This is an optimization exercise on Yosys and OpenROAD, whose aim is small area, not a production implementation. Where RTL was checked, it was by simulation tests only, not by an equivalence proof against the original. The series may have gaps, and a smaller design here may also do less where the tests do not look. For run 1, only the layout was checked, not whether the RTL still works.

Run 1, pin map:
Pins as bars across the die edge, other pins in gray.
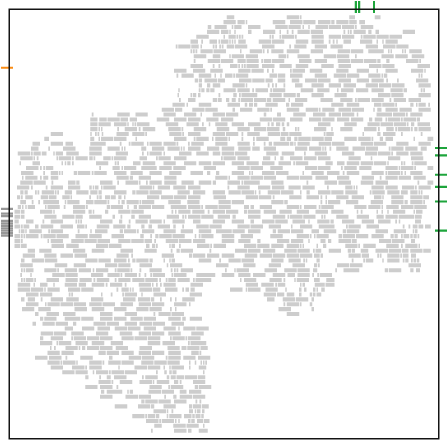
Run 1, clock nets:
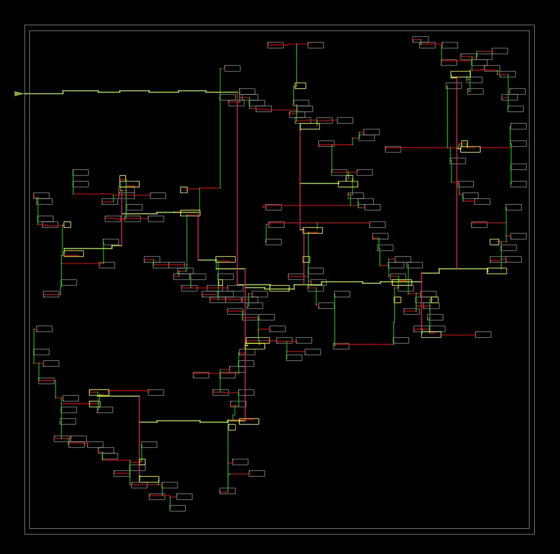
Run 1, local utilization:
The die is cut into 24 by 24 equal tiles; dark purple is low, yellow is high, 0 to 100% covered.
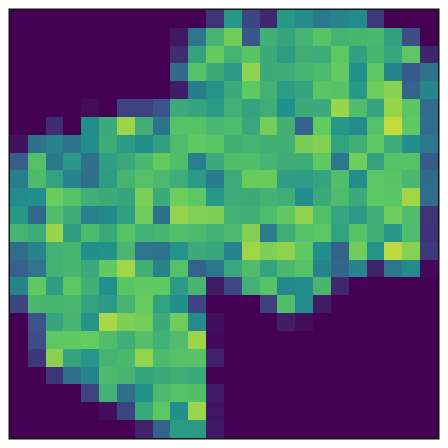
==> design/flow/design.v <==
module iir_fa (input a, input b, input c, output s, output co);
    assign s = a ^ b ^ c;
    assign co = (a & b) | (c & (a ^ b));
endmodule
module iir_sec1 (
    input  [8:0]   x0,
    input  [8:0]   x1,
    input  [8:0]   x2,
    input  [23:0]  y1,
    input  [23:0]  y2,
    output [23:0]  y0,
    output [8:0]   o
);
    wire n1, n2, n3, n4, n5, n6, n7, n8, n9, n10, n11, n12, n13, n14, n15, n16;
    wire n17, n18, n19, n20, n21, n22, n23, n24, n25, n26, n27, n28, n29, n30, n31, n32;
    wire n33, n34, n35, n36, n37, n38, n39, n40, n41, n42, n43, n44, n45, n46, n47, n48;
    wire n49, n50, n51, n52, n53, n54, n55, n56, n57, n58, n59, n60, n61, n62, n63, n64;
    wire n65, n66, n67, n68, n69, n70, n71, n72, n73, n74, n75, n76, n77, n78, n79, n80;
    wire n81, n82, n83, n84, n85, n86, n87, n88, n89, n90, n91, n92, n93, n94, n95, n96;
    wire n97, n98, n99, n100, n101, n102, n103, n104, n105, n106, n107, n108, n109, n110, n111, n112;
    wire n113, n114, n115, n116, n117, n118, n119, n120, n121, n122, n123, n124, n125, n126, n127, n128;
    wire n129, n130, n131, n132, n133, n134, n135, n136, n137, n138, n139, n140, n141, n142, n143, n144;
    wire n145, n146, n147, n148, n149, n150, n151, n152, n153, n154, n155, n156, n157, n158, n159, n160;
    wire n161, n162, n163, n164, n165, n166, n167, n168, n169, n170, n171, n172, n173, n174, n175, n176;
    wire n177, n178, n179, n180, n181, n182, n183, n184, n185, n186, n187, n188, n189, n190, n191, n192;
    wire n193, n194, n195, n196, n197, n198, n199, n200, n201, n202, n203, n204, n205, n206, n207, n208;
    wire n209, n210, n211, n212, n213, n214, n215, n216, n217, n218, n219, n220, n221, n222, n223, n224;
    wire n225, n226, n227, n228, n229, n230, n231, n232, n233, n234, n235, n236, n237, n238, n239, n240;
    wire n241, n242, n243, n244, n245, n246, n247, n248, n249, n250, n251, n252, n253, n254, n255, n256;
    wire n257, n258, n259, n260, n261, n262, n263, n264, n265, n266, n267, n268, n269, n270, n271, n272;
    wire n273, n274, n275, n276, n277, n278, n279, n280, n281, n282, n283, n284, n285, n286, n287, n288;
    wire n289, n290, n291, n292, n293, n294, n295, n296, n297, n298, n299, n300, n301, n302, n303, n304;
    wire n305, n306, n307, n308, n309, n310, n311, n312, n313, n314, n315, n316, n317, n318, n319, n320;
    wire n321, n322, n323, n324, n325, n326, n327, n328, n329, n330, n331, n332, n333, n334, n335, n336;
    wire n337, n338, n339, n340, n341, n342, n343, n344, n345, n346, n347, n348, n349, n350, n351, n352;
    wire n353, n354, n355, n356, n357, n358, n359, n360, n361, n362, n363, n364, n365, n366, n367, n368;
    wire n369, n370, n371, n372, n373, n374, n375, n376, n377, n378, n379, n380, n381, n382, n383, n384;
    wire n385, n386, n387, n388, n389, n390, n391, n392, n393, n394, n395, n396, n397, n398, n399, n400;
    wire n401, n402, n403, n404, n405, n406, n407, n408, n409, n410, n411, n412, n413, n414, n415, n416;
    wire n417, n418, n419, n420, n421, n422, n423, n424, n425, n426, n427, n428, n429, n430, n431, n432;
    wire n433, n434, n435, n436, n437, n438, n439, n440, n441, n442, n443, n444, n445, n446, n447, n448;
    wire n449, n450, n451, n452, n453, n454, n455, n456, n457, n458, n459, n460, n461, n462, n463, n464;
    wire n465, n466, n467, n468, n469, n470, n471, n472, n473, n474, n475, n476, n477, n478, n479, n480;
    wire n481, n482, n483, n484, n485, n486, n487, n488, n489, n490, n491, n492, n493, n494, n495, n496;
    wire n497, n498, n499, n500, n501, n502, n503, n504, n505, n506, n507, n508, n509, n510, n511, n512;
    wire n513, n514, n515, n516, n517, n518, n519, n520, n521, n522, n523, n524, n525, n526, n527, n528;
    wire n529, n530, n531, n532, n533, n534, n535, n536, n537, n538, n539, n540, n541, n542, n543, n544;
    wire n545, n546, n547, n548, n549, n550, n551, n552, n553, n554, n555, n556, n557, n558, n559, n560;
    wire n561, n562, n563, n564, n565, n566, n567, n568, n569, n570, n571, n572, n573, n574, n575, n576;
    wire n577, n578;
    assign n1 = x1[7] ^ x2[8];
    assign n2 = x1[7] & x2[8];
    assign n3 = x1[0] ^ x2[1];
    assign n4 = ~x1[0] & x2[1];
    iir_fa un6 (.a(~x1[1]), .b(x2[2]), .c(n4), .s(n5), .co(n6));
    iir_fa un8 (.a(~x1[2]), .b(x2[3]), .c(n6), .s(n7), .co(n8));
    iir_fa un10 (.a(~x1[3]), .b(x2[4]), .c(n8), .s(n9), .co(n10));
    iir_fa un12 (.a(~x1[4]), .b(x2[5]), .c(n10), .s(n11), .co(n12));
    iir_fa un14 (.a(~x1[5]), .b(x2[6]), .c(n12), .s(n13), .co(n14));
    iir_fa un16 (.a(~x1[6]), .b(x2[7]), .c(n14), .s(n15), .co(n16));
    assign n17 = n1 ^ n16;
    assign n18 = ~n1 & n16;
    iir_fa un20 (.a(x1[8]), .b(~n2), .c(n18), .s(n19), .co(n20));
    assign n21 = y1[22] ^ y1[23];
    assign n22 = y1[22] | y1[23];
    assign n23 = y1[0] ^ y1[1];
    assign n24 = y1[0] & ~y1[1];
    iir_fa un26 (.a(~y1[1]), .b(y1[2]), .c(n24), .s(n25), .co(n26));
    iir_fa un28 (.a(y1[2]), .b(y1[3]), .c(n26), .s(n27), .co(n28));
    iir_fa un30 (.a(y1[3]), .b(y1[4]), .c(n28), .s(n29), .co(n30));
    iir_fa un32 (.a(y1[4]), .b(y1[5]), .c(n30), .s(n31), .co(n32));
    iir_fa un34 (.a(y1[5]), .b(y1[6]), .c(n32), .s(n33), .co(n34));
    iir_fa un36 (.a(y1[6]), .b(~y1[7]), .c(n34), .s(n35), .co(n36));
    iir_fa un38 (.a(y1[7]), .b(y1[8]), .c(~n36), .s(n37), .co(n38));
    iir_fa un40 (.a(y1[8]), .b(y1[9]), .c(n38), .s(n39), .co(n40));
    iir_fa un42 (.a(y1[9]), .b(~y1[10]), .c(n40), .s(n41), .co(n42));
    iir_fa un44 (.a(~y1[10]), .b(y1[11]), .c(n42), .s(n43), .co(n44));
    iir_fa un46 (.a(y1[11]), .b(y1[12]), .c(n44), .s(n45), .co(n46));
    iir_fa un48 (.a(y1[12]), .b(y1[13]), .c(n46), .s(n47), .co(n48));
    iir_fa un50 (.a(y1[13]), .b(~y1[14]), .c(n48), .s(n49), .co(n50));
    iir_fa un52 (.a(y1[14]), .b(y1[15]), .c(~n50), .s(n51), .co(n52));
    iir_fa un54 (.a(y1[15]), .b(y1[16]), .c(n52), .s(n53), .co(n54));
    iir_fa un56 (.a(y1[16]), .b(y1[17]), .c(n54), .s(n55), .co(n56));
    iir_fa un58 (.a(y1[17]), .b(y1[18]), .c(n56), .s(n57), .co(n58));
    iir_fa un60 (.a(y1[18]), .b(y1[19]), .c(n58), .s(n59), .co(n60));
    iir_fa un62 (.a(y1[19]), .b(~y1[20]), .c(n60), .s(n61), .co(n62));
    iir_fa un64 (.a(y1[20]), .b(y1[21]), .c(~n62), .s(n63), .co(n64));
    iir_fa un66 (.a(y1[21]), .b(~y1[22]), .c(n64), .s(n65), .co(n66));
    assign n67 = n21 ^ n66;
    assign n68 = n21 | n66;
    iir_fa un70 (.a(y1[23]), .b(n22), .c(~n68), .s(n69), .co(n70));
    assign n71 = y2[23] ^ y2[19];
    assign n72 = y2[23] | ~y2[19];
    assign n73 = y2[20] ^ n72;
    assign n74 = y2[20] | n72;
    assign n75 = y2[21] ^ n74;
    assign n76 = y2[21] | n74;
    assign n77 = y2[22] ^ n76;
    assign n78 = ~y2[22] | n76;
    assign n79 = y2[1] ^ y2[0];
    assign n80 = ~y2[1] & y2[0];
    assign n81 = y2[2] ^ n80;
    assign n82 = y2[2] & n80;
    assign n83 = y2[3] ^ n82;
    assign n84 = y2[3] & n82;
    iir_fa un86 (.a(~y2[0]), .b(y2[4]), .c(n84), .s(n85), .co(n86));
    iir_fa un88 (.a(y2[1]), .b(y2[5]), .c(n86), .s(n87), .co(n88));
    iir_fa un90 (.a(~y2[2]), .b(y2[6]), .c(n88), .s(n89), .co(n90));
    iir_fa un92 (.a(y2[3]), .b(y2[7]), .c(~n90), .s(n91), .co(n92));
    iir_fa un94 (.a(y2[4]), .b(y2[8]), .c(n92), .s(n93), .co(n94));
    iir_fa un96 (.a(y2[5]), .b(y2[9]), .c(n94), .s(n95), .co(n96));
    iir_fa un98 (.a(y2[6]), .b(~y2[10]), .c(n96), .s(n97), .co(n98));
    iir_fa un100 (.a(~y2[7]), .b(y2[11]), .c(n98), .s(n99), .co(n100));
    iir_fa un102 (.a(~y2[8]), .b(y2[12]), .c(n100), .s(n101), .co(n102));
    iir_fa un104 (.a(~y2[9]), .b(y2[13]), .c(n102), .s(n103), .co(n104));
    iir_fa un106 (.a(y2[10]), .b(~y2[14]), .c(n104), .s(n105), .co(n106));
    iir_fa un108 (.a(y2[11]), .b(y2[15]), .c(~n106), .s(n107), .co(n108));
    iir_fa un110 (.a(y2[12]), .b(y2[16]), .c(n108), .s(n109), .co(n110));
    iir_fa un112 (.a(y2[13]), .b(y2[17]), .c(n110), .s(n111), .co(n112));
    iir_fa un114 (.a(~y2[14]), .b(y2[18]), .c(n112), .s(n113), .co(n114));
    iir_fa un116 (.a(~y2[15]), .b(y2[19]), .c(n114), .s(n115), .co(n116));
    iir_fa un118 (.a(y2[16]), .b(y2[20]), .c(~n116), .s(n117), .co(n118));
    iir_fa un120 (.a(y2[17]), .b(y2[21]), .c(n118), .s(n119), .co(n120));
    iir_fa un122 (.a(y2[18]), .b(~y2[22]), .c(n120), .s(n121), .co(n122));
    assign n123 = n71 ^ n122;
    assign n124 = n71 & ~n122;
    assign n125 = n73 ^ n124;
    assign n126 = ~n73 & n124;
    assign n127 = n75 ^ n126;
    assign n128 = ~n75 & n126;
    assign n129 = n77 ^ n128;
    assign n130 = n77 & n128;
    iir_fa un132 (.a(~y2[23]), .b(n78), .c(n130), .s(n131), .co(n132));
    assign n133 = n23 ^ n79;
    assign n134 = n23 | n79;
    iir_fa un136 (.a(y2[0]), .b(n81), .c(n25), .s(n135), .co(n136));
    iir_fa un138 (.a(n79), .b(n83), .c(n27), .s(n137), .co(n138));
    iir_fa un140 (.a(n85), .b(n138), .c(n29), .s(n139), .co(n140));
    iir_fa un142 (.a(n87), .b(n31), .c(n140), .s(n141), .co(n142));
    iir_fa un144 (.a(n89), .b(n33), .c(n142), .s(n143), .co(n144));
    assign n145 = y1[0] ^ n87;
    assign n146 = ~y1[0] | n87;
    iir_fa un148 (.a(n145), .b(n91), .c(~n35), .s(n147), .co(n148));
    assign n149 = y2[0] ^ n23;
    assign n150 = y2[0] | n23;
    iir_fa un152 (.a(n146), .b(n89), .c(n93), .s(n151), .co(n152));
    iir_fa un154 (.a(n37), .b(n148), .c(n151), .s(n153), .co(n154));
    iir_fa un156 (.a(n79), .b(n150), .c(n95), .s(n155), .co(n156));
    iir_fa un158 (.a(n152), .b(n39), .c(n154), .s(n157), .co(n158));
    iir_fa un160 (.a(n25), .b(n91), .c(~n155), .s(n159), .co(n160));
    iir_fa un162 (.a(n81), .b(n27), .c(n93), .s(n161), .co(n162));
    iir_fa un164 (.a(n97), .b(n156), .c(n41), .s(n163), .co(n164));
    iir_fa un166 (.a(n161), .b(~n158), .c(n160), .s(n165), .co(n166));
    iir_fa un168 (.a(n83), .b(n29), .c(n95), .s(n167), .co(n168));
    iir_fa un170 (.a(n99), .b(n164), .c(n43), .s(n169), .co(n170));
    iir_fa un172 (.a(n162), .b(n167), .c(n166), .s(n171), .co(n172));
    iir_fa un174 (.a(x2[0]), .b(n85), .c(n31), .s(n173), .co(n174));
    iir_fa un176 (.a(n173), .b(n97), .c(n168), .s(n175), .co(n176));
    iir_fa un178 (.a(n101), .b(n45), .c(n170), .s(n177), .co(n178));
    iir_fa un180 (.a(n175), .b(n172), .c(~n177), .s(n179), .co(n180));
    assign n181 = y1[0] ^ n3;
    assign n182 = y1[0] | n3;
    iir_fa un184 (.a(n181), .b(n87), .c(n33), .s(n183), .co(n184));
    iir_fa un186 (.a(n174), .b(n183), .c(n99), .s(n185), .co(n186));
    iir_fa un188 (.a(n103), .b(n47), .c(n178), .s(n187), .co(n188));
    iir_fa un190 (.a(n176), .b(n185), .c(n180), .s(n189), .co(n190));
    iir_fa un192 (.a(y1[1]), .b(x2[0]), .c(n5), .s(n191), .co(n192));
    iir_fa un194 (.a(n191), .b(n89), .c(n35), .s(n193), .co(n194));
    iir_fa un196 (.a(n184), .b(n193), .c(n101), .s(n195), .co(n196));
    iir_fa un198 (.a(n182), .b(n105), .c(n49), .s(n197), .co(n198));
    iir_fa un200 (.a(n186), .b(n195), .c(n190), .s(n199), .co(n200));
    iir_fa un202 (.a(n188), .b(n197), .c(~n199), .s(n201), .co(n202));
    assign n203 = y1[2] ^ n3;
    assign n204 = y1[2] | n3;
    iir_fa un206 (.a(n203), .b(n7), .c(n192), .s(n205), .co(n206));
    iir_fa un208 (.a(n205), .b(n194), .c(n103), .s(n207), .co(n208));
    iir_fa un210 (.a(n196), .b(n207), .c(n107), .s(n209), .co(n210));
    iir_fa un212 (.a(n91), .b(n37), .c(n198), .s(n211), .co(n212));
    iir_fa un214 (.a(n51), .b(n209), .c(n200), .s(n213), .co(n214));
    iir_fa un216 (.a(n211), .b(~n213), .c(n202), .s(n215), .co(n216));
    iir_fa un218 (.a(x2[0]), .b(n5), .c(n206), .s(n217), .co(n218));
    iir_fa un220 (.a(y1[3]), .b(n204), .c(n93), .s(n219), .co(n220));
    iir_fa un222 (.a(n9), .b(n217), .c(n105), .s(n221), .co(n222));
    iir_fa un224 (.a(n208), .b(n221), .c(n109), .s(n223), .co(n224));
    iir_fa un226 (.a(n219), .b(n39), .c(n212), .s(n225), .co(n226));
    iir_fa un228 (.a(n210), .b(n53), .c(n223), .s(n227), .co(n228));
    iir_fa un230 (.a(~n225), .b(n214), .c(n227), .s(n229), .co(n230));
    assign n231 = y1[4] ^ n3;
    assign n232 = y1[4] | n3;
    iir_fa un234 (.a(n231), .b(n7), .c(n218), .s(n233), .co(n234));
    iir_fa un236 (.a(n95), .b(n220), .c(n41), .s(n235), .co(n236));
    iir_fa un238 (.a(n11), .b(n233), .c(n222), .s(n237), .co(n238));
    iir_fa un240 (.a(n237), .b(n111), .c(n224), .s(n239), .co(n240));
    iir_fa un242 (.a(n235), .b(n107), .c(n226), .s(n241), .co(n242));
    iir_fa un244 (.a(n55), .b(n228), .c(n239), .s(n243), .co(n244));
    iir_fa un246 (.a(~n241), .b(n230), .c(n243), .s(n245), .co(n246));
    iir_fa un248 (.a(y1[5]), .b(x2[0]), .c(n232), .s(n247), .co(n248));
    iir_fa un250 (.a(n5), .b(n9), .c(n234), .s(n249), .co(n250));
    iir_fa un252 (.a(n247), .b(n97), .c(n236), .s(n251), .co(n252));
    iir_fa un254 (.a(n13), .b(n249), .c(n238), .s(n253), .co(n254));
    iir_fa un256 (.a(n43), .b(n251), .c(n109), .s(n255), .co(n256));
    iir_fa un258 (.a(n253), .b(n113), .c(n240), .s(n257), .co(n258));
    iir_fa un260 (.a(n57), .b(n244), .c(n257), .s(n259), .co(n260));
    iir_fa un262 (.a(n255), .b(n242), .c(~n246), .s(n261), .co(n262));
    iir_fa un264 (.a(n3), .b(n7), .c(n11), .s(n263), .co(n264));
    iir_fa un266 (.a(n263), .b(n250), .c(n15), .s(n265), .co(n266));
    iir_fa un268 (.a(y1[6]), .b(n248), .c(n99), .s(n267), .co(n268));
    iir_fa un270 (.a(n267), .b(n252), .c(n45), .s(n269), .co(n270));
    iir_fa un272 (.a(n269), .b(n111), .c(n256), .s(n271), .co(n272));
    iir_fa un274 (.a(n265), .b(n254), .c(n115), .s(n273), .co(n274));
    iir_fa un276 (.a(n258), .b(n59), .c(n260), .s(n275), .co(n276));
    iir_fa un278 (.a(~n271), .b(n273), .c(n275), .s(n277), .co(n278));
    assign n279 = y1[7] ^ n5;
    assign n280 = ~y1[7] | n5;
    iir_fa un282 (.a(n9), .b(n13), .c(n264), .s(n281), .co(n282));
    iir_fa un284 (.a(n279), .b(n17), .c(n101), .s(n283), .co(n284));
    iir_fa un286 (.a(n268), .b(n283), .c(n47), .s(n285), .co(n286));
    iir_fa un288 (.a(n270), .b(n285), .c(n113), .s(n287), .co(n288));
    iir_fa un290 (.a(n281), .b(n266), .c(n274), .s(n289), .co(n290));
    iir_fa un292 (.a(n272), .b(n287), .c(n117), .s(n291), .co(n292));
    iir_fa un294 (.a(n61), .b(n276), .c(n289), .s(n293), .co(n294));
    iir_fa un296 (.a(~n291), .b(n293), .c(n278), .s(n295), .co(n296));
    assign n297 = y1[8] ^ n280;
    assign n298 = ~y1[8] | n280;
    iir_fa un300 (.a(n11), .b(n15), .c(n282), .s(n299), .co(n300));
    iir_fa un302 (.a(n7), .b(n297), .c(n103), .s(n301), .co(n302));
    iir_fa un304 (.a(n284), .b(n301), .c(n49), .s(n303), .co(n304));
    iir_fa un306 (.a(n286), .b(n303), .c(n115), .s(n305), .co(n306));
    iir_fa un308 (.a(n299), .b(n19), .c(n290), .s(n307), .co(n308));
    iir_fa un310 (.a(n288), .b(n305), .c(n119), .s(n309), .co(n310));
    iir_fa un312 (.a(n292), .b(n63), .c(n309), .s(n311), .co(n312));
    iir_fa un314 (.a(n307), .b(n294), .c(n296), .s(n313), .co(n314));
    assign n315 = y1[9] ^ n298;
    assign n316 = ~y1[9] | n298;
    iir_fa un318 (.a(n9), .b(n315), .c(n17), .s(n317), .co(n318));
    iir_fa un320 (.a(n13), .b(n300), .c(n20), .s(n319), .co(n320));
    iir_fa un322 (.a(n317), .b(n105), .c(n302), .s(n321), .co(n322));
    iir_fa un324 (.a(n321), .b(n304), .c(n306), .s(n323), .co(n324));
    iir_fa un326 (.a(n319), .b(n51), .c(n117), .s(n325), .co(n326));
    iir_fa un328 (.a(n323), .b(n121), .c(n310), .s(n327), .co(n328));
    iir_fa un330 (.a(n65), .b(n312), .c(n327), .s(n329), .co(n330));
    iir_fa un332 (.a(n325), .b(n308), .c(n314), .s(n331), .co(n332));
    iir_fa un334 (.a(y1[10]), .b(n316), .c(n11), .s(n333), .co(n334));
    iir_fa un336 (.a(n15), .b(n19), .c(n320), .s(n335), .co(n336));
    iir_fa un338 (.a(n333), .b(n318), .c(n322), .s(n337), .co(n338));
    iir_fa un340 (.a(n335), .b(n107), .c(n53), .s(n339), .co(n340));
    iir_fa un342 (.a(n339), .b(n119), .c(n326), .s(n341), .co(n342));
    iir_fa un344 (.a(n337), .b(n324), .c(n123), .s(n343), .co(n344));
    iir_fa un346 (.a(n328), .b(n343), .c(n330), .s(n345), .co(n346));
    iir_fa un348 (.a(n341), .b(n67), .c(n332), .s(n347), .co(n348));
    iir_fa un350 (.a(n13), .b(n334), .c(n17), .s(n349), .co(n350));
    iir_fa un352 (.a(y1[11]), .b(n20), .c(n336), .s(n351), .co(n352));
    iir_fa un354 (.a(n351), .b(n109), .c(n55), .s(n353), .co(n354));
    iir_fa un356 (.a(n340), .b(n353), .c(n121), .s(n355), .co(n356));
    iir_fa un358 (.a(n349), .b(n338), .c(n125), .s(n357), .co(n358));
    iir_fa un360 (.a(n344), .b(n357), .c(n69), .s(n359), .co(n360));
    iir_fa un362 (.a(n342), .b(n355), .c(n348), .s(n361), .co(n362));
    iir_fa un364 (.a(n346), .b(n359), .c(~n361), .s(n363), .co(n364));
    iir_fa un366 (.a(y1[12]), .b(n19), .c(n352), .s(n365), .co(n366));
    iir_fa un368 (.a(n365), .b(n111), .c(n57), .s(n367), .co(n368));
    iir_fa un370 (.a(n354), .b(n367), .c(n123), .s(n369), .co(n370));
    iir_fa un372 (.a(n15), .b(n350), .c(n127), .s(n371), .co(n372));
    iir_fa un374 (.a(n358), .b(n371), .c(n360), .s(n373), .co(n374));
    iir_fa un376 (.a(n356), .b(n369), .c(n362), .s(n375), .co(n376));
    iir_fa un378 (.a(n373), .b(~n375), .c(n364), .s(n377), .co(n378));
    assign n379 = y1[13] ^ n17;
    assign n380 = y1[13] & n17;
    iir_fa un382 (.a(n379), .b(n20), .c(n366), .s(n381), .co(n382));
    iir_fa un384 (.a(n381), .b(n113), .c(n59), .s(n383), .co(n384));
    iir_fa un386 (.a(n368), .b(n383), .c(n125), .s(n385), .co(n386));
    iir_fa un388 (.a(n370), .b(n129), .c(n385), .s(n387), .co(n388));
    iir_fa un390 (.a(n372), .b(n374), .c(n378), .s(n389), .co(n390));
    iir_fa un392 (.a(n387), .b(n376), .c(~n389), .s(n391), .co(n392));
    assign n393 = y1[14] ^ n380;
    assign n394 = y1[14] | ~n380;
    iir_fa un396 (.a(n382), .b(n115), .c(n61), .s(n395), .co(n396));
    iir_fa un398 (.a(n384), .b(n395), .c(n127), .s(n397), .co(n398));
    iir_fa un400 (.a(n19), .b(n393), .c(n131), .s(n399), .co(n400));
    iir_fa un402 (.a(n386), .b(n397), .c(n388), .s(n401), .co(n402));
    iir_fa un404 (.a(n399), .b(~n401), .c(n390), .s(n403), .co(n404));
    assign n405 = y1[15] ^ n20;
    assign n406 = y1[15] | n20;
    iir_fa un408 (.a(n394), .b(n117), .c(n63), .s(n407), .co(n408));
    iir_fa un410 (.a(n405), .b(n396), .c(n398), .s(n409), .co(n410));
    iir_fa un412 (.a(n407), .b(n129), .c(n400), .s(n411), .co(n412));
    iir_fa un414 (.a(n409), .b(n402), .c(~n411), .s(n413), .co(n414));
    assign n415 = y1[16] ^ n406;
    assign n416 = y1[16] | n406;
    iir_fa un418 (.a(n119), .b(n65), .c(n408), .s(n417), .co(n418));
    iir_fa un420 (.a(n415), .b(n131), .c(n410), .s(n419), .co(n420));
    iir_fa un422 (.a(n417), .b(~n419), .c(n412), .s(n421), .co(n422));
    iir_fa un424 (.a(y1[17]), .b(n416), .c(n121), .s(n423), .co(n424));
    iir_fa un426 (.a(n423), .b(n418), .c(n422), .s(n425), .co(n426));
    iir_fa un428 (.a(n67), .b(n420), .c(~n425), .s(n427), .co(n428));
    iir_fa un430 (.a(y1[18]), .b(n123), .c(n424), .s(n429), .co(n430));
    iir_fa un432 (.a(n429), .b(n69), .c(n426), .s(n431), .co(n432));
    assign n433 = y1[19] ^ n125;
    assign n434 = y1[19] | n125;
    iir_fa un436 (.a(~n433), .b(n430), .c(n432), .s(n435), .co(n436));
    assign n437 = y1[20] ^ n127;
    assign n438 = ~y1[20] | n127;
    iir_fa un440 (.a(n434), .b(n437), .c(n436), .s(n439), .co(n440));
    assign n441 = y1[21] ^ n129;
    assign n442 = y1[21] & n129;
    iir_fa un444 (.a(n438), .b(~n441), .c(n440), .s(n443), .co(n444));
    iir_fa un446 (.a(y1[22]), .b(n131), .c(n444), .s(n445), .co(n446));
    iir_fa un448 (.a(~n187), .b(n189), .c(x0[1]), .s(n447), .co(n448));
    iir_fa un450 (.a(~n201), .b(x0[2]), .c(x0[0]), .s(n449), .co(n450));
    iir_fa un452 (.a(~n215), .b(x0[3]), .c(x0[1]), .s(n451), .co(n452));
    iir_fa un454 (.a(n229), .b(x0[4]), .c(x0[2]), .s(n453), .co(n454));
    iir_fa un456 (.a(n245), .b(x0[5]), .c(x0[3]), .s(n455), .co(n456));
    iir_fa un458 (.a(n259), .b(x0[6]), .c(x0[4]), .s(n457), .co(n458));
    iir_fa un460 (.a(n261), .b(~x0[2]), .c(x0[0]), .s(n459), .co(n460));
    iir_fa un462 (.a(n277), .b(x0[7]), .c(x0[5]), .s(n461), .co(n462));
    iir_fa un464 (.a(n262), .b(~x0[3]), .c(x0[1]), .s(n463), .co(n464));
    iir_fa un466 (.a(n295), .b(x0[6]), .c(x0[4]), .s(n465), .co(n466));
    iir_fa un468 (.a(x0[7]), .b(x0[5]), .c(n313), .s(n467), .co(n468));
    iir_fa un470 (.a(x0[8]), .b(x0[4]), .c(n329), .s(n469), .co(n470));
    iir_fa un472 (.a(~x0[7]), .b(x0[5]), .c(n345), .s(n471), .co(n472));
    iir_fa un474 (.a(x0[8]), .b(x0[6]), .c(n363), .s(n473), .co(n474));
    iir_fa un476 (.a(x0[0]), .b(n452), .c(n453), .s(n475), .co(n476));
    iir_fa un478 (.a(x0[1]), .b(n454), .c(n455), .s(n477), .co(n478));
    iir_fa un480 (.a(n456), .b(n457), .c(~n459), .s(n479), .co(n480));
    iir_fa un482 (.a(n458), .b(~n460), .c(n461), .s(n481), .co(n482));
    iir_fa un484 (.a(x0[8]), .b(x0[2]), .c(n464), .s(n483), .co(n484));
    iir_fa un486 (.a(n311), .b(x0[3]), .c(~n466), .s(n485), .co(n486));
    iir_fa un488 (.a(x0[6]), .b(n468), .c(n331), .s(n487), .co(n488));
    iir_fa un490 (.a(n470), .b(~n347), .c(n471), .s(n489), .co(n490));
    iir_fa un492 (.a(x0[7]), .b(n474), .c(n377), .s(n491), .co(n492));
    iir_fa un494 (.a(~n463), .b(n480), .c(n481), .s(n493), .co(n494));
    iir_fa un496 (.a(n462), .b(n465), .c(n482), .s(n495), .co(n496));
    iir_fa un498 (.a(~n467), .b(n484), .c(n485), .s(n497), .co(n498));
    iir_fa un500 (.a(n469), .b(n486), .c(~n487), .s(n499), .co(n500));
    iir_fa un502 (.a(n472), .b(n490), .c(n473), .s(n501), .co(n502));
    iir_fa un504 (.a(x0[8]), .b(~n492), .c(n391), .s(n503), .co(n504));
    iir_fa un506 (.a(~n483), .b(n494), .c(n495), .s(n505), .co(n506));
    iir_fa un508 (.a(~n488), .b(n500), .c(n489), .s(n507), .co(n508));
    iir_fa un510 (.a(~n403), .b(n392), .c(n504), .s(n509), .co(n510));
    iir_fa un512 (.a(n496), .b(~n497), .c(n506), .s(n511), .co(n512));
    iir_fa un514 (.a(n413), .b(~n404), .c(n510), .s(n513), .co(n514));
    iir_fa un516 (.a(n498), .b(n499), .c(~n512), .s(n515), .co(n516));
    iir_fa un518 (.a(~n421), .b(n414), .c(n514), .s(n517), .co(n518));
    assign n519 = ~y1[0] & y2[0];
    assign n520 = ~n133 & n519;
    assign n521 = (n134 & ~n135) | (n520 & (n134 | ~n135));
    assign n522 = (n136 & n137) | (~n521 & (n136 | n137));
    assign n523 = (~n81 & n139) | (n522 & (~n81 | n139));
    assign n524 = (~n83 & n141) | (n523 & (~n83 | n141));
    assign n525 = (~n85 & n143) | (n524 & (~n85 | n143));
    assign n526 = (n144 & ~n147) | (n525 & (n144 | ~n147));
    assign n527 = (n149 & ~n153) | (n526 & (n149 | ~n153));
    assign n528 = (~n157 & n159) | (n527 & (~n157 | n159));
    assign n529 = (~n163 & n165) | (n528 & (~n163 | n165));
    assign n530 = (~n169 & n171) | (n529 & (~n169 | n171));
    iir_fa un532 (.a(n179), .b(x0[0]), .c(n530), .s(n531), .co(n532));
    assign n533 = n447 ^ n532;
    assign n534 = n447 | n532;
    iir_fa un536 (.a(n448), .b(n449), .c(n534), .s(n535), .co(n536));
    iir_fa un538 (.a(n450), .b(n451), .c(n536), .s(n537), .co(n538));
    iir_fa un540 (.a(n475), .b(~n216), .c(n538), .s(n539), .co(n540));
    iir_fa un542 (.a(n476), .b(n477), .c(n540), .s(n541), .co(n542));
    iir_fa un544 (.a(n478), .b(n479), .c(n542), .s(n543), .co(n544));
    assign n545 = n493 ^ n544;
    assign n546 = n493 | n544;
    assign n547 = n505 ^ n546;
    assign n548 = n505 | n546;
    assign n549 = n511 ^ n548;
    assign n550 = n511 | n548;
    assign n551 = n515 ^ n550;
    assign n552 = n515 & ~n550;
    iir_fa un554 (.a(n516), .b(n507), .c(n552), .s(n553), .co(n554));
    iir_fa un556 (.a(n508), .b(n501), .c(n554), .s(n555), .co(n556));
    iir_fa un558 (.a(n502), .b(n491), .c(n556), .s(n557), .co(n558));
    assign n559 = n503 ^ n558;
    assign n560 = ~n503 & n558;
    assign n561 = n509 ^ n560;
    assign n562 = ~n509 & n560;
    assign n563 = n513 ^ n562;
    assign n564 = ~n513 & n562;
    assign n565 = n517 ^ n564;
    assign n566 = ~n517 & n564;
    iir_fa un568 (.a(n518), .b(n427), .c(~n566), .s(n567), .co(n568));
    iir_fa un570 (.a(n428), .b(~n431), .c(n568), .s(n569), .co(n570));
    assign n571 = n435 ^ n570;
    assign n572 = n435 & ~n570;
    assign n573 = n439 ^ n572;
    assign n574 = n439 & n572;
    assign n575 = n443 ^ n574;
    assign n576 = n443 & n574;
    iir_fa un578 (.a(~n442), .b(n445), .c(n576), .s(n577), .co(n578));
    assign y0[0] = n531;
    assign y0[1] = n533;
    assign y0[2] = n535;
    assign y0[3] = n537;
    assign y0[4] = n539;
    assign y0[5] = n541;
    assign y0[6] = n543;
    assign y0[7] = n545;
    assign y0[8] = n547;
    assign y0[9] = n549;
    assign y0[10] = n551;
    assign y0[11] = n553;
    assign y0[12] = n555;
    assign y0[13] = n557;
    assign y0[14] = n559;
    assign y0[15] = n561;
    assign y0[16] = n563;
    assign y0[17] = n565;
    assign y0[18] = n567;
    assign y0[19] = n569;
    assign y0[20] = n571;
    assign y0[21] = n573;
    assign y0[22] = n575;
    assign y0[23] = n577;
    wire sat = (~y0[23] & (y0[21] | y0[22]));
    assign o = sat ? 9'h0FF : {y0[21], ~y0[20], ~y0[19], ~y0[18], ~y0[17], ~y0[16], ~y0[15], ~y0[14], y0[13]};
endmodule
module iir_sec2 (
    input  [8:0]   x0,
    input  [8:0]   x1,
    input  [8:0]   x2,
    input  [22:0]  y1,
    input  [22:0]  y2,
    output [22:0]  y0,
    output [8:0]   o
);
    wire n1, n2, n3, n4, n5, n6, n7, n8, n9, n10, n11, n12, n13, n14, n15, n16;
    wire n17, n18, n19, n20, n21, n22, n23, n24, n25, n26, n27, n28, n29, n30, n31, n32;
    wire n33, n34, n35, n36, n37, n38, n39, n40, n41, n42, n43, n44, n45, n46, n47, n48;
    wire n49, n50, n51, n52, n53, n54, n55, n56, n57, n58, n59, n60, n61, n62, n63, n64;
    wire n65, n66, n67, n68, n69, n70, n71, n72, n73, n74, n75, n76, n77, n78, n79, n80;
    wire n81, n82, n83, n84, n85, n86, n87, n88, n89, n90, n91, n92, n93, n94, n95, n96;
    wire n97, n98, n99, n100, n101, n102, n103, n104, n105, n106, n107, n108, n109, n110, n111, n112;
    wire n113, n114, n115, n116, n117, n118, n119, n120, n121, n122, n123, n124, n125, n126, n127, n128;
    wire n129, n130, n131, n132, n133, n134, n135, n136, n137, n138, n139, n140, n141, n142, n143, n144;
    wire n145, n146, n147, n148, n149, n150, n151, n152, n153, n154, n155, n156, n157, n158, n159, n160;
    wire n161, n162, n163, n164, n165, n166, n167, n168, n169, n170, n171, n172, n173, n174, n175, n176;
    wire n177, n178, n179, n180, n181, n182, n183, n184, n185, n186, n187, n188, n189, n190, n191, n192;
    wire n193, n194, n195, n196, n197, n198, n199, n200, n201, n202, n203, n204, n205, n206, n207, n208;
    wire n209, n210, n211, n212, n213, n214, n215, n216, n217, n218, n219, n220, n221, n222, n223, n224;
    wire n225, n226, n227, n228, n229, n230, n231, n232, n233, n234, n235, n236, n237, n238, n239, n240;
    wire n241, n242, n243, n244, n245, n246, n247, n248, n249, n250, n251, n252, n253, n254, n255, n256;
    wire n257, n258, n259, n260, n261, n262, n263, n264, n265, n266, n267, n268, n269, n270, n271, n272;
    wire n273, n274, n275, n276, n277, n278, n279, n280, n281, n282, n283, n284, n285, n286, n287, n288;
    wire n289, n290, n291, n292, n293, n294, n295, n296, n297, n298, n299, n300, n301, n302, n303, n304;
    wire n305, n306, n307, n308, n309, n310, n311, n312, n313, n314, n315, n316, n317, n318, n319, n320;
    wire n321, n322, n323, n324, n325, n326, n327, n328, n329, n330, n331, n332, n333, n334, n335, n336;
    wire n337, n338, n339, n340, n341, n342, n343, n344, n345, n346, n347, n348, n349, n350, n351, n352;
    wire n353, n354, n355, n356, n357, n358, n359, n360, n361, n362, n363, n364, n365, n366, n367, n368;
    wire n369, n370, n371, n372, n373, n374, n375, n376, n377, n378, n379, n380, n381, n382, n383, n384;
    wire n385, n386, n387, n388, n389, n390, n391, n392, n393, n394, n395, n396, n397, n398, n399, n400;
    wire n401, n402, n403, n404, n405, n406, n407, n408, n409, n410, n411, n412, n413, n414, n415, n416;
    wire n417, n418, n419, n420, n421, n422, n423, n424, n425, n426, n427, n428, n429, n430, n431, n432;
    wire n433, n434, n435, n436, n437, n438, n439, n440, n441, n442, n443, n444, n445, n446, n447, n448;
    wire n449, n450, n451, n452, n453, n454, n455, n456, n457, n458, n459, n460, n461, n462, n463, n464;
    wire n465, n466, n467, n468, n469, n470, n471, n472, n473, n474, n475, n476, n477, n478, n479, n480;
    wire n481, n482, n483, n484, n485, n486, n487, n488, n489, n490, n491, n492, n493, n494, n495, n496;
    wire n497, n498, n499, n500, n501, n502, n503, n504, n505, n506, n507, n508, n509, n510, n511, n512;
    wire n513, n514, n515, n516, n517, n518, n519, n520, n521, n522, n523;
    assign n1 = x1[7] ^ x2[8];
    assign n2 = x1[7] | ~x2[8];
    assign n3 = x1[0] ^ x2[1];
    assign n4 = x1[0] & x2[1];
    iir_fa un6 (.a(x1[1]), .b(x2[2]), .c(n4), .s(n5), .co(n6));
    iir_fa un8 (.a(x1[2]), .b(x2[3]), .c(n6), .s(n7), .co(n8));
    iir_fa un10 (.a(x1[3]), .b(x2[4]), .c(n8), .s(n9), .co(n10));
    iir_fa un12 (.a(x1[4]), .b(x2[5]), .c(n10), .s(n11), .co(n12));
    iir_fa un14 (.a(x1[5]), .b(x2[6]), .c(n12), .s(n13), .co(n14));
    iir_fa un16 (.a(x1[6]), .b(x2[7]), .c(n14), .s(n15), .co(n16));
    assign n17 = n1 ^ n16;
    assign n18 = n1 & n16;
    iir_fa un20 (.a(~x1[8]), .b(n2), .c(n18), .s(n19), .co(n20));
    assign n21 = y1[21] ^ y1[22];
    assign n22 = y1[21] & y1[22];
    assign n23 = y1[0] ^ y1[1];
    assign n24 = y1[0] | y1[1];
    iir_fa un26 (.a(y1[1]), .b(y1[2]), .c(n24), .s(n25), .co(n26));
    iir_fa un28 (.a(y1[2]), .b(y1[3]), .c(n26), .s(n27), .co(n28));
    iir_fa un30 (.a(y1[3]), .b(y1[4]), .c(n28), .s(n29), .co(n30));
    iir_fa un32 (.a(y1[4]), .b(y1[5]), .c(n30), .s(n31), .co(n32));
    iir_fa un34 (.a(y1[5]), .b(y1[6]), .c(n32), .s(n33), .co(n34));
    iir_fa un36 (.a(y1[6]), .b(y1[7]), .c(n34), .s(n35), .co(n36));
    iir_fa un38 (.a(y1[7]), .b(y1[8]), .c(n36), .s(n37), .co(n38));
    iir_fa un40 (.a(y1[8]), .b(y1[9]), .c(n38), .s(n39), .co(n40));
    iir_fa un42 (.a(y1[9]), .b(y1[10]), .c(n40), .s(n41), .co(n42));
    iir_fa un44 (.a(y1[10]), .b(y1[11]), .c(n42), .s(n43), .co(n44));
    iir_fa un46 (.a(y1[11]), .b(y1[12]), .c(n44), .s(n45), .co(n46));
    iir_fa un48 (.a(y1[12]), .b(~y1[13]), .c(n46), .s(n47), .co(n48));
    iir_fa un50 (.a(y1[13]), .b(y1[14]), .c(~n48), .s(n49), .co(n50));
    iir_fa un52 (.a(y1[14]), .b(y1[15]), .c(n50), .s(n51), .co(n52));
    iir_fa un54 (.a(y1[15]), .b(y1[16]), .c(n52), .s(n53), .co(n54));
    iir_fa un56 (.a(y1[16]), .b(y1[17]), .c(n54), .s(n55), .co(n56));
    iir_fa un58 (.a(y1[17]), .b(~y1[18]), .c(n56), .s(n57), .co(n58));
    iir_fa un60 (.a(y1[18]), .b(y1[19]), .c(~n58), .s(n59), .co(n60));
    iir_fa un62 (.a(y1[19]), .b(y1[20]), .c(n60), .s(n61), .co(n62));
    iir_fa un64 (.a(y1[20]), .b(y1[21]), .c(n62), .s(n63), .co(n64));
    assign n65 = n21 ^ n64;
    assign n66 = n21 | n64;
    iir_fa un68 (.a(y1[22]), .b(n22), .c(n66), .s(n67), .co(n68));
    assign n69 = y2[20] ^ y2[22];
    assign n70 = y2[20] | y2[22];
    assign n71 = y2[21] ^ n70;
    assign n72 = y2[21] | n70;
    assign n73 = y2[0] ^ y2[2];
    assign n74 = y2[0] & y2[2];
    iir_fa un76 (.a(y2[1]), .b(y2[3]), .c(n74), .s(n75), .co(n76));
    iir_fa un78 (.a(y2[2]), .b(y2[4]), .c(n76), .s(n77), .co(n78));
    iir_fa un80 (.a(y2[3]), .b(y2[5]), .c(n78), .s(n79), .co(n80));
    iir_fa un82 (.a(y2[4]), .b(y2[6]), .c(n80), .s(n81), .co(n82));
    iir_fa un84 (.a(y2[5]), .b(y2[7]), .c(n82), .s(n83), .co(n84));
    iir_fa un86 (.a(y2[6]), .b(y2[8]), .c(n84), .s(n85), .co(n86));
    iir_fa un88 (.a(y2[7]), .b(y2[9]), .c(n86), .s(n87), .co(n88));
    iir_fa un90 (.a(y2[8]), .b(y2[10]), .c(n88), .s(n89), .co(n90));
    iir_fa un92 (.a(y2[9]), .b(y2[11]), .c(n90), .s(n91), .co(n92));
    iir_fa un94 (.a(y2[10]), .b(y2[12]), .c(n92), .s(n93), .co(n94));
    iir_fa un96 (.a(y2[11]), .b(~y2[13]), .c(n94), .s(n95), .co(n96));
    iir_fa un98 (.a(y2[12]), .b(~y2[14]), .c(n96), .s(n97), .co(n98));
    iir_fa un100 (.a(y2[13]), .b(y2[15]), .c(~n98), .s(n99), .co(n100));
    iir_fa un102 (.a(y2[14]), .b(y2[16]), .c(n100), .s(n101), .co(n102));
    iir_fa un104 (.a(y2[15]), .b(y2[17]), .c(n102), .s(n103), .co(n104));
    iir_fa un106 (.a(y2[16]), .b(~y2[18]), .c(n104), .s(n105), .co(n106));
    iir_fa un108 (.a(y2[17]), .b(~y2[19]), .c(n106), .s(n107), .co(n108));
    iir_fa un110 (.a(y2[18]), .b(y2[20]), .c(~n108), .s(n109), .co(n110));
    iir_fa un112 (.a(y2[19]), .b(y2[21]), .c(n110), .s(n111), .co(n112));
    assign n113 = n69 ^ n112;
    assign n114 = ~n69 & n112;
    assign n115 = n71 ^ n114;
    assign n116 = ~n71 & n114;
    iir_fa un118 (.a(y2[22]), .b(n72), .c(n116), .s(n117), .co(n118));
    iir_fa un120 (.a(~y1[0]), .b(n73), .c(n27), .s(n119), .co(n120));
    iir_fa un122 (.a(n23), .b(n75), .c(n120), .s(n121), .co(n122));
    iir_fa un124 (.a(n77), .b(n122), .c(n31), .s(n123), .co(n124));
    assign n125 = y1[0] ^ n27;
    assign n126 = y1[0] | ~n27;
    iir_fa un128 (.a(n125), .b(n79), .c(n33), .s(n127), .co(n128));
    iir_fa un130 (.a(n126), .b(n81), .c(n35), .s(n129), .co(n130));
    iir_fa un132 (.a(n23), .b(n29), .c(~n128), .s(n131), .co(n132));
    iir_fa un134 (.a(n25), .b(n83), .c(n37), .s(n133), .co(n134));
    iir_fa un136 (.a(n31), .b(~n130), .c(n132), .s(n135), .co(n136));
    iir_fa un138 (.a(y1[0]), .b(n27), .c(n85), .s(n137), .co(n138));
    iir_fa un140 (.a(n137), .b(n39), .c(n134), .s(n139), .co(n140));
    iir_fa un142 (.a(y2[0]), .b(n33), .c(n136), .s(n141), .co(n142));
    assign n143 = y2[1] ^ n23;
    assign n144 = y2[1] & n23;
    iir_fa un146 (.a(n29), .b(n87), .c(n138), .s(n145), .co(n146));
    iir_fa un148 (.a(n145), .b(n41), .c(n140), .s(n147), .co(n148));
    iir_fa un150 (.a(n143), .b(n35), .c(n142), .s(n149), .co(n150));
    iir_fa un152 (.a(n73), .b(n144), .c(n37), .s(n151), .co(n152));
    iir_fa un154 (.a(n25), .b(n31), .c(n89), .s(n153), .co(n154));
    iir_fa un156 (.a(n146), .b(n153), .c(n43), .s(n155), .co(n156));
    iir_fa un158 (.a(n151), .b(~n148), .c(n150), .s(n157), .co(n158));
    assign n159 = y2[0] ^ n75;
    assign n160 = y2[0] & n75;
    iir_fa un162 (.a(n159), .b(n39), .c(n152), .s(n161), .co(n162));
    iir_fa un164 (.a(n27), .b(n33), .c(n91), .s(n163), .co(n164));
    iir_fa un166 (.a(n154), .b(n163), .c(n45), .s(n165), .co(n166));
    iir_fa un168 (.a(n161), .b(~n156), .c(n158), .s(n167), .co(n168));
    iir_fa un170 (.a(y2[1]), .b(n160), .c(n77), .s(n169), .co(n170));
    iir_fa un172 (.a(n169), .b(n41), .c(n162), .s(n171), .co(n172));
    iir_fa un174 (.a(n29), .b(n35), .c(n93), .s(n173), .co(n174));
    iir_fa un176 (.a(n164), .b(n173), .c(n47), .s(n175), .co(n176));
    iir_fa un178 (.a(n171), .b(~n166), .c(n168), .s(n177), .co(n178));
    iir_fa un180 (.a(y1[0]), .b(y2[2]), .c(n170), .s(n179), .co(n180));
    iir_fa un182 (.a(n79), .b(n179), .c(n43), .s(n181), .co(n182));
    iir_fa un184 (.a(n31), .b(n37), .c(n95), .s(n183), .co(n184));
    iir_fa un186 (.a(n174), .b(n183), .c(n176), .s(n185), .co(n186));
    iir_fa un188 (.a(n172), .b(n181), .c(n49), .s(n187), .co(n188));
    iir_fa un190 (.a(n178), .b(~n185), .c(n187), .s(n189), .co(n190));
    iir_fa un192 (.a(y1[1]), .b(y2[3]), .c(n180), .s(n191), .co(n192));
    iir_fa un194 (.a(n81), .b(n191), .c(n45), .s(n193), .co(n194));
    iir_fa un196 (.a(n33), .b(n39), .c(n97), .s(n195), .co(n196));
    iir_fa un198 (.a(n184), .b(n195), .c(n186), .s(n197), .co(n198));
    iir_fa un200 (.a(n182), .b(n193), .c(n51), .s(n199), .co(n200));
    iir_fa un202 (.a(n188), .b(n190), .c(n199), .s(n201), .co(n202));
    iir_fa un204 (.a(y1[2]), .b(y2[4]), .c(n192), .s(n203), .co(n204));
    iir_fa un206 (.a(x2[0]), .b(n35), .c(n41), .s(n205), .co(n206));
    iir_fa un208 (.a(n83), .b(n203), .c(n47), .s(n207), .co(n208));
    iir_fa un210 (.a(n194), .b(n99), .c(n207), .s(n209), .co(n210));
    iir_fa un212 (.a(n205), .b(n196), .c(n198), .s(n211), .co(n212));
    iir_fa un214 (.a(n209), .b(n53), .c(n200), .s(n213), .co(n214));
    iir_fa un216 (.a(~n211), .b(n202), .c(n213), .s(n215), .co(n216));
    iir_fa un218 (.a(y1[3]), .b(y2[5]), .c(n204), .s(n217), .co(n218));
    iir_fa un220 (.a(n3), .b(n37), .c(n43), .s(n219), .co(n220));
    iir_fa un222 (.a(n85), .b(n217), .c(n208), .s(n221), .co(n222));
    iir_fa un224 (.a(n206), .b(n219), .c(n49), .s(n223), .co(n224));
    iir_fa un226 (.a(n101), .b(n210), .c(n221), .s(n225), .co(n226));
    iir_fa un228 (.a(n225), .b(n55), .c(n214), .s(n227), .co(n228));
    iir_fa un230 (.a(n223), .b(n212), .c(~n216), .s(n229), .co(n230));
    iir_fa un232 (.a(y1[4]), .b(y2[6]), .c(n218), .s(n231), .co(n232));
    iir_fa un234 (.a(x2[0]), .b(n5), .c(n39), .s(n233), .co(n234));
    iir_fa un236 (.a(n233), .b(n45), .c(n220), .s(n235), .co(n236));
    iir_fa un238 (.a(n87), .b(n231), .c(n222), .s(n237), .co(n238));
    iir_fa un240 (.a(n235), .b(n51), .c(n224), .s(n239), .co(n240));
    iir_fa un242 (.a(n103), .b(n226), .c(n237), .s(n241), .co(n242));
    iir_fa un244 (.a(n241), .b(n57), .c(n228), .s(n243), .co(n244));
    iir_fa un246 (.a(n239), .b(~n243), .c(n230), .s(n245), .co(n246));
    iir_fa un248 (.a(y1[5]), .b(y2[7]), .c(n232), .s(n247), .co(n248));
    iir_fa un250 (.a(n3), .b(n7), .c(n41), .s(n249), .co(n250));
    iir_fa un252 (.a(n234), .b(n249), .c(n47), .s(n251), .co(n252));
    iir_fa un254 (.a(n89), .b(n247), .c(n238), .s(n253), .co(n254));
    iir_fa un256 (.a(n236), .b(n251), .c(n53), .s(n255), .co(n256));
    iir_fa un258 (.a(n105), .b(n242), .c(n253), .s(n257), .co(n258));
    iir_fa un260 (.a(n240), .b(n255), .c(n59), .s(n259), .co(n260));
    iir_fa un262 (.a(n257), .b(n244), .c(~n259), .s(n261), .co(n262));
    iir_fa un264 (.a(y1[6]), .b(y2[8]), .c(n91), .s(n263), .co(n264));
    iir_fa un266 (.a(n5), .b(n9), .c(n43), .s(n265), .co(n266));
    iir_fa un268 (.a(n250), .b(n265), .c(n252), .s(n267), .co(n268));
    iir_fa un270 (.a(n248), .b(n263), .c(n49), .s(n269), .co(n270));
    iir_fa un272 (.a(n267), .b(n55), .c(n256), .s(n271), .co(n272));
    iir_fa un274 (.a(n269), .b(n254), .c(n107), .s(n273), .co(n274));
    iir_fa un276 (.a(n271), .b(n61), .c(n260), .s(n275), .co(n276));
    iir_fa un278 (.a(n258), .b(n273), .c(n262), .s(n277), .co(n278));
    iir_fa un280 (.a(y1[7]), .b(y2[9]), .c(n93), .s(n279), .co(n280));
    iir_fa un282 (.a(n7), .b(n11), .c(n45), .s(n281), .co(n282));
    iir_fa un284 (.a(n266), .b(n281), .c(n268), .s(n283), .co(n284));
    iir_fa un286 (.a(n264), .b(n279), .c(n51), .s(n285), .co(n286));
    iir_fa un288 (.a(n283), .b(n57), .c(n272), .s(n287), .co(n288));
    iir_fa un290 (.a(n270), .b(n285), .c(n274), .s(n289), .co(n290));
    iir_fa un292 (.a(n109), .b(n287), .c(n63), .s(n291), .co(n292));
    iir_fa un294 (.a(~n289), .b(n276), .c(n291), .s(n293), .co(n294));
    iir_fa un296 (.a(y1[8]), .b(y2[10]), .c(n95), .s(n295), .co(n296));
    iir_fa un298 (.a(n9), .b(n13), .c(n47), .s(n297), .co(n298));
    iir_fa un300 (.a(n282), .b(n297), .c(n284), .s(n299), .co(n300));
    iir_fa un302 (.a(n280), .b(n295), .c(n53), .s(n301), .co(n302));
    iir_fa un304 (.a(n286), .b(n301), .c(n59), .s(n303), .co(n304));
    iir_fa un306 (.a(n299), .b(n288), .c(n111), .s(n305), .co(n306));
    iir_fa un308 (.a(n290), .b(n303), .c(n65), .s(n307), .co(n308));
    iir_fa un310 (.a(n305), .b(n292), .c(n294), .s(n309), .co(n310));
    assign n311 = y1[9] ^ y2[11];
    assign n312 = y1[9] & y2[11];
    iir_fa un314 (.a(n311), .b(n97), .c(n296), .s(n313), .co(n314));
    iir_fa un316 (.a(n11), .b(n15), .c(n298), .s(n315), .co(n316));
    iir_fa un318 (.a(n49), .b(n313), .c(n55), .s(n317), .co(n318));
    iir_fa un320 (.a(n302), .b(n317), .c(n61), .s(n319), .co(n320));
    iir_fa un322 (.a(n315), .b(n300), .c(n306), .s(n321), .co(n322));
    iir_fa un324 (.a(n304), .b(n113), .c(n319), .s(n323), .co(n324));
    iir_fa un326 (.a(n323), .b(n308), .c(n67), .s(n325), .co(n326));
    iir_fa un328 (.a(n321), .b(~n325), .c(n310), .s(n327), .co(n328));
    iir_fa un330 (.a(y1[10]), .b(y2[12]), .c(n312), .s(n329), .co(n330));
    iir_fa un332 (.a(n13), .b(n17), .c(n99), .s(n331), .co(n332));
    iir_fa un334 (.a(n329), .b(n314), .c(n51), .s(n333), .co(n334));
    iir_fa un336 (.a(n333), .b(n57), .c(n318), .s(n335), .co(n336));
    iir_fa un338 (.a(n335), .b(n63), .c(n115), .s(n337), .co(n338));
    iir_fa un340 (.a(n316), .b(n331), .c(n322), .s(n339), .co(n340));
    iir_fa un342 (.a(n320), .b(n324), .c(n337), .s(n341), .co(n342));
    iir_fa un344 (.a(~n339), .b(n341), .c(n326), .s(n343), .co(n344));
    iir_fa un346 (.a(y2[13]), .b(n15), .c(n19), .s(n345), .co(n346));
    iir_fa un348 (.a(n345), .b(n101), .c(n332), .s(n347), .co(n348));
    iir_fa un350 (.a(y1[11]), .b(n330), .c(n53), .s(n349), .co(n350));
    iir_fa un352 (.a(n334), .b(n349), .c(n336), .s(n351), .co(n352));
    iir_fa un354 (.a(n347), .b(n59), .c(n65), .s(n353), .co(n354));
    iir_fa un356 (.a(n351), .b(n338), .c(n117), .s(n355), .co(n356));
    iir_fa un358 (.a(n342), .b(n355), .c(n344), .s(n357), .co(n358));
    iir_fa un360 (.a(n353), .b(n340), .c(~n357), .s(n359), .co(n360));
    iir_fa un362 (.a(y2[14]), .b(n17), .c(n20), .s(n361), .co(n362));
    iir_fa un364 (.a(n346), .b(n361), .c(n103), .s(n363), .co(n364));
    iir_fa un366 (.a(y1[12]), .b(n55), .c(n350), .s(n365), .co(n366));
    iir_fa un368 (.a(n348), .b(n363), .c(n61), .s(n367), .co(n368));
    iir_fa un370 (.a(n367), .b(n354), .c(n67), .s(n369), .co(n370));
    iir_fa un372 (.a(n365), .b(n352), .c(n356), .s(n371), .co(n372));
    iir_fa un374 (.a(~n369), .b(n371), .c(n358), .s(n373), .co(n374));
    iir_fa un376 (.a(y1[13]), .b(y2[15]), .c(n19), .s(n375), .co(n376));
    iir_fa un378 (.a(n362), .b(n375), .c(n105), .s(n377), .co(n378));
    iir_fa un380 (.a(n364), .b(n377), .c(n63), .s(n379), .co(n380));
    iir_fa un382 (.a(n368), .b(n379), .c(n370), .s(n381), .co(n382));
    iir_fa un384 (.a(n57), .b(n366), .c(n372), .s(n383), .co(n384));
    iir_fa un386 (.a(~n381), .b(n383), .c(n374), .s(n385), .co(n386));
    iir_fa un388 (.a(y1[14]), .b(y2[16]), .c(n20), .s(n387), .co(n388));
    iir_fa un390 (.a(n376), .b(n387), .c(n107), .s(n389), .co(n390));
    iir_fa un392 (.a(n378), .b(n59), .c(n389), .s(n391), .co(n392));
    iir_fa un394 (.a(n391), .b(n380), .c(n382), .s(n393), .co(n394));
    iir_fa un396 (.a(n65), .b(n384), .c(n386), .s(n395), .co(n396));
    iir_fa un398 (.a(y1[15]), .b(y2[17]), .c(n388), .s(n397), .co(n398));
    iir_fa un400 (.a(n397), .b(n390), .c(n61), .s(n399), .co(n400));
    iir_fa un402 (.a(n392), .b(n399), .c(n394), .s(n401), .co(n402));
    iir_fa un404 (.a(n109), .b(n67), .c(n396), .s(n403), .co(n404));
    assign n405 = y1[16] ^ y2[18];
    assign n406 = y1[16] | ~y2[18];
    iir_fa un408 (.a(n405), .b(n398), .c(n63), .s(n407), .co(n408));
    iir_fa un410 (.a(n400), .b(n407), .c(n402), .s(n409), .co(n410));
    iir_fa un412 (.a(n111), .b(~n409), .c(n404), .s(n411), .co(n412));
    assign n413 = y1[17] ^ y2[19];
    assign n414 = y1[17] | ~y2[19];
    iir_fa un416 (.a(n413), .b(n406), .c(n113), .s(n415), .co(n416));
    iir_fa un418 (.a(n415), .b(n408), .c(n410), .s(n417), .co(n418));
    iir_fa un420 (.a(n65), .b(~n417), .c(n412), .s(n419), .co(n420));
    iir_fa un422 (.a(n414), .b(n115), .c(n416), .s(n421), .co(n422));
    iir_fa un424 (.a(y1[18]), .b(y2[20]), .c(n67), .s(n423), .co(n424));
    iir_fa un426 (.a(n421), .b(~n423), .c(n418), .s(n425), .co(n426));
    iir_fa un428 (.a(y1[19]), .b(y2[21]), .c(n424), .s(n427), .co(n428));
    iir_fa un430 (.a(n117), .b(n422), .c(n426), .s(n429), .co(n430));
    iir_fa un432 (.a(y1[20]), .b(y2[22]), .c(n428), .s(n431), .co(n432));
    assign n433 = y1[21] ^ n432;
    assign n434 = y1[21] & n432;
    iir_fa un436 (.a(~n227), .b(n229), .c(x0[1]), .s(n435), .co(n436));
    iir_fa un438 (.a(n245), .b(x0[2]), .c(x0[0]), .s(n437), .co(n438));
    iir_fa un440 (.a(n246), .b(x0[3]), .c(x0[1]), .s(n439), .co(n440));
    iir_fa un442 (.a(n275), .b(x0[4]), .c(x0[2]), .s(n441), .co(n442));
    iir_fa un444 (.a(n293), .b(x0[5]), .c(x0[3]), .s(n443), .co(n444));
    iir_fa un446 (.a(n309), .b(x0[6]), .c(x0[4]), .s(n445), .co(n446));
    iir_fa un448 (.a(n327), .b(x0[7]), .c(x0[5]), .s(n447), .co(n448));
    iir_fa un450 (.a(n343), .b(~n328), .c(x0[8]), .s(n449), .co(n450));
    iir_fa un452 (.a(n373), .b(~n360), .c(x0[8]), .s(n451), .co(n452));
    iir_fa un454 (.a(~n261), .b(n438), .c(n439), .s(n453), .co(n454));
    iir_fa un456 (.a(~n277), .b(n440), .c(n441), .s(n455), .co(n456));
    iir_fa un458 (.a(~n278), .b(n442), .c(n443), .s(n457), .co(n458));
    iir_fa un460 (.a(~n307), .b(n444), .c(n445), .s(n459), .co(n460));
    iir_fa un462 (.a(x0[6]), .b(n448), .c(~n449), .s(n461), .co(n462));
    iir_fa un464 (.a(n359), .b(x0[7]), .c(~n450), .s(n463), .co(n464));
    iir_fa un466 (.a(n446), .b(n447), .c(n460), .s(n465), .co(n466));
    assign n467 = (~n23 & y2[0]) | (y1[0] & (~n23 | y2[0]));
    assign n468 = (n25 & y2[1]) | (n467 & (n25 | y2[1]));
    assign n469 = n119 & n468;
    assign n470 = (n29 & n121) | (n469 & (n29 | n121));
    assign n471 = (~n25 & n123) | (n470 & (~n25 | n123));
    assign n472 = (n124 & n127) | (n471 & (n124 | n127));
    assign n473 = (n129 & ~n131) | (n472 & (n129 | ~n131));
    assign n474 = (n133 & ~n135) | (n473 & (n133 | ~n135));
    assign n475 = (n139 & ~n141) | (n474 & (n139 | ~n141));
    assign n476 = (n147 & ~n149) | (n475 & (n147 | ~n149));
    assign n477 = (n155 & ~n157) | (n476 & (n155 | ~n157));
    assign n478 = (n165 & ~n167) | (n477 & (n165 | ~n167));
    iir_fa un480 (.a(n175), .b(~n177), .c(n478), .s(n479), .co(n480));
    assign n481 = n189 ^ n480;
    assign n482 = ~n189 & n480;
    iir_fa un484 (.a(n197), .b(~n201), .c(n482), .s(n483), .co(n484));
    iir_fa un486 (.a(~n215), .b(x0[0]), .c(n484), .s(n485), .co(n486));
    assign n487 = n435 ^ n486;
    assign n488 = n435 & n486;
    iir_fa un490 (.a(n436), .b(n437), .c(n488), .s(n489), .co(n490));
    assign n491 = n453 ^ n490;
    assign n492 = n453 & n490;
    iir_fa un494 (.a(n454), .b(n455), .c(n492), .s(n493), .co(n494));
    iir_fa un496 (.a(n456), .b(n457), .c(n494), .s(n495), .co(n496));
    iir_fa un498 (.a(n458), .b(n459), .c(n496), .s(n497), .co(n498));
    assign n499 = n465 ^ n498;
    assign n500 = n465 & n498;
    iir_fa un502 (.a(n466), .b(n461), .c(n500), .s(n501), .co(n502));
    iir_fa un504 (.a(n462), .b(n463), .c(n502), .s(n503), .co(n504));
    iir_fa un506 (.a(n464), .b(~n451), .c(n504), .s(n505), .co(n506));
    iir_fa un508 (.a(n452), .b(n385), .c(~n506), .s(n507), .co(n508));
    iir_fa un510 (.a(~n393), .b(n395), .c(n508), .s(n509), .co(n510));
    iir_fa un512 (.a(~n401), .b(n403), .c(n510), .s(n511), .co(n512));
    assign n513 = n411 ^ n512;
    assign n514 = n411 | n512;
    assign n515 = n419 ^ n514;
    assign n516 = n419 | n514;
    iir_fa un518 (.a(n420), .b(~n425), .c(n516), .s(n517), .co(n518));
    iir_fa un520 (.a(n427), .b(~n429), .c(n518), .s(n519), .co(n520));
    iir_fa un522 (.a(~n430), .b(n431), .c(n520), .s(n521), .co(n522));
    assign n523 = n433 ^ n522;
    assign y0[0] = n479;
    assign y0[1] = n481;
    assign y0[2] = n483;
    assign y0[3] = n485;
    assign y0[4] = n487;
    assign y0[5] = n489;
    assign y0[6] = n491;
    assign y0[7] = n493;
    assign y0[8] = n495;
    assign y0[9] = n497;
    assign y0[10] = n499;
    assign y0[11] = n501;
    assign y0[12] = n503;
    assign y0[13] = n505;
    assign y0[14] = n507;
    assign y0[15] = n509;
    assign y0[16] = n511;
    assign y0[17] = n513;
    assign y0[18] = n515;
    assign y0[19] = n517;
    assign y0[20] = n519;
    assign y0[21] = n521;
    assign y0[22] = n523;
    wire sat = (~y0[22] & (~y0[21]));
    assign o = sat ? 9'h0FF : {~y0[21], ~y0[20], ~y0[19], y0[18], y0[17], ~y0[16], ~y0[15], ~y0[14], y0[13]};
endmodule
module iir_sec3 (
    input  [8:0]   x0,
    input  [8:0]   x1,
    input  [8:0]   x2,
    input  [22:0]  y1,
    input  [22:0]  y2,
    output [22:0]  y0,
    output [8:0]   o
);
    wire n1, n2, n3, n4, n5, n6, n7, n8, n9, n10, n11, n12, n13, n14, n15, n16;
    wire n17, n18, n19, n20, n21, n22, n23, n24, n25, n26, n27, n28, n29, n30, n31, n32;
    wire n33, n34, n35, n36, n37, n38, n39, n40, n41, n42, n43, n44, n45, n46, n47, n48;
    wire n49, n50, n51, n52, n53, n54, n55, n56, n57, n58, n59, n60, n61, n62, n63, n64;
    wire n65, n66, n67, n68, n69, n70, n71, n72, n73, n74, n75, n76, n77, n78, n79, n80;
    wire n81, n82, n83, n84, n85, n86, n87, n88, n89, n90, n91, n92, n93, n94, n95, n96;
    wire n97, n98, n99, n100, n101, n102, n103, n104, n105, n106, n107, n108, n109, n110, n111, n112;
    wire n113, n114, n115, n116, n117, n118, n119, n120, n121, n122, n123, n124, n125, n126, n127, n128;
    wire n129, n130, n131, n132, n133, n134, n135, n136, n137, n138, n139, n140, n141, n142, n143, n144;
    wire n145, n146, n147, n148, n149, n150, n151, n152, n153, n154, n155, n156, n157, n158, n159, n160;
    wire n161, n162, n163, n164, n165, n166, n167, n168, n169, n170, n171, n172, n173, n174, n175, n176;
    wire n177, n178, n179, n180, n181, n182, n183, n184, n185, n186, n187, n188, n189, n190, n191, n192;
    wire n193, n194, n195, n196, n197, n198, n199, n200, n201, n202, n203, n204, n205, n206, n207, n208;
    wire n209, n210, n211, n212, n213, n214, n215, n216, n217, n218, n219, n220, n221, n222, n223, n224;
    wire n225, n226, n227, n228, n229, n230, n231, n232, n233, n234, n235, n236, n237, n238, n239, n240;
    wire n241, n242, n243, n244, n245, n246, n247, n248, n249, n250, n251, n252, n253, n254, n255, n256;
    wire n257, n258, n259, n260, n261, n262, n263, n264, n265, n266, n267, n268, n269, n270, n271, n272;
    wire n273, n274, n275, n276, n277, n278, n279, n280, n281, n282, n283, n284, n285, n286, n287, n288;
    wire n289, n290, n291, n292, n293, n294, n295, n296, n297, n298, n299, n300, n301, n302, n303, n304;
    wire n305, n306, n307, n308, n309, n310, n311, n312, n313, n314, n315, n316, n317, n318, n319, n320;
    wire n321, n322, n323, n324, n325, n326, n327, n328, n329, n330, n331, n332, n333, n334, n335, n336;
    wire n337, n338, n339, n340, n341, n342, n343, n344, n345, n346, n347, n348, n349, n350, n351, n352;
    wire n353, n354, n355, n356, n357, n358, n359, n360, n361, n362, n363, n364, n365, n366, n367, n368;
    wire n369, n370, n371, n372, n373, n374, n375, n376, n377, n378, n379, n380, n381, n382, n383, n384;
    wire n385, n386, n387, n388, n389, n390, n391, n392, n393, n394, n395, n396, n397, n398, n399, n400;
    wire n401, n402, n403, n404, n405, n406, n407, n408, n409, n410, n411, n412, n413, n414, n415, n416;
    wire n417, n418, n419, n420, n421, n422, n423, n424, n425, n426, n427, n428, n429, n430, n431, n432;
    wire n433, n434, n435, n436, n437, n438, n439, n440, n441, n442, n443, n444, n445, n446, n447, n448;
    wire n449, n450, n451, n452, n453, n454, n455, n456, n457, n458, n459, n460, n461, n462, n463, n464;
    wire n465, n466, n467, n468, n469, n470, n471, n472, n473, n474, n475, n476, n477, n478, n479, n480;
    wire n481, n482, n483, n484, n485, n486, n487, n488, n489, n490, n491, n492, n493, n494, n495, n496;
    wire n497, n498, n499, n500, n501, n502, n503, n504, n505, n506, n507, n508, n509, n510, n511, n512;
    wire n513, n514, n515, n516, n517, n518, n519, n520, n521, n522, n523, n524, n525, n526, n527, n528;
    wire n529, n530, n531, n532, n533, n534, n535, n536, n537, n538, n539, n540, n541, n542, n543, n544;
    wire n545, n546, n547, n548;
    assign n1 = x1[7] ^ x2[8];
    assign n2 = x1[7] | ~x2[8];
    assign n3 = x1[0] ^ x2[1];
    assign n4 = x1[0] & x2[1];
    iir_fa un6 (.a(x1[1]), .b(x2[2]), .c(n4), .s(n5), .co(n6));
    iir_fa un8 (.a(x1[2]), .b(x2[3]), .c(n6), .s(n7), .co(n8));
    iir_fa un10 (.a(x1[3]), .b(x2[4]), .c(n8), .s(n9), .co(n10));
    iir_fa un12 (.a(x1[4]), .b(x2[5]), .c(n10), .s(n11), .co(n12));
    iir_fa un14 (.a(x1[5]), .b(x2[6]), .c(n12), .s(n13), .co(n14));
    iir_fa un16 (.a(x1[6]), .b(x2[7]), .c(n14), .s(n15), .co(n16));
    assign n17 = n1 ^ n16;
    assign n18 = n1 & n16;
    iir_fa un20 (.a(~x1[8]), .b(n2), .c(n18), .s(n19), .co(n20));
    assign n21 = y1[19] ^ y1[22];
    assign n22 = y1[19] | ~y1[22];
    assign n23 = y1[20] ^ n22;
    assign n24 = y1[20] | n22;
    assign n25 = y1[21] ^ n24;
    assign n26 = ~y1[21] | n24;
    assign n27 = y1[1] ^ y1[0];
    assign n28 = y1[1] | y1[0];
    assign n29 = y1[2] ^ n28;
    assign n30 = y1[2] | n28;
    iir_fa un32 (.a(~y1[0]), .b(y1[3]), .c(n30), .s(n31), .co(n32));
    iir_fa un34 (.a(y1[1]), .b(y1[4]), .c(~n32), .s(n33), .co(n34));
    iir_fa un36 (.a(y1[2]), .b(~y1[5]), .c(n34), .s(n35), .co(n36));
    iir_fa un38 (.a(y1[3]), .b(y1[6]), .c(n36), .s(n37), .co(n38));
    iir_fa un40 (.a(y1[4]), .b(y1[7]), .c(~n38), .s(n39), .co(n40));
    iir_fa un42 (.a(y1[5]), .b(y1[8]), .c(~n40), .s(n41), .co(n42));
    iir_fa un44 (.a(y1[6]), .b(y1[9]), .c(~n42), .s(n43), .co(n44));
    iir_fa un46 (.a(y1[7]), .b(y1[10]), .c(~n44), .s(n45), .co(n46));
    iir_fa un48 (.a(~y1[8]), .b(y1[11]), .c(n46), .s(n47), .co(n48));
    iir_fa un50 (.a(y1[9]), .b(y1[12]), .c(n48), .s(n49), .co(n50));
    iir_fa un52 (.a(~y1[10]), .b(y1[13]), .c(n50), .s(n51), .co(n52));
    iir_fa un54 (.a(y1[11]), .b(y1[14]), .c(~n52), .s(n53), .co(n54));
    iir_fa un56 (.a(y1[12]), .b(y1[15]), .c(n54), .s(n55), .co(n56));
    iir_fa un58 (.a(y1[13]), .b(y1[16]), .c(n56), .s(n57), .co(n58));
    iir_fa un60 (.a(y1[14]), .b(y1[17]), .c(~n58), .s(n59), .co(n60));
    iir_fa un62 (.a(y1[15]), .b(~y1[18]), .c(n60), .s(n61), .co(n62));
    iir_fa un64 (.a(y1[16]), .b(~y1[19]), .c(n62), .s(n63), .co(n64));
    iir_fa un66 (.a(y1[17]), .b(y1[20]), .c(~n64), .s(n65), .co(n66));
    iir_fa un68 (.a(y1[18]), .b(y1[21]), .c(~n66), .s(n67), .co(n68));
    assign n69 = n21 ^ n68;
    assign n70 = n21 & n68;
    assign n71 = n23 ^ n70;
    assign n72 = ~n23 & n70;
    assign n73 = n25 ^ n72;
    assign n74 = y2[21] ^ y2[22];
    assign n75 = y2[21] | ~y2[22];
    assign n76 = y2[0] ^ y2[1];
    assign n77 = y2[0] | y2[1];
    iir_fa un79 (.a(y2[1]), .b(y2[2]), .c(n77), .s(n78), .co(n79));
    iir_fa un81 (.a(y2[2]), .b(y2[3]), .c(n79), .s(n80), .co(n81));
    iir_fa un83 (.a(y2[3]), .b(~y2[4]), .c(n81), .s(n82), .co(n83));
    iir_fa un85 (.a(~y2[4]), .b(y2[5]), .c(n83), .s(n84), .co(n85));
    iir_fa un87 (.a(y2[5]), .b(~y2[6]), .c(n85), .s(n86), .co(n87));
    iir_fa un89 (.a(~y2[6]), .b(y2[7]), .c(n87), .s(n88), .co(n89));
    iir_fa un91 (.a(y2[7]), .b(~y2[8]), .c(n89), .s(n90), .co(n91));
    iir_fa un93 (.a(~y2[8]), .b(y2[9]), .c(n91), .s(n92), .co(n93));
    iir_fa un95 (.a(y2[9]), .b(~y2[10]), .c(n93), .s(n94), .co(n95));
    iir_fa un97 (.a(y2[10]), .b(y2[11]), .c(~n95), .s(n96), .co(n97));
    iir_fa un99 (.a(y2[11]), .b(y2[12]), .c(n97), .s(n98), .co(n99));
    iir_fa un101 (.a(y2[12]), .b(y2[13]), .c(n99), .s(n100), .co(n101));
    iir_fa un103 (.a(y2[13]), .b(~y2[14]), .c(n101), .s(n102), .co(n103));
    iir_fa un105 (.a(y2[14]), .b(y2[15]), .c(~n103), .s(n104), .co(n105));
    iir_fa un107 (.a(y2[15]), .b(y2[16]), .c(n105), .s(n106), .co(n107));
    iir_fa un109 (.a(y2[16]), .b(~y2[17]), .c(n107), .s(n108), .co(n109));
    iir_fa un111 (.a(~y2[17]), .b(y2[18]), .c(n109), .s(n110), .co(n111));
    iir_fa un113 (.a(y2[18]), .b(y2[19]), .c(n111), .s(n112), .co(n113));
    iir_fa un115 (.a(y2[19]), .b(y2[20]), .c(n113), .s(n114), .co(n115));
    iir_fa un117 (.a(y2[20]), .b(~y2[21]), .c(n115), .s(n116), .co(n117));
    assign n118 = n74 ^ n117;
    assign n119 = n74 & ~n117;
    iir_fa un121 (.a(~y2[22]), .b(n75), .c(n119), .s(n120), .co(n121));
    assign n122 = y1[0] ^ y2[2];
    assign n123 = y1[0] & y2[2];
    assign n124 = y2[0] ^ y2[3];
    assign n125 = y2[0] | ~y2[3];
    iir_fa un127 (.a(n27), .b(n123), .c(n31), .s(n126), .co(n127));
    iir_fa un129 (.a(y2[4]), .b(y2[1]), .c(n125), .s(n128), .co(n129));
    iir_fa un131 (.a(n29), .b(~n128), .c(n127), .s(n130), .co(n131));
    iir_fa un133 (.a(y2[2]), .b(n129), .c(n31), .s(n132), .co(n133));
    iir_fa un135 (.a(y2[5]), .b(~n132), .c(n131), .s(n134), .co(n135));
    iir_fa un137 (.a(y2[6]), .b(y2[3]), .c(n133), .s(n136), .co(n137));
    iir_fa un139 (.a(n33), .b(~n136), .c(n135), .s(n138), .co(n139));
    assign n140 = y1[0] ^ y2[7];
    assign n141 = y1[0] & y2[7];
    iir_fa un143 (.a(y2[4]), .b(n140), .c(n35), .s(n142), .co(n143));
    iir_fa un145 (.a(n142), .b(n139), .c(n39), .s(n144), .co(n145));
    iir_fa un147 (.a(y1[1]), .b(n141), .c(n37), .s(n146), .co(n147));
    iir_fa un149 (.a(n143), .b(n146), .c(n145), .s(n148), .co(n149));
    iir_fa un151 (.a(y2[8]), .b(y2[5]), .c(n41), .s(n150), .co(n151));
    iir_fa un153 (.a(y1[2]), .b(y2[9]), .c(y2[6]), .s(n152), .co(n153));
    iir_fa un155 (.a(n152), .b(n147), .c(n149), .s(n154), .co(n155));
    iir_fa un157 (.a(n39), .b(n151), .c(~n43), .s(n156), .co(n157));
    iir_fa un159 (.a(y1[3]), .b(n153), .c(n41), .s(n158), .co(n159));
    iir_fa un161 (.a(y2[10]), .b(y2[7]), .c(n45), .s(n160), .co(n161));
    iir_fa un163 (.a(n158), .b(n155), .c(~n157), .s(n162), .co(n163));
    assign n164 = y1[4] ^ y1[0];
    assign n165 = y1[4] | y1[0];
    iir_fa un167 (.a(y2[8]), .b(n164), .c(n159), .s(n166), .co(n167));
    iir_fa un169 (.a(y2[11]), .b(y2[0]), .c(n43), .s(n168), .co(n169));
    iir_fa un171 (.a(n168), .b(n47), .c(n161), .s(n170), .co(n171));
    iir_fa un173 (.a(n166), .b(n163), .c(~n170), .s(n172), .co(n173));
    iir_fa un175 (.a(y2[12]), .b(y2[9]), .c(n27), .s(n174), .co(n175));
    iir_fa un177 (.a(y1[5]), .b(n76), .c(n167), .s(n176), .co(n177));
    iir_fa un179 (.a(n165), .b(n174), .c(n169), .s(n178), .co(n179));
    iir_fa un181 (.a(n178), .b(n49), .c(n171), .s(n180), .co(n181));
    iir_fa un183 (.a(n45), .b(n176), .c(n173), .s(n182), .co(n183));
    iir_fa un185 (.a(y1[6]), .b(y2[13]), .c(n29), .s(n184), .co(n185));
    iir_fa un187 (.a(n175), .b(n78), .c(n184), .s(n186), .co(n187));
    iir_fa un189 (.a(y2[10]), .b(x2[0]), .c(n177), .s(n188), .co(n189));
    iir_fa un191 (.a(n186), .b(n179), .c(n51), .s(n190), .co(n191));
    iir_fa un193 (.a(n47), .b(n188), .c(n183), .s(n192), .co(n193));
    iir_fa un195 (.a(n181), .b(n190), .c(~n192), .s(n194), .co(n195));
    assign n196 = y1[7] ^ y2[14];
    assign n197 = y1[7] & y2[14];
    iir_fa un199 (.a(y2[11]), .b(n196), .c(n31), .s(n198), .co(n199));
    iir_fa un201 (.a(n185), .b(n80), .c(n187), .s(n200), .co(n201));
    iir_fa un203 (.a(n3), .b(n198), .c(n189), .s(n202), .co(n203));
    iir_fa un205 (.a(n49), .b(n202), .c(n53), .s(n204), .co(n205));
    iir_fa un207 (.a(n200), .b(n191), .c(n195), .s(n206), .co(n207));
    iir_fa un209 (.a(n193), .b(n204), .c(~n206), .s(n208), .co(n209));
    iir_fa un211 (.a(y2[15]), .b(y2[12]), .c(n197), .s(n210), .co(n211));
    iir_fa un213 (.a(y1[8]), .b(n33), .c(n82), .s(n212), .co(n213));
    iir_fa un215 (.a(n210), .b(n199), .c(n5), .s(n214), .co(n215));
    iir_fa un217 (.a(n214), .b(n203), .c(n51), .s(n216), .co(n217));
    iir_fa un219 (.a(n216), .b(n55), .c(n205), .s(n218), .co(n219));
    iir_fa un221 (.a(n201), .b(n212), .c(n207), .s(n220), .co(n221));
    iir_fa un223 (.a(n218), .b(~n220), .c(n209), .s(n222), .co(n223));
    iir_fa un225 (.a(y1[9]), .b(y2[16]), .c(y2[13]), .s(n224), .co(n225));
    iir_fa un227 (.a(x2[0]), .b(n35), .c(n84), .s(n226), .co(n227));
    iir_fa un229 (.a(n224), .b(n211), .c(n215), .s(n228), .co(n229));
    iir_fa un231 (.a(n7), .b(n228), .c(n217), .s(n230), .co(n231));
    iir_fa un233 (.a(n213), .b(n226), .c(n53), .s(n232), .co(n233));
    iir_fa un235 (.a(n230), .b(n57), .c(n219), .s(n234), .co(n235));
    iir_fa un237 (.a(n232), .b(~n234), .c(n221), .s(n236), .co(n237));
    iir_fa un239 (.a(y1[10]), .b(y2[17]), .c(y2[14]), .s(n238), .co(n239));
    iir_fa un241 (.a(n238), .b(n3), .c(n37), .s(n240), .co(n241));
    iir_fa un243 (.a(n225), .b(n229), .c(n9), .s(n242), .co(n243));
    iir_fa un245 (.a(n86), .b(n227), .c(n240), .s(n244), .co(n245));
    iir_fa un247 (.a(n244), .b(n55), .c(n233), .s(n246), .co(n247));
    iir_fa un249 (.a(n242), .b(n231), .c(n235), .s(n248), .co(n249));
    iir_fa un251 (.a(n246), .b(n59), .c(n237), .s(n250), .co(n251));
    iir_fa un253 (.a(y1[11]), .b(y2[15]), .c(n239), .s(n252), .co(n253));
    iir_fa un255 (.a(x2[0]), .b(n252), .c(n5), .s(n254), .co(n255));
    iir_fa un257 (.a(n254), .b(n241), .c(n88), .s(n256), .co(n257));
    iir_fa un259 (.a(y2[18]), .b(n39), .c(n11), .s(n258), .co(n259));
    iir_fa un261 (.a(n245), .b(n256), .c(n57), .s(n260), .co(n261));
    iir_fa un263 (.a(n243), .b(n258), .c(n249), .s(n262), .co(n263));
    iir_fa un265 (.a(n247), .b(n260), .c(n61), .s(n264), .co(n265));
    iir_fa un267 (.a(~n262), .b(n264), .c(n251), .s(n266), .co(n267));
    iir_fa un269 (.a(y1[12]), .b(y2[16]), .c(n253), .s(n268), .co(n269));
    iir_fa un271 (.a(n3), .b(n268), .c(n255), .s(n270), .co(n271));
    iir_fa un273 (.a(n7), .b(n270), .c(n41), .s(n272), .co(n273));
    iir_fa un275 (.a(y2[19]), .b(n13), .c(n259), .s(n274), .co(n275));
    iir_fa un277 (.a(n90), .b(n257), .c(n272), .s(n276), .co(n277));
    iir_fa un279 (.a(n274), .b(n59), .c(n263), .s(n278), .co(n279));
    iir_fa un281 (.a(n276), .b(n261), .c(n63), .s(n280), .co(n281));
    iir_fa un283 (.a(n265), .b(n280), .c(n267), .s(n282), .co(n283));
    iir_fa un285 (.a(y1[13]), .b(n269), .c(n5), .s(n284), .co(n285));
    iir_fa un287 (.a(n284), .b(n271), .c(n9), .s(n286), .co(n287));
    iir_fa un289 (.a(n286), .b(n92), .c(n273), .s(n288), .co(n289));
    iir_fa un291 (.a(y2[20]), .b(y2[17]), .c(n15), .s(n290), .co(n291));
    iir_fa un293 (.a(n275), .b(n43), .c(n290), .s(n292), .co(n293));
    iir_fa un295 (.a(n292), .b(n61), .c(n279), .s(n294), .co(n295));
    iir_fa un297 (.a(n277), .b(n288), .c(n281), .s(n296), .co(n297));
    iir_fa un299 (.a(n65), .b(n294), .c(~n296), .s(n298), .co(n299));
    assign n300 = y2[21] ^ y2[18];
    assign n301 = y2[21] | y2[18];
    iir_fa un303 (.a(n285), .b(n7), .c(n11), .s(n302), .co(n303));
    iir_fa un305 (.a(y1[14]), .b(n300), .c(n17), .s(n304), .co(n305));
    iir_fa un307 (.a(n287), .b(n302), .c(n94), .s(n306), .co(n307));
    iir_fa un309 (.a(n289), .b(n45), .c(n306), .s(n308), .co(n309));
    iir_fa un311 (.a(n291), .b(n304), .c(n293), .s(n310), .co(n311));
    iir_fa un313 (.a(n310), .b(n63), .c(n295), .s(n312), .co(n313));
    iir_fa un315 (.a(n308), .b(n297), .c(n67), .s(n314), .co(n315));
    iir_fa un317 (.a(n312), .b(n299), .c(~n314), .s(n316), .co(n317));
    iir_fa un319 (.a(y2[19]), .b(n301), .c(n9), .s(n318), .co(n319));
    iir_fa un321 (.a(n318), .b(n13), .c(n303), .s(n320), .co(n321));
    iir_fa un323 (.a(y1[15]), .b(y2[22]), .c(n305), .s(n322), .co(n323));
    iir_fa un325 (.a(n320), .b(n307), .c(n47), .s(n324), .co(n325));
    iir_fa un327 (.a(n19), .b(n96), .c(n322), .s(n326), .co(n327));
    iir_fa un329 (.a(n309), .b(n324), .c(n65), .s(n328), .co(n329));
    iir_fa un331 (.a(n311), .b(n326), .c(n313), .s(n330), .co(n331));
    iir_fa un333 (.a(n328), .b(n69), .c(n315), .s(n332), .co(n333));
    iir_fa un335 (.a(n330), .b(~n332), .c(n317), .s(n334), .co(n335));
    iir_fa un337 (.a(y2[20]), .b(n11), .c(n319), .s(n336), .co(n337));
    iir_fa un339 (.a(n336), .b(n15), .c(n321), .s(n338), .co(n339));
    iir_fa un341 (.a(y1[16]), .b(n20), .c(n323), .s(n340), .co(n341));
    iir_fa un343 (.a(n338), .b(n49), .c(n325), .s(n342), .co(n343));
    iir_fa un345 (.a(n98), .b(n327), .c(n340), .s(n344), .co(n345));
    iir_fa un347 (.a(n344), .b(n67), .c(n71), .s(n346), .co(n347));
    iir_fa un349 (.a(n342), .b(n329), .c(n333), .s(n348), .co(n349));
    iir_fa un351 (.a(n331), .b(n346), .c(n335), .s(n350), .co(n351));
    assign n352 = y1[17] ^ y2[21];
    assign n353 = y1[17] | ~y2[21];
    iir_fa un355 (.a(n352), .b(n13), .c(n337), .s(n354), .co(n355));
    iir_fa un357 (.a(n354), .b(n17), .c(n339), .s(n356), .co(n357));
    iir_fa un359 (.a(n356), .b(n51), .c(n343), .s(n358), .co(n359));
    iir_fa un361 (.a(n341), .b(n100), .c(n345), .s(n360), .co(n361));
    iir_fa un363 (.a(n360), .b(n69), .c(n73), .s(n362), .co(n363));
    iir_fa un365 (.a(n347), .b(n362), .c(n351), .s(n364), .co(n365));
    iir_fa un367 (.a(n358), .b(n349), .c(~n364), .s(n366), .co(n367));
    assign n368 = y2[22] ^ y1[18];
    assign n369 = y2[22] | ~y1[18];
    iir_fa un371 (.a(n368), .b(n353), .c(n15), .s(n370), .co(n371));
    iir_fa un373 (.a(n355), .b(n370), .c(n19), .s(n372), .co(n373));
    iir_fa un375 (.a(n357), .b(n372), .c(n359), .s(n374), .co(n375));
    iir_fa un377 (.a(n102), .b(n53), .c(n361), .s(n376), .co(n377));
    iir_fa un379 (.a(n376), .b(n363), .c(n365), .s(n378), .co(n379));
    iir_fa un381 (.a(n374), .b(n71), .c(n367), .s(n380), .co(n381));
    assign n382 = y1[19] ^ n369;
    assign n383 = ~y1[19] | n369;
    iir_fa un385 (.a(n382), .b(n17), .c(n371), .s(n384), .co(n385));
    iir_fa un387 (.a(n20), .b(n384), .c(n373), .s(n386), .co(n387));
    iir_fa un389 (.a(n386), .b(n104), .c(n375), .s(n388), .co(n389));
    iir_fa un391 (.a(n55), .b(n377), .c(n379), .s(n390), .co(n391));
    iir_fa un393 (.a(n388), .b(n73), .c(n381), .s(n392), .co(n393));
    assign n394 = y1[20] ^ n383;
    assign n395 = ~y1[20] | n383;
    iir_fa un397 (.a(n394), .b(n19), .c(n385), .s(n396), .co(n397));
    iir_fa un399 (.a(n396), .b(n387), .c(n106), .s(n398), .co(n399));
    iir_fa un401 (.a(n389), .b(n398), .c(n393), .s(n400), .co(n401));
    iir_fa un403 (.a(n57), .b(n391), .c(~n400), .s(n402), .co(n403));
    assign n404 = y1[21] ^ n395;
    assign n405 = y1[21] | n395;
    iir_fa un407 (.a(n20), .b(n397), .c(n108), .s(n406), .co(n407));
    iir_fa un409 (.a(n399), .b(n59), .c(n406), .s(n408), .co(n409));
    iir_fa un411 (.a(~n404), .b(n408), .c(n401), .s(n410), .co(n411));
    assign n412 = y1[22] ^ n405;
    assign n413 = ~y1[22] | n405;
    iir_fa un415 (.a(n412), .b(n110), .c(n407), .s(n414), .co(n415));
    iir_fa un417 (.a(n61), .b(n409), .c(n414), .s(n416), .co(n417));
    iir_fa un419 (.a(n413), .b(n112), .c(n415), .s(n418), .co(n419));
    iir_fa un421 (.a(n63), .b(n418), .c(n417), .s(n420), .co(n421));
    assign n422 = n114 ^ n419;
    assign n423 = n114 | n419;
    iir_fa un425 (.a(n65), .b(n422), .c(~n421), .s(n424), .co(n425));
    assign n426 = n423 ^ n116;
    assign n427 = n423 | n116;
    iir_fa un429 (.a(~n67), .b(n426), .c(n425), .s(n428), .co(n429));
    assign n430 = n118 ^ n427;
    assign n431 = n118 | n427;
    iir_fa un433 (.a(~n69), .b(n430), .c(n429), .s(n432), .co(n433));
    iir_fa un435 (.a(n431), .b(n120), .c(~n71), .s(n434), .co(n435));
    iir_fa un437 (.a(~n236), .b(n223), .c(x0[3]), .s(n436), .co(n437));
    iir_fa un439 (.a(n248), .b(~n250), .c(x0[4]), .s(n438), .co(n439));
    iir_fa un441 (.a(n266), .b(x0[2]), .c(x0[0]), .s(n440), .co(n441));
    iir_fa un443 (.a(n282), .b(x0[3]), .c(x0[1]), .s(n442), .co(n443));
    iir_fa un445 (.a(n283), .b(x0[4]), .c(x0[2]), .s(n444), .co(n445));
    iir_fa un447 (.a(x0[8]), .b(x0[5]), .c(x0[3]), .s(n446), .co(n447));
    iir_fa un449 (.a(~n334), .b(x0[6]), .c(x0[4]), .s(n448), .co(n449));
    iir_fa un451 (.a(n348), .b(x0[7]), .c(x0[5]), .s(n450), .co(n451));
    iir_fa un453 (.a(n366), .b(~x0[8]), .c(x0[6]), .s(n452), .co(n453));
    iir_fa un455 (.a(~n378), .b(n380), .c(x0[7]), .s(n454), .co(n455));
    iir_fa un457 (.a(n390), .b(~n392), .c(x0[8]), .s(n456), .co(n457));
    iir_fa un459 (.a(~x0[1]), .b(n437), .c(n438), .s(n458), .co(n459));
    iir_fa un461 (.a(x0[5]), .b(n439), .c(~n440), .s(n460), .co(n461));
    iir_fa un463 (.a(n278), .b(x0[6]), .c(~n441), .s(n462), .co(n463));
    iir_fa un465 (.a(n298), .b(x0[7]), .c(~n443), .s(n464), .co(n465));
    iir_fa un467 (.a(~n316), .b(n445), .c(n446), .s(n466), .co(n467));
    iir_fa un469 (.a(~n350), .b(n449), .c(n450), .s(n468), .co(n469));
    iir_fa un471 (.a(~n442), .b(n461), .c(n462), .s(n470), .co(n471));
    iir_fa un473 (.a(~n444), .b(n463), .c(n464), .s(n472), .co(n473));
    iir_fa un475 (.a(n447), .b(n448), .c(n467), .s(n474), .co(n475));
    iir_fa un477 (.a(n451), .b(n452), .c(n469), .s(n476), .co(n477));
    iir_fa un479 (.a(n465), .b(~n466), .c(n473), .s(n478), .co(n479));
    iir_fa un481 (.a(n453), .b(n454), .c(n477), .s(n480), .co(n481));
    iir_fa un483 (.a(n455), .b(~n456), .c(n481), .s(n482), .co(n483));
    iir_fa un485 (.a(n402), .b(n457), .c(~n483), .s(n484), .co(n485));
    iir_fa un487 (.a(~n410), .b(n403), .c(n485), .s(n486), .co(n487));
    iir_fa un489 (.a(n416), .b(n411), .c(~n487), .s(n488), .co(n489));
    assign n490 = y1[0] & ~y2[0];
    assign n491 = (n27 & ~y2[1]) | (n490 & (n27 | ~y2[1]));
    assign n492 = (n29 & ~n122) | (n491 & (n29 | ~n122));
    assign n493 = (n124 & ~n126) | (n492 & (n124 | ~n126));
    assign n494 = (n33 & ~n130) | (n493 & (n33 | ~n130));
    assign n495 = (n35 & ~n134) | (n494 & (n35 | ~n134));
    assign n496 = (n37 & ~n138) | (n495 & (n37 | ~n138));
    assign n497 = (n137 & ~n144) | (n496 & (n137 | ~n144));
    assign n498 = (~n148 & n150) | (n497 & (~n148 | n150));
    assign n499 = (~n154 & n156) | (n498 & (~n154 | n156));
    assign n500 = (n160 & ~n162) | (n499 & (n160 | ~n162));
    assign n501 = ~n172 & n500;
    assign n502 = (n180 & ~n182) | (n501 & (n180 | ~n182));
    iir_fa un504 (.a(n194), .b(~x0[0]), .c(n502), .s(n503), .co(n504));
    iir_fa un506 (.a(n208), .b(x0[1]), .c(~n504), .s(n505), .co(n506));
    iir_fa un508 (.a(n222), .b(x0[2]), .c(n506), .s(n507), .co(n508));
    iir_fa un510 (.a(n436), .b(~x0[0]), .c(n508), .s(n509), .co(n510));
    assign n511 = n458 ^ n510;
    assign n512 = n458 | n510;
    iir_fa un514 (.a(n459), .b(n460), .c(n512), .s(n513), .co(n514));
    assign n515 = n470 ^ n514;
    assign n516 = n470 | n514;
    iir_fa un518 (.a(n471), .b(n472), .c(n516), .s(n517), .co(n518));
    assign n519 = n478 ^ n518;
    assign n520 = n478 | n518;
    iir_fa un522 (.a(n479), .b(~n474), .c(n520), .s(n521), .co(n522));
    iir_fa un524 (.a(n475), .b(n468), .c(~n522), .s(n523), .co(n524));
    assign n525 = n476 ^ n524;
    assign n526 = n476 & n524;
    assign n527 = n480 ^ n526;
    assign n528 = n480 & n526;
    assign n529 = n482 ^ n528;
    assign n530 = n482 & n528;
    assign n531 = n484 ^ n530;
    assign n532 = ~n484 & n530;
    assign n533 = n486 ^ n532;
    assign n534 = ~n486 & n532;
    assign n535 = n488 ^ n534;
    assign n536 = n488 & n534;
    iir_fa un538 (.a(n489), .b(n420), .c(n536), .s(n537), .co(n538));
    assign n539 = n424 ^ n538;
    assign n540 = ~n424 & n538;
    assign n541 = n428 ^ n540;
    assign n542 = ~n428 & n540;
    assign n543 = n432 ^ n542;
    assign n544 = ~n432 & n542;
    iir_fa un546 (.a(~n433), .b(n434), .c(n544), .s(n545), .co(n546));
    iir_fa un548 (.a(~n73), .b(n435), .c(n546), .s(n547), .co(n548));
    assign y0[0] = n503;
    assign y0[1] = n505;
    assign y0[2] = n507;
    assign y0[3] = n509;
    assign y0[4] = n511;
    assign y0[5] = n513;
    assign y0[6] = n515;
    assign y0[7] = n517;
    assign y0[8] = n519;
    assign y0[9] = n521;
    assign y0[10] = n523;
    assign y0[11] = n525;
    assign y0[12] = n527;
    assign y0[13] = n529;
    assign y0[14] = n531;
    assign y0[15] = n533;
    assign y0[16] = n535;
    assign y0[17] = n537;
    assign y0[18] = n539;
    assign y0[19] = n541;
    assign y0[20] = n543;
    assign y0[21] = n545;
    assign y0[22] = n547;
    wire sat = (~y0[22] & (y0[21]));
    assign o = sat ? 9'h0FF : {y0[21], ~y0[20], ~y0[19], ~y0[18], y0[17], y0[16], ~y0[15], ~y0[14], y0[13]};
endmodule
module iir_top
    (
        output signed [8:0] o_sample,
        input  signed [8:0] i_sample,
        input               i_reset,
        input               clock
    );
    reg  [8:0]  x1n, x2;
    reg  [23:0] ya1, ya2;
    wire [23:0] ya0;
    reg  [22:0] yb1, yb2;
    wire [22:0] yb0;
    reg  [22:0] yc1, yc2;
    wire [22:0] yc0;
    wire [8:0]  oa, ob, oa1, oa2, ob1, ob2;
    assign oa1 = (~~ya1[23] & (~ya1[21] | ya1[22])) ? 9'h0FF : {~ya1[21], ~ya1[20], ya1[19], ya1[18], ya1[17], ya1[16], ya1[15], ya1[14], ~ya1[13]};
    assign oa2 = (~ya2[23] & (ya2[21] | ~ya2[22])) ? 9'h0FF : {ya2[21], ya2[20], ~ya2[19], ~ya2[18], ~ya2[17], ~ya2[16], ~ya2[15], ~ya2[14], ya2[13]};
    assign ob1 = (~yb1[22] & (~yb1[21])) ? 9'h0FF : {~yb1[21], ~yb1[20], ~yb1[19], ~yb1[18], yb1[17], yb1[16], yb1[15], yb1[14], yb1[13]};
    assign ob2 = (~~yb2[22] & (yb2[21])) ? 9'h0FF : {yb2[21], yb2[20], yb2[19], yb2[18], ~yb2[17], ~yb2[16], ~yb2[15], ~yb2[14], ~yb2[13]};
    iir_sec1 u_sec1 (.x0(i_sample), .x1(x1n), .x2(x2), .y1(ya1), .y2(ya2), .y0(ya0), .o(oa));
    iir_sec2 u_sec2 (.x0(oa), .x1(oa1), .x2(oa2), .y1(yb1), .y2(yb2), .y0(yb0), .o(ob));
    iir_sec3 u_sec3 (.x0(ob), .x1(ob1), .x2(ob2), .y1(yc1), .y2(yc2), .y0(yc0), .o(o_sample));
    always @(posedge clock) begin
        x1n <= i_reset ? 9'h1FF : ~i_sample;
        x2  <= i_reset ? 9'h000 : ~x1n;
        ya1 <= i_reset ? 24'b101100000011101110000010 : (ya0 ^ 24'b101011111111111111111111);
        ya2 <= i_reset ? 24'b010011111100010001111101 : ~ya1;
        yb1 <= i_reset ? 23'b01111000001111111111111 : (yb0 ^ 23'b00001011101111111111101);
        yb2 <= i_reset ? 23'b10000111110000000000000 : ~yb1;
        yc1 <= i_reset ? 23'b11000100011110101010000 : (yc0 ^ 23'b11111101111111111111110);
        yc2 <= i_reset ? 23'b00111011100001010101111 : ~yc1;
    end
endmodule
==> design/flow/run.sh <==
#!/bin/bash
# synth_recipe.tcl (not shown) runs the flow's synth.tcl, then flattens the netlist and writes it again
# the make line also repeats each setting of config.mk as NAME=value (left out here)
make -C /OpenROAD-flow-scripts/flow DESIGN_CONFIG=/design/flow/config.mk WORK_HOME=/design/flow/orfs CLKGATE_MAP_FILE= SYNTH_SCRIPT=/design/flow/synth_recipe.tcl finish
==> design/flow/config.mk <==
export PLATFORM = sky130hd
export DESIGN_NAME = iir_top
export DESIGN_NICKNAME = iir_top
export VERILOG_FILES = /design/flow/design.v
export SDC_FILE = /design/flow/constraint.sdc
export NUM_CORES = 4
export LEC_CHECK = 0
export CAP_MARGIN = 20
export CORE_MARGIN = 2
export CORE_UTILIZATION = 40
export SLEW_MARGIN = 20
export SYNTH_HIERARCHICAL = 1
export SYNTH_MINIMUM_KEEP_SIZE = 0
==> design/flow/constraint.sdc <==
create_clock -name core_clock -period 45.0 [get_ports {clock}]
set_input_delay 9.0000 -clock core_clock [delete_from_list [all_inputs] [get_ports {clock}]]
set_output_delay 9.0000 -clock core_clock [all_outputs]
set_load 0.01 [all_outputs]
==> qor.csv, run 1 <==
stage;metric;value;unit
run_status;status;no timing/DRC/antenna violations;
sta;post-route-period-util;0.853;
cts;cts_tree;done;
logic_synthesis;synth-xor-area-share;0.00198;
cts;clk_pin_slew;0.07;ns
final_layout;n_fill_cell;5110;
grt;globalRoute.totalOverflow;0;
sta;finalSetupTns;0;ns
sta;clock.fmax;0.0260;GHz
cts;clk_path_buf_depth;2;
critical_path;reg2reg_depth;110;
route;drtPass1Iterations;5;
route;drt-initial-drc-count;414;
logic_synthesis;synth_cells;1716;
route;drt-total-wl;44800;um
critical_path;critical_path_class;primary input to primary output;
critical_path;cp-endpoint;o_sample[6];
sta;slew_headroom;0.363;
placement;gp_congestion;0.870;
logic_synthesis;synthArstFlopShare;0;
logic_synthesis;synth_ff_type;dfxtp_1;
route;drc;0;
final_layout;fin_area;23200;um2
route;wl_per_cell;18.8;um
logic_synthesis;syn_area;22200;um2
logic_synthesis;syn_nets;2528;
critical_path;crit_path_end_kind;primary output;
hold_path;hold_depth;1;
cts;cts_hold_buf;0;
sta;finalHoldViolCount;0;
logic_synthesis;synth_simple_gate_area_frac;0.0560;
logic_synthesis;synth_compound_area_frac;0.0174;
placement;placed_area;22600;um2
final_layout;final_cells;2384;
sta;finalSetupViolations;0;
grt;grt_first_pass_wirelength;76700;um
critical_path;critPathLaunch;i_sample[2];
cts;cts.sinks;158;
logic_synthesis;synth_top_family_by_area;adder cells;
route;routed-via-count;11300;
route;ant_nets;0;
final_layout;seqCellArea;3160;um2
sta;setup_ws;6.60;ns
sta;report.final.slew_viol_count;0;
hold_path;min_path_type;flip-flop to flip-flop;
sta;rsz0062_at_grt;false;
final_layout;n_antenna_cell;0;
logic_synthesis;avgSynthCellArea;12.9;um2
critical_path;cpPeakStageDelay;0.65;ns
hold_path;min_from;x1n[2];
logic_synthesis;synth_edf_count;0;
critical_path;ff2ff_setup_slack;16.95;ns
logic_synthesis;ys_warn_count;7;
critical_path;worstReg2RegEnd;yc1[22];
cts;root_buffer;clkbuf_16;
sta;worst_hold_slack;0.410;ns
critical_path;r2r-start;ya2[0];
final_layout;drive_above_1_share;0.0333;
cts;h-tree-depth;4;
sta;skew;0.0115;ns
grt;first_global_vias;14300;
floorplanning;ioPinCount;20;
logic_synthesis;synth_seq_cells;158;
placement;dp_slack;6.50;ns
sta;period_needed;38.40;ns
placement;dp_cells;2352;
logic_synthesis;synthDistinctLibCells;46;
cts;numCtsBuffers;17;
cts;post_cts_buffers;0;
job;drv_cap;0;
cts;cts.repair.resized;0;
-- 'pin map' (at the start) --
Green shows i_sample, pins 9, direction input, edge 6 right, 3 top. Orange shows clock, pins 1, direction input, edge left.
All pins by edge: 11 left, 6 right, 3 top.
Die Height: 239 um
Die Width: 239 um
count of input and output buffers: 19

-- 'clock nets' (at the start) --
Clk Latency, worst-skew pair: 0.48 ns

-- 'local utilization' (at the start) --
The emptiest ninth of the die: bottom right. 9.4% of the tiles are over 75% full. 31% of the tiles are nearly empty. The fullest tile reaches 91%. The mean over all tiles is 39%.
Finished Core Util: 0.422
Core ar.: 54900 um2
Starting Density: 0.404

[run 1: critical path, delay by kind of cell]
kind	cells	cell delay, ns
xor+xnor	2	0.35
simple gates	5	1.07
compound gates	1	0.31
buf+inv	19	2.27
fa+ha+maj	62	16.33
[run 1: registers in the layout, summed over array words and instances (netlist names)]
signal,cells
x1n,9
x2,9
ya2,24
ya1,24
yb1,23
yc1,23
yb2,23
yc2,23
[run 1: cell usage after synthesis (10+ instances only)]
library cell    n  area (um2)
o21bai_1       10        75.1
nand2b_1       94         588
ha_1          105        1310
dfxtp_1       158        3160
a21oi_1        11        55.1
buf_4          71         533
o21ai_0        12        60.1
inv_1         361        1360
nand2_1        29         109
nor2b_1        13        81.3
nor2_1         79         297
fa_1          696       13900
[run 1: metal layers]
layer / vias up / wire length [um] / part of all wire / global-route usage
met5: - / 0 / 0 / 0
met4: 0 / 1130 / 0.025 / 0.0598
met3: 62 / 1230 / 0.027 / 0.0285
met2: 145 / 24900 / 0.56 / 0.333
met1: 6235 / 17500 / 0.39 / 0.215
li1: 4837 / - / - / -
[run 1: final cells by class]
type / count / area share
Multi-Input combinational cell: 1108 / 0.733
Sequential cell: 158 / 0.136
Inverter: 362 / 0.0586
Tap cell: 704 / 0.0380
Clock buffer: 19 / 0.0195
Timing Repair Buffer: 20 / 0.00842
Clock inverter: 13 / 0.00561
[run 1: kinds of logic (layout without fill, tap and decap cells)]
family                   after synthesis  after routing
buffers and inverters                450            414
flip-flops                           158            158
adder cells (fa/ha/maj)              809            809
XOR/XNOR                               5              5
AO/OA/AOI/OAI                         54             54
AND/OR/NAND/NOR                      240            240
[run 1: cells in the final DEF, fill, tap and decap left out, types with 2 or more instances in the layout]
cell type / count
o21ai_0: 12
clkbuf_16: 17
and2_1: 3
or2_2: 8
clkdlybuf4s50_1: 18
fa_1: 696
maj3_1: 3
a21oi_1: 11
inv_1: 361
nand2b_1: 94
ha_1: 105
inv_6: 4
or2_1: 2
xor2_1: 3
dfxtp_1: 158
nor2_1: 79
o221ai_1: 2
clkinvlp_4: 3
clkinv_4: 3
xnor2_1: 2
nand3_1: 5
clkbuf_8: 2
nor2b_1: 13
buf_4: 2
o21ai_1: 2
nand2_1: 29
o21bai_1: 10
a222oi_1: 3
maj3_2: 5
nor3_1: 3
--- run 2: outline of the changes from run 1 ---
design/flow/design.v: 1201 -> 1131 lines; modules unchanged: 1
  iir_inv: new, 3 lines
  iir_sec1: edited, 413 -> 387 lines
  iir_sec2: edited, 360 -> 336 lines
  iir_sec3: edited, 391 -> 366 lines
  iir_top: edited, 33 -> 35 lines
==> module iir_inv as of run 2 <==
module iir_inv (input a, output y);
    assign y = ~a;
endmodule
==> module iir_top as of run 2 <==
module iir_top
    (
        output signed [8:0] o_sample,
        input  signed [8:0] i_sample,
        input               i_reset,
        input               clock
    );
    reg  [8:0]  x1n, x2;
    reg  [23:0] ya1, ya2;
    wire [23:0] ya0;
    reg  [22:0] yb1, yb2;
    wire [22:0] yb0;
    reg  [22:0] yc1, yc2;
    wire [22:0] yc0;
    wire [8:0]  oa, ob, oa1, oa2, ob1, ob2;
    assign oa1 = (~~ya1[23] & (~ya1[21] | ~ya1[22])) ? 9'h0FF : {~ya1[21], ya1[20], ya1[19], ya1[18], ya1[17], ya1[16], ya1[15], ya1[14], ~ya1[13]};
    assign oa2 = (~ya2[23] & (ya2[21] | ya2[22])) ? 9'h0FF : {ya2[21], ~ya2[20], ~ya2[19], ~ya2[18], ~ya2[17], ~ya2[16], ~ya2[15], ~ya2[14], ya2[13]};
    assign ob1 = (~yb1[22] & (yb1[21])) ? 9'h0FF : {yb1[21], yb1[20], yb1[19], yb1[18], yb1[17], yb1[16], yb1[15], yb1[14], yb1[13]};
    assign ob2 = (~~yb2[22] & (~yb2[21])) ? 9'h0FF : {~yb2[21], ~yb2[20], ~yb2[19], ~yb2[18], ~yb2[17], ~yb2[16], ~yb2[15], ~yb2[14], ~yb2[13]};
    iir_sec1 u_sec1 (.x0(i_sample), .x1(x1n), .x2(x2), .y1(ya1), .y2(ya2), .y0(ya0), .o(oa));
    iir_sec2 u_sec2 (.x0(oa), .x1(oa1), .x2(oa2), .y1(yb1), .y2(yb2), .y0(yb0), .o(ob));
    iir_sec3 u_sec3 (.x0(ob), .x1(ob1), .x2(ob2), .y1(yc1), .y2(yc2), .y0(yc0), .o(o_sample));
    wire rstn;
    iir_inv u_rstn (.a(i_reset), .y(rstn));
    always @(posedge clock) begin
        x1n <= ~({9{rstn}} & i_sample);
        x2  <= ~({9{i_reset}} | x1n);
        ya1 <= (24'b111000000011011110000010 & ~({24{rstn}} & ~(ya0 ^ 24'b111111111111001111111111))) | (~24'b111000000011011110000010 & ~({24{i_reset}} | ~(ya0 ^ 24'b111111111111001111111111)));
        ya2 <= (24'b000111111100100001111101 & ~({24{rstn}} & ya1)) | (~24'b000111111100100001111101 & ~({24{i_reset}} | ya1));
        yb1 <= (23'b00000000000000000000000 & ~({23{rstn}} & ~(yb0 ^ 23'b10000111100000000000000))) | (~23'b00000000000000000000000 & ~({23{i_reset}} | ~(yb0 ^ 23'b10000111100000000000000)));
        yb2 <= (23'b11111111111111111111111 & ~({23{rstn}} & yb1)) | (~23'b11111111111111111111111 & ~({23{i_reset}} | yb1));
        yc1 <= (23'b11000100011110101010000 & ~({23{rstn}} & ~(yc0 ^ 23'b11111101111111111111110))) | (~23'b11000100011110101010000 & ~({23{i_reset}} | ~(yc0 ^ 23'b11111101111111111111110)));
        yc2 <= (23'b00111011100001010101111 & ~({23{rstn}} & yc1)) | (~23'b00111011100001010101111 & ~({23{i_reset}} | yc1));
    end
endmodule
--- a/design/flow/config.mk
+++ b/design/flow/config.mk
@@ -9,4 +9,5 @@
 export CORE_MARGIN = 2
 export CORE_UTILIZATION = 40
+export CTS_BUF_LIST = sky130_fd_sc_hd__clkbuf_8
 export SLEW_MARGIN = 20
 export SYNTH_HIERARCHICAL = 1
==> run 2 against run 1 <==
Compared with the run above: setup slack worse by 1.1 ns; sequential share of layout area is 0.22 points higher; maximum frequency fell by 2.8%; area after synthesis fell by 3.2%; die area shrank 3.1%; critical endpoint is now o_sample[7].
==> qor.csv, run 2 <==
stage;metric;value;unit;change
sta;rsz0062_at_grt;false;;
cts;post_cts_buffers;0;;unchanged
logic_synthesis;yosys.area.top_type;fa_1;;
sta;slew_headroom;0.440;;+0.0762
floorplanning;fp.dieH;236;um;-1.6%
cts;numCtsBuffers;17;;unchanged
grt;grt_start_max_net_pins;65;;
grt;grtUsageTotal;0.187;;
cts;cts_tree;done;;
sta;skew;0.0172;ns;+0.00571 ns
sta;post-route-period-util;0.878;;+0.0249
route;vias_per_cell;4.74;;
cts;cts.sinks;158;;unchanged
final_layout;multi_input_area;16800;um2;
sta;period_needed;39.52;ns;+1.12 ns
sta;report.final.slew_viol_count;0;;unchanged
critical_path;worst_path_max_delay_cell;clkdlybuf4s50_1;;
grt;globalRoute.totalOverflow;0;;unchanged
critical_path;worst-endpoint-required;36.00;ns;
placement;placed_area;22400;um2;-0.94%
logic_synthesis;synthDistinctLibCells;50;;+8.7%
placement;io_buffers;19;;unchanged
logic_synthesis;ys_top_cells_by_count;696 x fa_1, 351 x inv_1, 158 x dfxtp_1, 114 x nand2_1, 105 x ha_1;;
logic_synthesis;synth_top_area_share;0.649;;+0.0205
sta;finalHoldViolCount;0;;unchanged
critical_path;cp_num_buf_inv;22;;+3
final_layout;areaGrowthSynthToFinish;6.30;%;
final_layout;nNetsFinal;2470;;
critical_path;cp_max_fo;8;;
cts;insertion_delay;0.50;ns;+0.02 ns
route;drc;0;;unchanged
final_layout;seqCellArea;3160;um2;unchanged
critical_path;cpPeakStageDelay;0.54;ns;-0.11 ns
floorplanning;die_w;236;um;-1.6%
critical_path;cpMostUsedCell;fa_1;;
route;drtPass1Iterations;5;;unchanged
placement;dp_cells;2327;;-1.1%
logic_synthesis;yosysMostFrequentCell;fa_1;;
critical_path;ff2ff_setup_slack;15.68;ns;-1.27 ns
logic_synthesis;syn_nets;2449;;-3.1%
final_layout;n_antenna_cell;0;;unchanged
grt;antenna_found_initial;0;;
floorplanning;floorplan.die_area;55500;um2;
grt;grt_first_pass_wirelength;78000;um;+1.7%
logic_synthesis;synth_seq_cells;158;;unchanged
final_layout;top_regs;ya1 (24), ya2 (24);;
cts;h-tree-depth;4;;unchanged
cts;cts_hold_buf;0;;unchanged
final_layout;mostFrequentLayoutCell;fa_1;;
logic_synthesis;synth_edf_count;0;;unchanged
final_layout;final_cells;2359;;-1.0%
sta;finalSetupViolations;0;;unchanged
floorplanning;ioPinCount;20;;unchanged
sta;finalSetupTns;0;ns;unchanged
final_layout;drive_above_1_share;0.0323;;-0.00102
final_layout;fin_area;22800;um2;-1.6%
cts;root_buffer;clkbuf_8;;
route;drt-initial-drc-count;522;;+26%
run_status;status;no timing/DRC/antenna violations;;
sta;worst_pin_slew;0.841;ns;
critical_path;crit_path_end_kind;primary output;;
critical_path;arrival;30.52;ns;
route;wl_per_cell;19.5;um;+3.8%
critical_path;crit_family;adder cells;;
cts;clk_path_buf_depth;2;;unchanged
logic_synthesis;ys_warn_count;7;;unchanged
hold_path;min_path_type;flip-flop to flip-flop;;
logic_synthesis;yosys-top-cells-area;fa_1 65%, dfxtp_1 15%, inv_1 6.1%;;
final_layout;layout_common_cells;696 x fa_1, 351 x inv_1, 158 x dfxtp_1, 114 x nand2_1, 105 x ha_1;;
logic_synthesis;synth_ff_type;dfxtp_1;;
logic_synthesis;syn_area;21500;um2;-3.2%
floorplanning;placement_rows;84;;
sta;clock.fmax;0.0253;GHz;-2.8%
final_layout;n_fill_cell;4879;;-4.5%
cts;cts.repair.resized;0;;unchanged
placement;detailed_place_hpwl;41500;um;
logic_synthesis;avgSynthCellArea;13.1;um2;+1.5%
logic_synthesis;yosysSeqAreaShare;0.147;;
logic_synthesis;synthArstFlopShare;0;;unchanged
route;ant_nets;0;;unchanged
cts;clk_pin_slew;0.10;ns;+0.03 ns
logic_synthesis;synth_cells;1637;;-4.6%
critical_path;start_kind;flip-flop;;
job;drv_cap;0;;unchanged
grt;first_global_vias;14100;;-1.5%
placement;gp_congestion;0.862;;-0.93%
critical_path;critical_path_class;flip-flop to primary output;;
run 2: changes by cell type after synthesis, sizes merged, moves of 3 or more:
cell	delta
a21oi	-9
buf	-64
clkbuf	-5
inv	-10
nand2	+86
nand2b	-64
nor2	-10
nor2b	+10
o21ai	-12
o21bai	-8
or2	-3
run 2: final cells by class:
| class | instances | share of cell area |
|---|---|---|
| multi-input combinational | 1108 | 0.738 |
| sequential | 158 | 0.139 |
| inverter | 352 | 0.0579 |
| tap | 688 | 0.0377 |
| clock buffer | 17 | 0.0103 |
| timing repair buffer | 21 | 0.00889 |
| clock inverter | 15 | 0.00823 |
run 2: worst paths after layout:
check,start,end,depth (start not counted)
max,ya1[1],o_sample[7],115
min,x1n[4],x2[4],1
max reg2reg,ya1[1],yc1[22],113
min reg2reg,x1n[4],x2[4],1
run 2: stage by stage:
step / setup slack [ns] / util / hold WS [ns]
2_1_floorplan: 8.23 / - / 0.383
3_3_place_gp: 6.21 / 0.424 / 0.391
3_5_place_dp: 5.61 / 0.424 / 0.394
4_1_cts: 5.23 / 0.432 / 0.410
5_1_grt: 4.04 / 0.432 / 0.435
6_report: 5.48 / 0.432 / 0.406
run 2: layer usage:
| metal | track usage | share of wire | vias to the layer above | wire, um |
|---|---|---|---|---|
| li1 | - | - | 4806 | - |
| met4 | 0.0483 | 0.023 | 0 | 1080 |
| met5 | 0 | 0 | - | 0 |
| met2 | 0.347 | 0.56 | 161 | 25900 |
| met1 | 0.227 | 0.39 | 6158 | 18000 |
| met3 | 0.0253 | 0.025 | 61 | 1130 |
run 2: logic make-up after synthesis:
group / share of synthesized area
AO/OA/AOI/OAI: 0.0142
adder cells (fa/ha/maj): 0.714
buffers and inverters: 0.0678
AND/OR/NAND/NOR: 0.0551
XOR/XNOR: 0.00204
flip-flops: 0.147
run 2: worst reg2reg max path, delay by kind of cell (launching register included):
kind                       cells  cell delay, ns
xor gates and xnor gates       2            0.45
buffers and inverters         21            1.29
AOI/OAI and AO/OA              1            0.34
and+or+nand+nor                4            0.62
adders and majority gates     85           26.10
DFF                            1            0.40
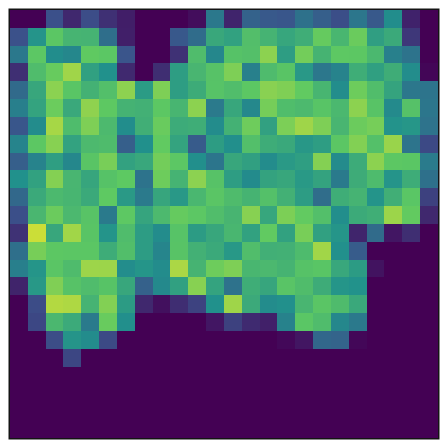
Run 2: local utilization
The die is cut into 24 by 24 equal tiles; dark purple is low, yellow is high, 0 to 100% covered.
The fullest tile reaches 92%. The emptiest ninth of the die: bottom middle. 30% of the tiles are nearly empty.
Starting Density: 0.407
Finished Core Util: 0.432
Core ar.: 52800 um2

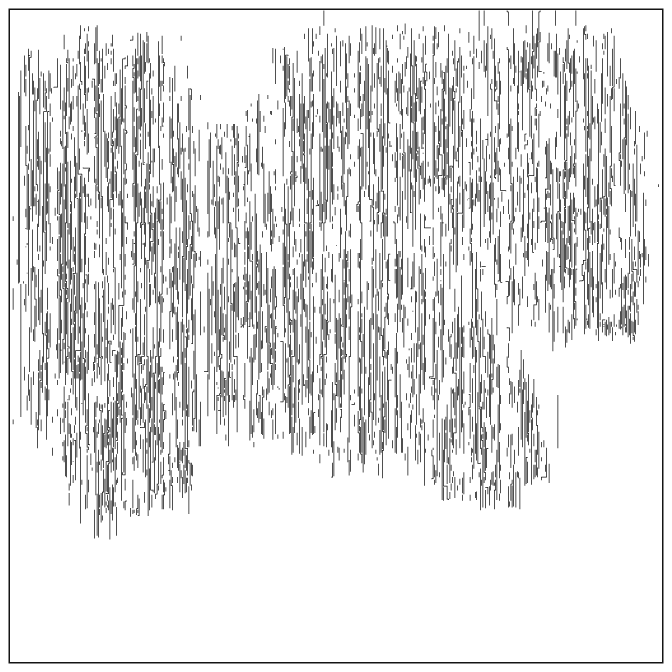
Run 2: signal wires on met2
The longest straight run is 81.6 um. The layer holds 56% of the routed length. 2190 nets have wire on it. The wires run mostly vertical.
vias: 11200
Routed WL: 46100 um
GR Util met2: 0.347

==> run 3, diff against run 2 <==
--- a/design/flow/config.mk
+++ b/design/flow/config.mk
@@ -8,7 +8,6 @@
 export CAP_MARGIN = 20
 export CORE_MARGIN = 2
 export CORE_UTILIZATION = 40
-export CTS_BUF_LIST = sky130_fd_sc_hd__clkbuf_8
 export SLEW_MARGIN = 20
 export SYNTH_HIERARCHICAL = 1
 export SYNTH_MINIMUM_KEEP_SIZE = 0
==> run 3 against run 2 <==
Compared with the run above: die area unchanged; clock-buffer cell count up 1; setup slack better by 0.056 ns; final area up 0.84%; highest routed layer unchanged; area after synthesis unchanged; register-to-register slack about the same; still clean; wire length up 0.92%; critical endpoint unchanged; maximum frequency up 0.14%; hold slack worse by 0.0047 ns; via count up 0.42%; utilization up 0.36 points.
==> qor.csv, run 3 <==
stage;metric;value;unit;change
run_status;status;no timing/DRC/antenna violations;;
logic_synthesis;yosysSeqAreaShare;0.147;;unchanged
final_layout;multi_input_area;16800;um2;unchanged
critical_path;worst-endpoint-required;36.00;ns;about the same
logic_synthesis;ys_warn_count;7;;unchanged
cts;clk_pin_slew;0.07;ns;-0.03 ns
final_layout;nMultiInputCombCells;1108;;unchanged
sta;finalHoldViolCount;0;;unchanged
critical_path;cpPeakStageDelay;0.54;ns;about the same
final_layout;multi_input_area_share;0.732;;-0.00615
route;drt-initial-drc-count;424;;-19%
route;routed-via-count;11200;;+0.42%
logic_synthesis;syn_area;21500;um2;unchanged
critical_path;worst_path_max_delay_cell;clkdlybuf4s50_1;;
sta;finalSetupTns;0;ns;unchanged
logic_synthesis;yosysMostFrequentCell;fa_1;;
final_layout;clk_share;0.0267;;+0.00817
cts;post_cts_buffers;0;;unchanged
logic_synthesis;yosys.area.top_type;fa_1;;
sta;period_needed;39.46;ns;-0.0556 ns
sta;worst_pin_slew;0.820;ns;-0.0207 ns
sta;slew_headroom;0.453;;+0.0138
grt;grt_first_pass_wirelength;78500;um;+0.68%
cts;cts.sinks;158;;unchanged
cts;cts.repair.resized;0;;unchanged
grt;globalRoute.totalOverflow;0;;unchanged
job;drv_cap;0;;unchanged
final_layout;n_fill_cell;4856;;-0.47%
floorplanning;ioPinCount;20;;unchanged
sta;report.final.slew_viol_count;0;;unchanged
final_layout;mostFrequentLayoutCell;fa_1;;
critical_path;start_kind;flip-flop;;
logic_synthesis;synthDistinctLibCells;50;;unchanged
logic_synthesis;synth_cells;1637;;unchanged
critical_path;worstReg2RegEnd;yc1[22];;
sta;post-route-period-util;0.877;;-0.00124
final_layout;nNetsFinal;2470;;unchanged
final_layout;seqCellArea;3160;um2;unchanged
cts;cts_tree;done;;
cts;numCtsBuffers;17;;unchanged
critical_path;arrival;30.46;ns;-0.06 ns
final_layout;top_area_cell_class;multi-input gates;;
cts;cts_hold_buf;0;;unchanged
logic_synthesis;synth_top_area_share;0.649;;unchanged
final_layout;sh_seq_area;0.138;;-0.00115
final_layout;design.seq.count;158;;unchanged
cts;insertion_delay;0.45;ns;-0.05 ns
logic_synthesis;avgSynthCellArea;13.1;um2;unchanged
route;ant_nets;0;;unchanged
logic_synthesis;ys_top_cells_by_count;696 x fa_1, 351 x inv_1, 158 x dfxtp_1, 114 x nand2_1, 105 x ha_1;;
logic_synthesis;synth_ff_type;dfxtp_1;;
logic_synthesis;synthArstFlopShare;0;;unchanged
route;m1WireLength;17800;um;-0.81%
placement;dp_cells;2327;;unchanged
final_layout;inverters_excl_clock;352;;unchanged
critical_path;crit_path_end_kind;primary output;;
critical_path;cp-endpoint;o_sample[7];;
route;met2_length;26300;um;+1.6%
route;vias_per_cell;4.76;;+0.42%
floorplanning;taps;688;;unchanged
final_layout;final_cells;2359;;unchanged
sta;rsz0062_at_grt;false;;
grt;first_global_vias;14200;;+0.45%
placement;detailed_place_hpwl;41500;um;unchanged
final_layout;signal_buffers;21;;unchanged
floorplanning;floorplan.die_area;55500;um2;unchanged
route;wl_per_cell;19.7;um;+0.92%
grt;antenna_found_initial;0;;unchanged
route;drc;0;;unchanged
cts;root_buffer;clkbuf_16;;
sta;clock.fmax;0.0253;GHz;+0.14%
final_layout;layout_common_cells;696 x fa_1, 350 x inv_1, 158 x dfxtp_1, 114 x nand2_1, 105 x ha_1;;
route;highest_layer;met4;;
final_layout;areaGrowthSynthToFinish;7.20;%;
route;wl_met3;1280;um;+13%
critical_path;critical_path_class;flip-flop to primary output;;
grt;grt_start_max_net_pins;65;;unchanged
sta;finalSetupViolations;0;;unchanged
critical_path;ff2ff_setup_slack;15.68;ns;about the same
critical_path;cpMostUsedCell;fa_1;;
final_layout;n_antenna_cell;0;;unchanged
critical_path;cp_max_fo;8;;unchanged
route;drtPass1Iterations;4;;-1
route;drt-total-wl;46500;um;+0.92%
logic_synthesis;synth_edf_count;0;;unchanged
cts;clk_path_buf_depth;2;;unchanged
logic_synthesis;syn_nets;2449;;unchanged
floorplanning;placement_rows;84;;unchanged
placement;gp_congestion;0.862;;unchanged
grt;grtUsageTotal;0.188;;+0.00153
floorplanning;initial_core_util;0.407;;unchanged
critical_path;reg2reg_depth;113;;unchanged
final_layout;top_regs;ya1 (24), ya2 (24);;
hold_path;min_path_type;flip-flop to flip-flop;;
critical_path;critPathLaunch;ya1[1];;
logic_synthesis;synth_seq_cells;158;;unchanged
sta;skew;0.0147;ns;-0.00250 ns
critical_path;r2r-start;ya1[1];;
placement;io_buffers;19;;unchanged
floorplanning;core-area;52800;um2;unchanged
cts;h-tree-depth;4;;unchanged
final_layout;drive_above_1_share;0.0323;;unchanged
logic_synthesis;yosys-top-cells-area;fa_1 65%, dfxtp_1 15%, inv_1 6.1%;;
final_layout;nClkBuffers;18;;+1
final_layout;area_share_nonclk_buffers;0.00881;;-0.0000740
-- run 3: changes by cell type in the layout (fill, tap and decap cells not counted) --
cell       before  now
clkbuf_16       0   17
clkbuf_8       17    0
clkbuf_1        0    1
inv_1         351  350
-- run 3: per-stage QoR --
step / hold slack (ns) / worst slack, ns / instance area (um2) / utilization
detailed placement: 0.394 / 5.61 / 22400 / 0.424
CTS: 0.405 / 5.31 / 23000 / 0.436
global placement: 0.391 / 6.21 / 22400 / 0.424
finish: 0.401 / 5.54 / 23000 / 0.436
global route: 0.429 / 4.12 / 23000 / 0.436
floorplan: 0.383 / 8.23 / 21500 / -
-- run 3: how the worst min path moves through the flow --
stage,cells past startpoint,to,startpoint
finish,1,x2[4],x1n[4]
global route,1,x2[3],x1n[3]
CTS,1,x2[4],x1n[4]
detailed placement,1,x2[4],x1n[4]
global placement,1,x2[5],x1n[5]
floorplan,1,yc2[19],yc1[19]
-- run 3: logic make-up (layout without fill, tap and decap cells) --
group | after synthesis | in the layout | share of synthesized area
xor+xnor | 5 | 5 | 0.00204
buf+inv | 371 | 405 | 0.0678
compound gates | 35 | 35 | 0.0142
flops | 158 | 158 | 0.147
fa+ha+maj | 807 | 807 | 0.714
simple gates | 261 | 261 | 0.0551
-- run 3: layer usage --
layer | vias to the layer above | global-route usage
li1 | 4813 | -
met3 | 56 | 0.0250
met4 | 0 | 0.0510
met5 | - | 0
met1 | 6176 | 0.228
met2 | 188 | 0.350
-- run 3: critical path, delay by kind of cell, from the launching register on --
family | cells | cell delay, ns
AND/OR/NAND/NOR | 5 | 0.97
buffers and inverters | 22 | 1.80
AO/OA/AOI/OAI | 1 | 0.34
XOR/XNOR | 2 | 0.45
adder cells (fa/ha/maj) | 85 | 25.98
flip-flops | 1 | 0.39
-- run 3: per-module statistics from Yosys, one instance, submodules excluded --
module	copies in the design	cell area, um2
iir_sec1	1	1300
iir_sec2	1	820
iir_fa	696	20.0
iir_inv	1	3.75
iir_top	1	4160
iir_sec3	1	1240
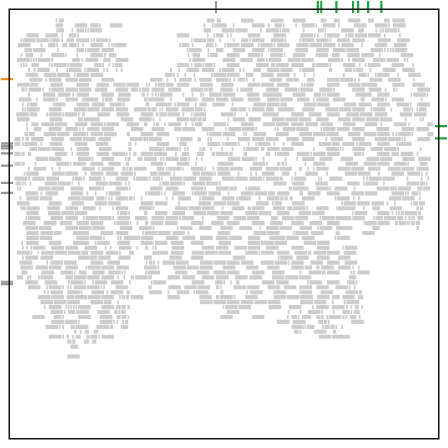
Run 3: pin map
Pins as bars across the die edge, other pins in gray.
Orange shows clock, pins 1, direction input, edge left. Green shows i_sample, pins 9, direction input, edge 7 top, 2 right.
All pins by edge: 10 left, 8 top, 2 right.
Die Width: 236 um
Die Height: 236 um

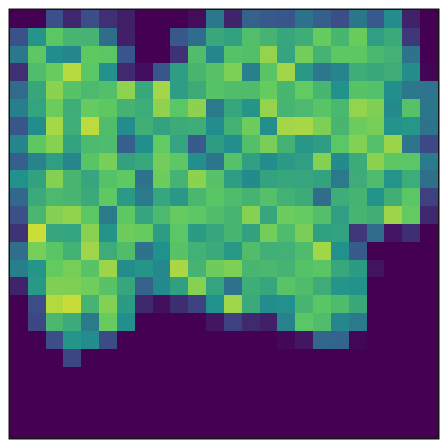
Run 3: local utilization
The die is cut into 24 by 24 equal tiles; dark purple is low, yellow is high, 0 to 100% covered.
The mean over all tiles is 40%. The fullest tile reaches 92%. The emptiest ninth of the die: bottom middle. 30% of the tiles are nearly empty.
Finished Core Util: 0.436

## Run 4: large edit since run 3, in outline
design/flow/design.v: 1131 -> 1095 lines; modules unchanged: 2
  iir_sec1: edited, 387 -> 358 lines
  iir_sec2: edited, 336 -> 336 lines
  iir_sec3: edited, 366 -> 359 lines
  iir_top: edited, 35 -> 35 lines
==> module iir_top as of run 4 <==
module iir_top
    (
        output signed [8:0] o_sample,
        input  signed [8:0] i_sample,
        input               i_reset,
        input               clock
    );
    reg  [8:0]  x1n, x2;
    reg  [23:0] ya1, ya2;
    wire [23:0] ya0;
    reg  [22:0] yb1, yb2;
    wire [22:0] yb0;
    reg  [22:0] yc1, yc2;
    wire [22:0] yc0;
    wire [8:0]  oa, ob, oa1, oa2, ob1, ob2;
    assign oa1 = (~ya1[23] & (ya1[21] | ya1[22])) ? 9'h0FF : {ya1[21], ya1[20], ya1[19], ya1[18], ya1[17], ya1[16], ya1[15], ya1[14], ya1[13]};
    assign oa2 = (~~ya2[23] & (~ya2[21] | ~ya2[22])) ? 9'h0FF : {~ya2[21], ~ya2[20], ~ya2[19], ~ya2[18], ~ya2[17], ~ya2[16], ~ya2[15], ~ya2[14], ~ya2[13]};
    assign ob1 = (~yb1[22] & (~yb1[21])) ? 9'h0FF : {~yb1[21], ~yb1[20], ~yb1[19], yb1[18], ~yb1[17], ~yb1[16], ~yb1[15], ~yb1[14], ~yb1[13]};
    assign ob2 = (~~yb2[22] & (yb2[21])) ? 9'h0FF : {yb2[21], yb2[20], yb2[19], ~yb2[18], yb2[17], yb2[16], yb2[15], yb2[14], yb2[13]};
    iir_sec1 u_sec1 (.x0(i_sample), .x1(x1n), .x2(x2), .y1(ya1), .y2(ya2), .y0(ya0), .o(oa));
    iir_sec2 u_sec2 (.x0(oa), .x1(oa1), .x2(oa2), .y1(yb1), .y2(yb2), .y0(yb0), .o(ob));
    iir_sec3 u_sec3 (.x0(ob), .x1(ob1), .x2(ob2), .y1(yc1), .y2(yc2), .y0(yc0), .o(o_sample));
    wire rstn;
    iir_inv u_rstn (.a(i_reset), .y(rstn));
    always @(posedge clock) begin
        x1n <= ~({9{rstn}} & i_sample);
        x2  <= ~({9{i_reset}} | x1n);
        ya1 <= (24'b000000000000000000000000 & ~({24{rstn}} & ~(ya0 ^ 24'b011100110011011110111101))) | (~24'b000000000000000000000000 & ~({24{i_reset}} | ~(ya0 ^ 24'b011100110011011110111101)));
        ya2 <= (24'b111111111111111111111111 & ~({24{rstn}} & ya1)) | (~24'b111111111111111111111111 & ~({24{i_reset}} | ya1));
        yb1 <= (23'b01110111111111111111101 & ~({23{rstn}} & ~(yb0 ^ 23'b00111100011111111111111))) | (~23'b01110111111111111111101 & ~({23{i_reset}} | ~(yb0 ^ 23'b00111100011111111111111)));
        yb2 <= (23'b10001000000000000000010 & ~({23{rstn}} & yb1)) | (~23'b10001000000000000000010 & ~({23{i_reset}} | yb1));
        yc1 <= (23'b11011111111111111001000 & ~({23{rstn}} & ~(yc0 ^ 23'b00100111111111110011111))) | (~23'b11011111111111111001000 & ~({23{i_reset}} | ~(yc0 ^ 23'b00100111111111110011111)));
        yc2 <= (23'b00100000000000000110111 & ~({23{rstn}} & yc1)) | (~23'b00100000000000000110111 & ~({23{i_reset}} | yc1));
    end
endmodule
--- a/design/flow/config.mk
+++ b/design/flow/config.mk
@@ -8,5 +8,6 @@
 export CAP_MARGIN = 20
 export CORE_MARGIN = 2
-export CORE_UTILIZATION = 40
+export CORE_UTILIZATION = 65
+export CTS_BUF_LIST = sky130_fd_sc_hd__clkbuf_8
 export SLEW_MARGIN = 20
 export SYNTH_HIERARCHICAL = 1
==> run 4 against run 3 <==
Compared with the run above: first-iteration DRC count grew 60%; area after synthesis shrank 3.9%; still clean on timing, DRC and antenna; global-route usage grew 11 points; utilization grew 25 points; highest routed layer unchanged; maximum frequency shrank 10%; die area shrank 40%; sequential share of layout area grew 0.90 points; register-to-register slack lost 2.7 ns; hold slack gained 0.0081 ns; via count shrank 4.0%; largest cell class unchanged.
==> qor.csv, run 4 <==
stage;metric;value;unit;change
run_status;status;no timing/DRC/antenna violations;;
sta;report.final.slew_viol_count;0;;unchanged
sta;period_needed;43.85;ns;+4.38 ns
placement;detailed_place_hpwl;37600;um;-9.3%
final_layout;mostFrequentLayoutCell;fa_1;;
logic_synthesis;synth_edf_count;0;;unchanged
final_layout;nNetsFinal;2362;;-4.4%
critical_path;cp-endpoint;o_sample[2];;
critical_path;worst-endpoint-required;36.00;ns;about the same
sta;finalSetupTns;0;ns;unchanged
job;drv_cap;0;;unchanged
grt;antenna_found_initial;1;;+1
floorplanning;floorplan.die_area;33200;um2;-40%
placement;gp_congestion;0.902;;+4.6%
placement;placed_area;21200;um2;-5.5%
final_layout;layout_common_cells;656 x fa_1, 310 x inv_1, 158 x dfxtp_1, 111 x ha_1, 95 x nand2_1;;
logic_synthesis;synth_seq_cells;158;;unchanged
logic_synthesis;ys_warn_count;7;;unchanged
placement;dp_slack;0.666;ns;-4.94 ns
cts;clk_pin_slew;0.09;ns;+0.02 ns
final_layout;n_antenna_cell;0;;unchanged
logic_synthesis;synthDistinctLibCells;50;;unchanged
final_layout;final_cells;1999;;-15%
critical_path;cpMostUsedCell;fa_1;;
critical_path;critPathLaunch;i_sample[0];;
route;drtPass1Iterations;5;;+1
grt;globalRoute.totalOverflow;0;;unchanged
floorplanning;placement_rows;65;;-23%
logic_synthesis;syn_area;20600;um2;-3.9%
final_layout;drive_above_1_share;0.0394;;+0.00713
critical_path;path_depth;92;;-20%
sta;post-route-period-util;0.974;;+0.0974
cts;insertion_delay;0.50;ns;+0.05 ns
critical_path;critical_path_class;primary input to primary output;;
sta;slew_headroom;0.274;;-0.179
logic_synthesis;yosysMostFrequentCell;fa_1;;
route;drt-initial-drc-count;678;;+60%
grt;first_global_vias;12800;;-9.9%
critical_path;cp_num_buf_inv;12;;-45%
grt;grt_start_max_net_pins;80;;+23%
logic_synthesis;ys_top_cells_by_count;656 x fa_1, 310 x inv_1, 158 x dfxtp_1, 111 x ha_1, 95 x nand2_1;;
floorplanning;fp.dieH;182;um;-23%
logic_synthesis;synth_cells;1563;;-4.5%
critical_path;reg2reg_depth;103;;-8.8%
hold_path;min_path_type;flip-flop to flip-flop;;
sta;worst_hold_slack;0.409;ns;+0.00812 ns
route;vias_per_cell;5.39;;+13%
final_layout;areaGrowthSynthToFinish;4.67;%;
placement;dp_cells;1967;;-15%
placement;io_buffers;19;;unchanged
logic_synthesis;syn_nets;2341;;-4.4%
sta;finalHoldViolCount;0;;unchanged
route;drc;0;;unchanged
critical_path;crit_path_end_kind;primary output;;
logic_synthesis;avgSynthCellArea;13.2;um2;+0.64%
sta;skew;0.0246;ns;+0.00992 ns
grt;grtUsageTotal;0.295;;+0.107
floorplanning;ioPinCount;20;;unchanged
final_layout;fin_area;21600;um2;-6.2%
critical_path;ff2ff_setup_slack;12.97;ns;-2.71 ns
route;ant_nets;0;;unchanged
logic_synthesis;yosys.area.top_type;fa_1;;
cts;h-tree-depth;4;;unchanged
route;wl_per_cell;21.0;um;+6.3%
critical_path;cp_max_fo;8;;unchanged
cts;numCtsBuffers;17;;unchanged
critical_path;start_kind;primary input;;
logic_synthesis;yosys-top-cells-area;fa_1 64%, dfxtp_1 15%, ha_1 6.7%;;
logic_synthesis;synth_top_area_share;0.637;;-0.0124
sta;worst_pin_slew;1.09;ns;+0.269 ns
critical_path;crit_family;adder cells;;
sta;rsz0062_at_grt;false;;
sta;clock.fmax;0.0228;GHz;-10%
grt;grt_first_pass_wirelength;71400;um;-9.1%
critical_path;worst_path_max_delay_cell;fa_1;;
logic_synthesis;synthArstFlopShare;0;;unchanged
cts;root_buffer;clkbuf_8;;
critical_path;worstReg2RegEnd;yc1[22];;
logic_synthesis;synth_ff_type;dfxtp_1;;
floorplanning;die_w;182;um;-23%
sta;setup_ws;1.15;ns;-4.38 ns
cts;cts.sinks;158;;unchanged
sta;finalSetupViolations;0;;unchanged
critical_path;cpPeakStageDelay;0.67;ns;+0.13 ns
logic_synthesis;yosysSeqAreaShare;0.153;;+0.00599
cts;clk_path_buf_depth;2;;unchanged
cts;cts_tree;done;;
final_layout;top_regs;ya1 (24), ya2 (24);;
critical_path;arrival;34.85;ns;+4.39 ns
critical_path;r2r-start;ya2[0];;
final_layout;fin_util;0.688;;+0.252
## run 4: how the worst min path moves through the flow
| stage | startpoint | to | slack, ns | cells after the start |
|---|---|---|---|---|
| after global placement | x1n[0] | x2[0] | 0.39 | 1 |
| final | x1n[0] | x2[0] | 0.41 | 1 |
| after floorplan | x1n[0] | x2[0] | 0.39 | 1 |
| after detailed placement | x1n[4] | x2[4] | 0.40 | 1 |
| after global routing | x1n[0] | x2[0] | 0.42 | 1 |
| after CTS | x1n[4] | x2[4] | 0.41 | 1 |
## run 4: timing repair
action,CTS,global route
setup buffers,0,0
resized for setup,0,3
hold buffers,0,0
endpoints found under the setup margin,0,9
## run 4: worst reg2reg max path, delay by kind of cell, from the launching register on
kind | cells | cell delay [ns]
AO/OA/AOI/OAI | 1 | 0.25
flip-flops | 1 | 0.39
adder cells (fa/ha/maj) | 86 | 29.71
AND/OR/NAND/NOR | 4 | 0.64
buffers and inverters | 10 | 0.65
XOR/XNOR | 2 | 0.27
## run 4: kinds of logic after synthesis
family | after synthesis | synth area share
compound gates | 43 | 0.0150
xor+xnor | 4 | 0.00170
fa+ha+maj | 771 | 0.706
buf+inv | 331 | 0.0650
flops | 158 | 0.153
simple gates | 256 | 0.0585
## run 4: per-module statistics from Yosys (local to each module, per instance)
module | copies in the design | area, um2 | flip-flops and latches
iir_sec2 | 1 | 828 | 0
iir_sec3 | 1 | 1190 | 0
iir_fa | 656 | 20.0 | 0
iir_sec1 | 1 | 1250 | 0
iir_top | 1 | 4220 | 158
iir_inv | 1 | 3.75 | 0
## run 4: final cells by class
type	count	area, um2
inverters	312	1170
clock buffers	18	248
well taps	402	503
flip-flops and latches	158	3160
clock inverters	14	169
repair buffers	21	203
fillers	2318	9810
multi-input cells	1074	16100
## run 4: metal layers
metal,global-route usage,wire [um]
met5,0,0
met3,0.0726,2740
met1,0.465,19500
met2,0.433,19200
met4,0.0535,461
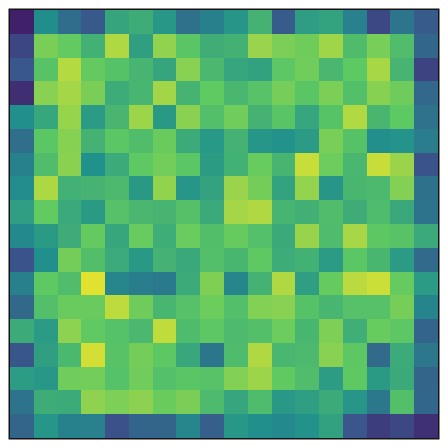
Run 4: local utilization
The die is cut into 18 by 18 equal tiles; dark purple is low, yellow is high, 0 to 100% covered.
29% of the tiles are over 75% full. The mean over all tiles is 64%. The fullest tile reaches 96%.
Starting Density: 0.657
Core ar.: 31400 um2

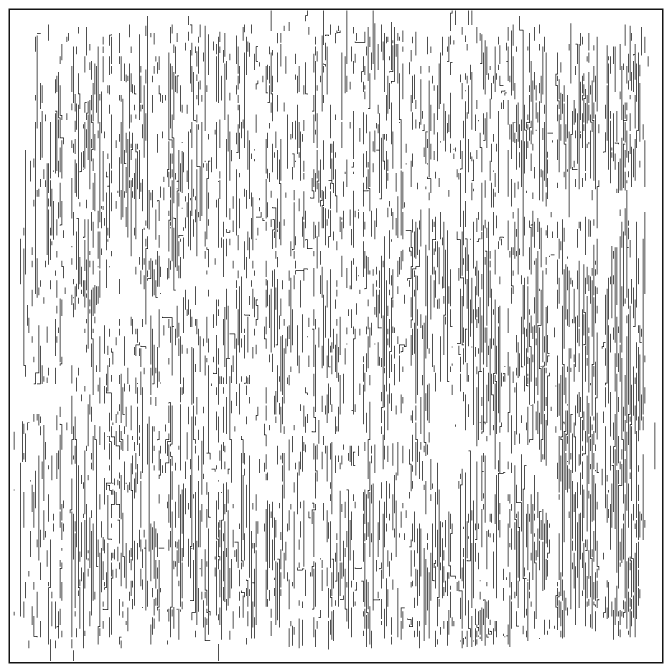
Run 4: signal wires on met2
2005 nets have wire on it. The layer carries 19200 um of wire. The longest straight run is 63.1 um. The wires run mostly vertical.
vias: 10800
Routed WL: 41900 um
GR Util met2: 0.433

## what the ideal ports hide
How much do the figures lean on ideal ports? The routed layouts below were timed once more, with nothing changed but the port constraints. Step 1 (the two cells are an assumption about what drives the block):
set clk [get_ports {clock}]
set_driving_cell -lib_cell sky130_fd_sc_hd__clkbuf_16 $clk
set_driving_cell -lib_cell sky130_fd_sc_hd__buf_2 [delete_from_list [all_inputs] $clk]
Step 2 also shifts input and output timing later by t, the mid clock arrival at the registers, as if the neighbouring blocks saw the same clock. Three values: ideal ports, drivers, drivers and shift; two values: the first two.
| run | t (ns) | setup WS [ns] | worst hold slack (ns) | worst setup path at the end | worst slew at a driven data input, ns |
|---|---|---|---|---|---|
| run 1 | 0.532 | 6.604 / 6.580 / 6.580 | 0.410 / 0.410 / 0.410 | input to output | 0.03 |
| run 2 | 0.534 | 5.482 / 5.436 / 5.835 | 0.406 / 0.406 / 0.406 | input to output | 0.03 |
| run 3 | 0.494 | 5.538 / 5.488 / 5.823 | 0.401 / 0.401 / 0.401 | input to output | 0.03 |
| run 4 | 0.536 | 1.155 / 1.133 / 1.133 | 0.409 / 0.409 / 0.409 | input to output | 0.07 |
After both steps every run listed still meets setup and hold. The setup slack of run 1, which loses most, moves by -0.024 ns with the drivers and by -0.024 ns with both steps.
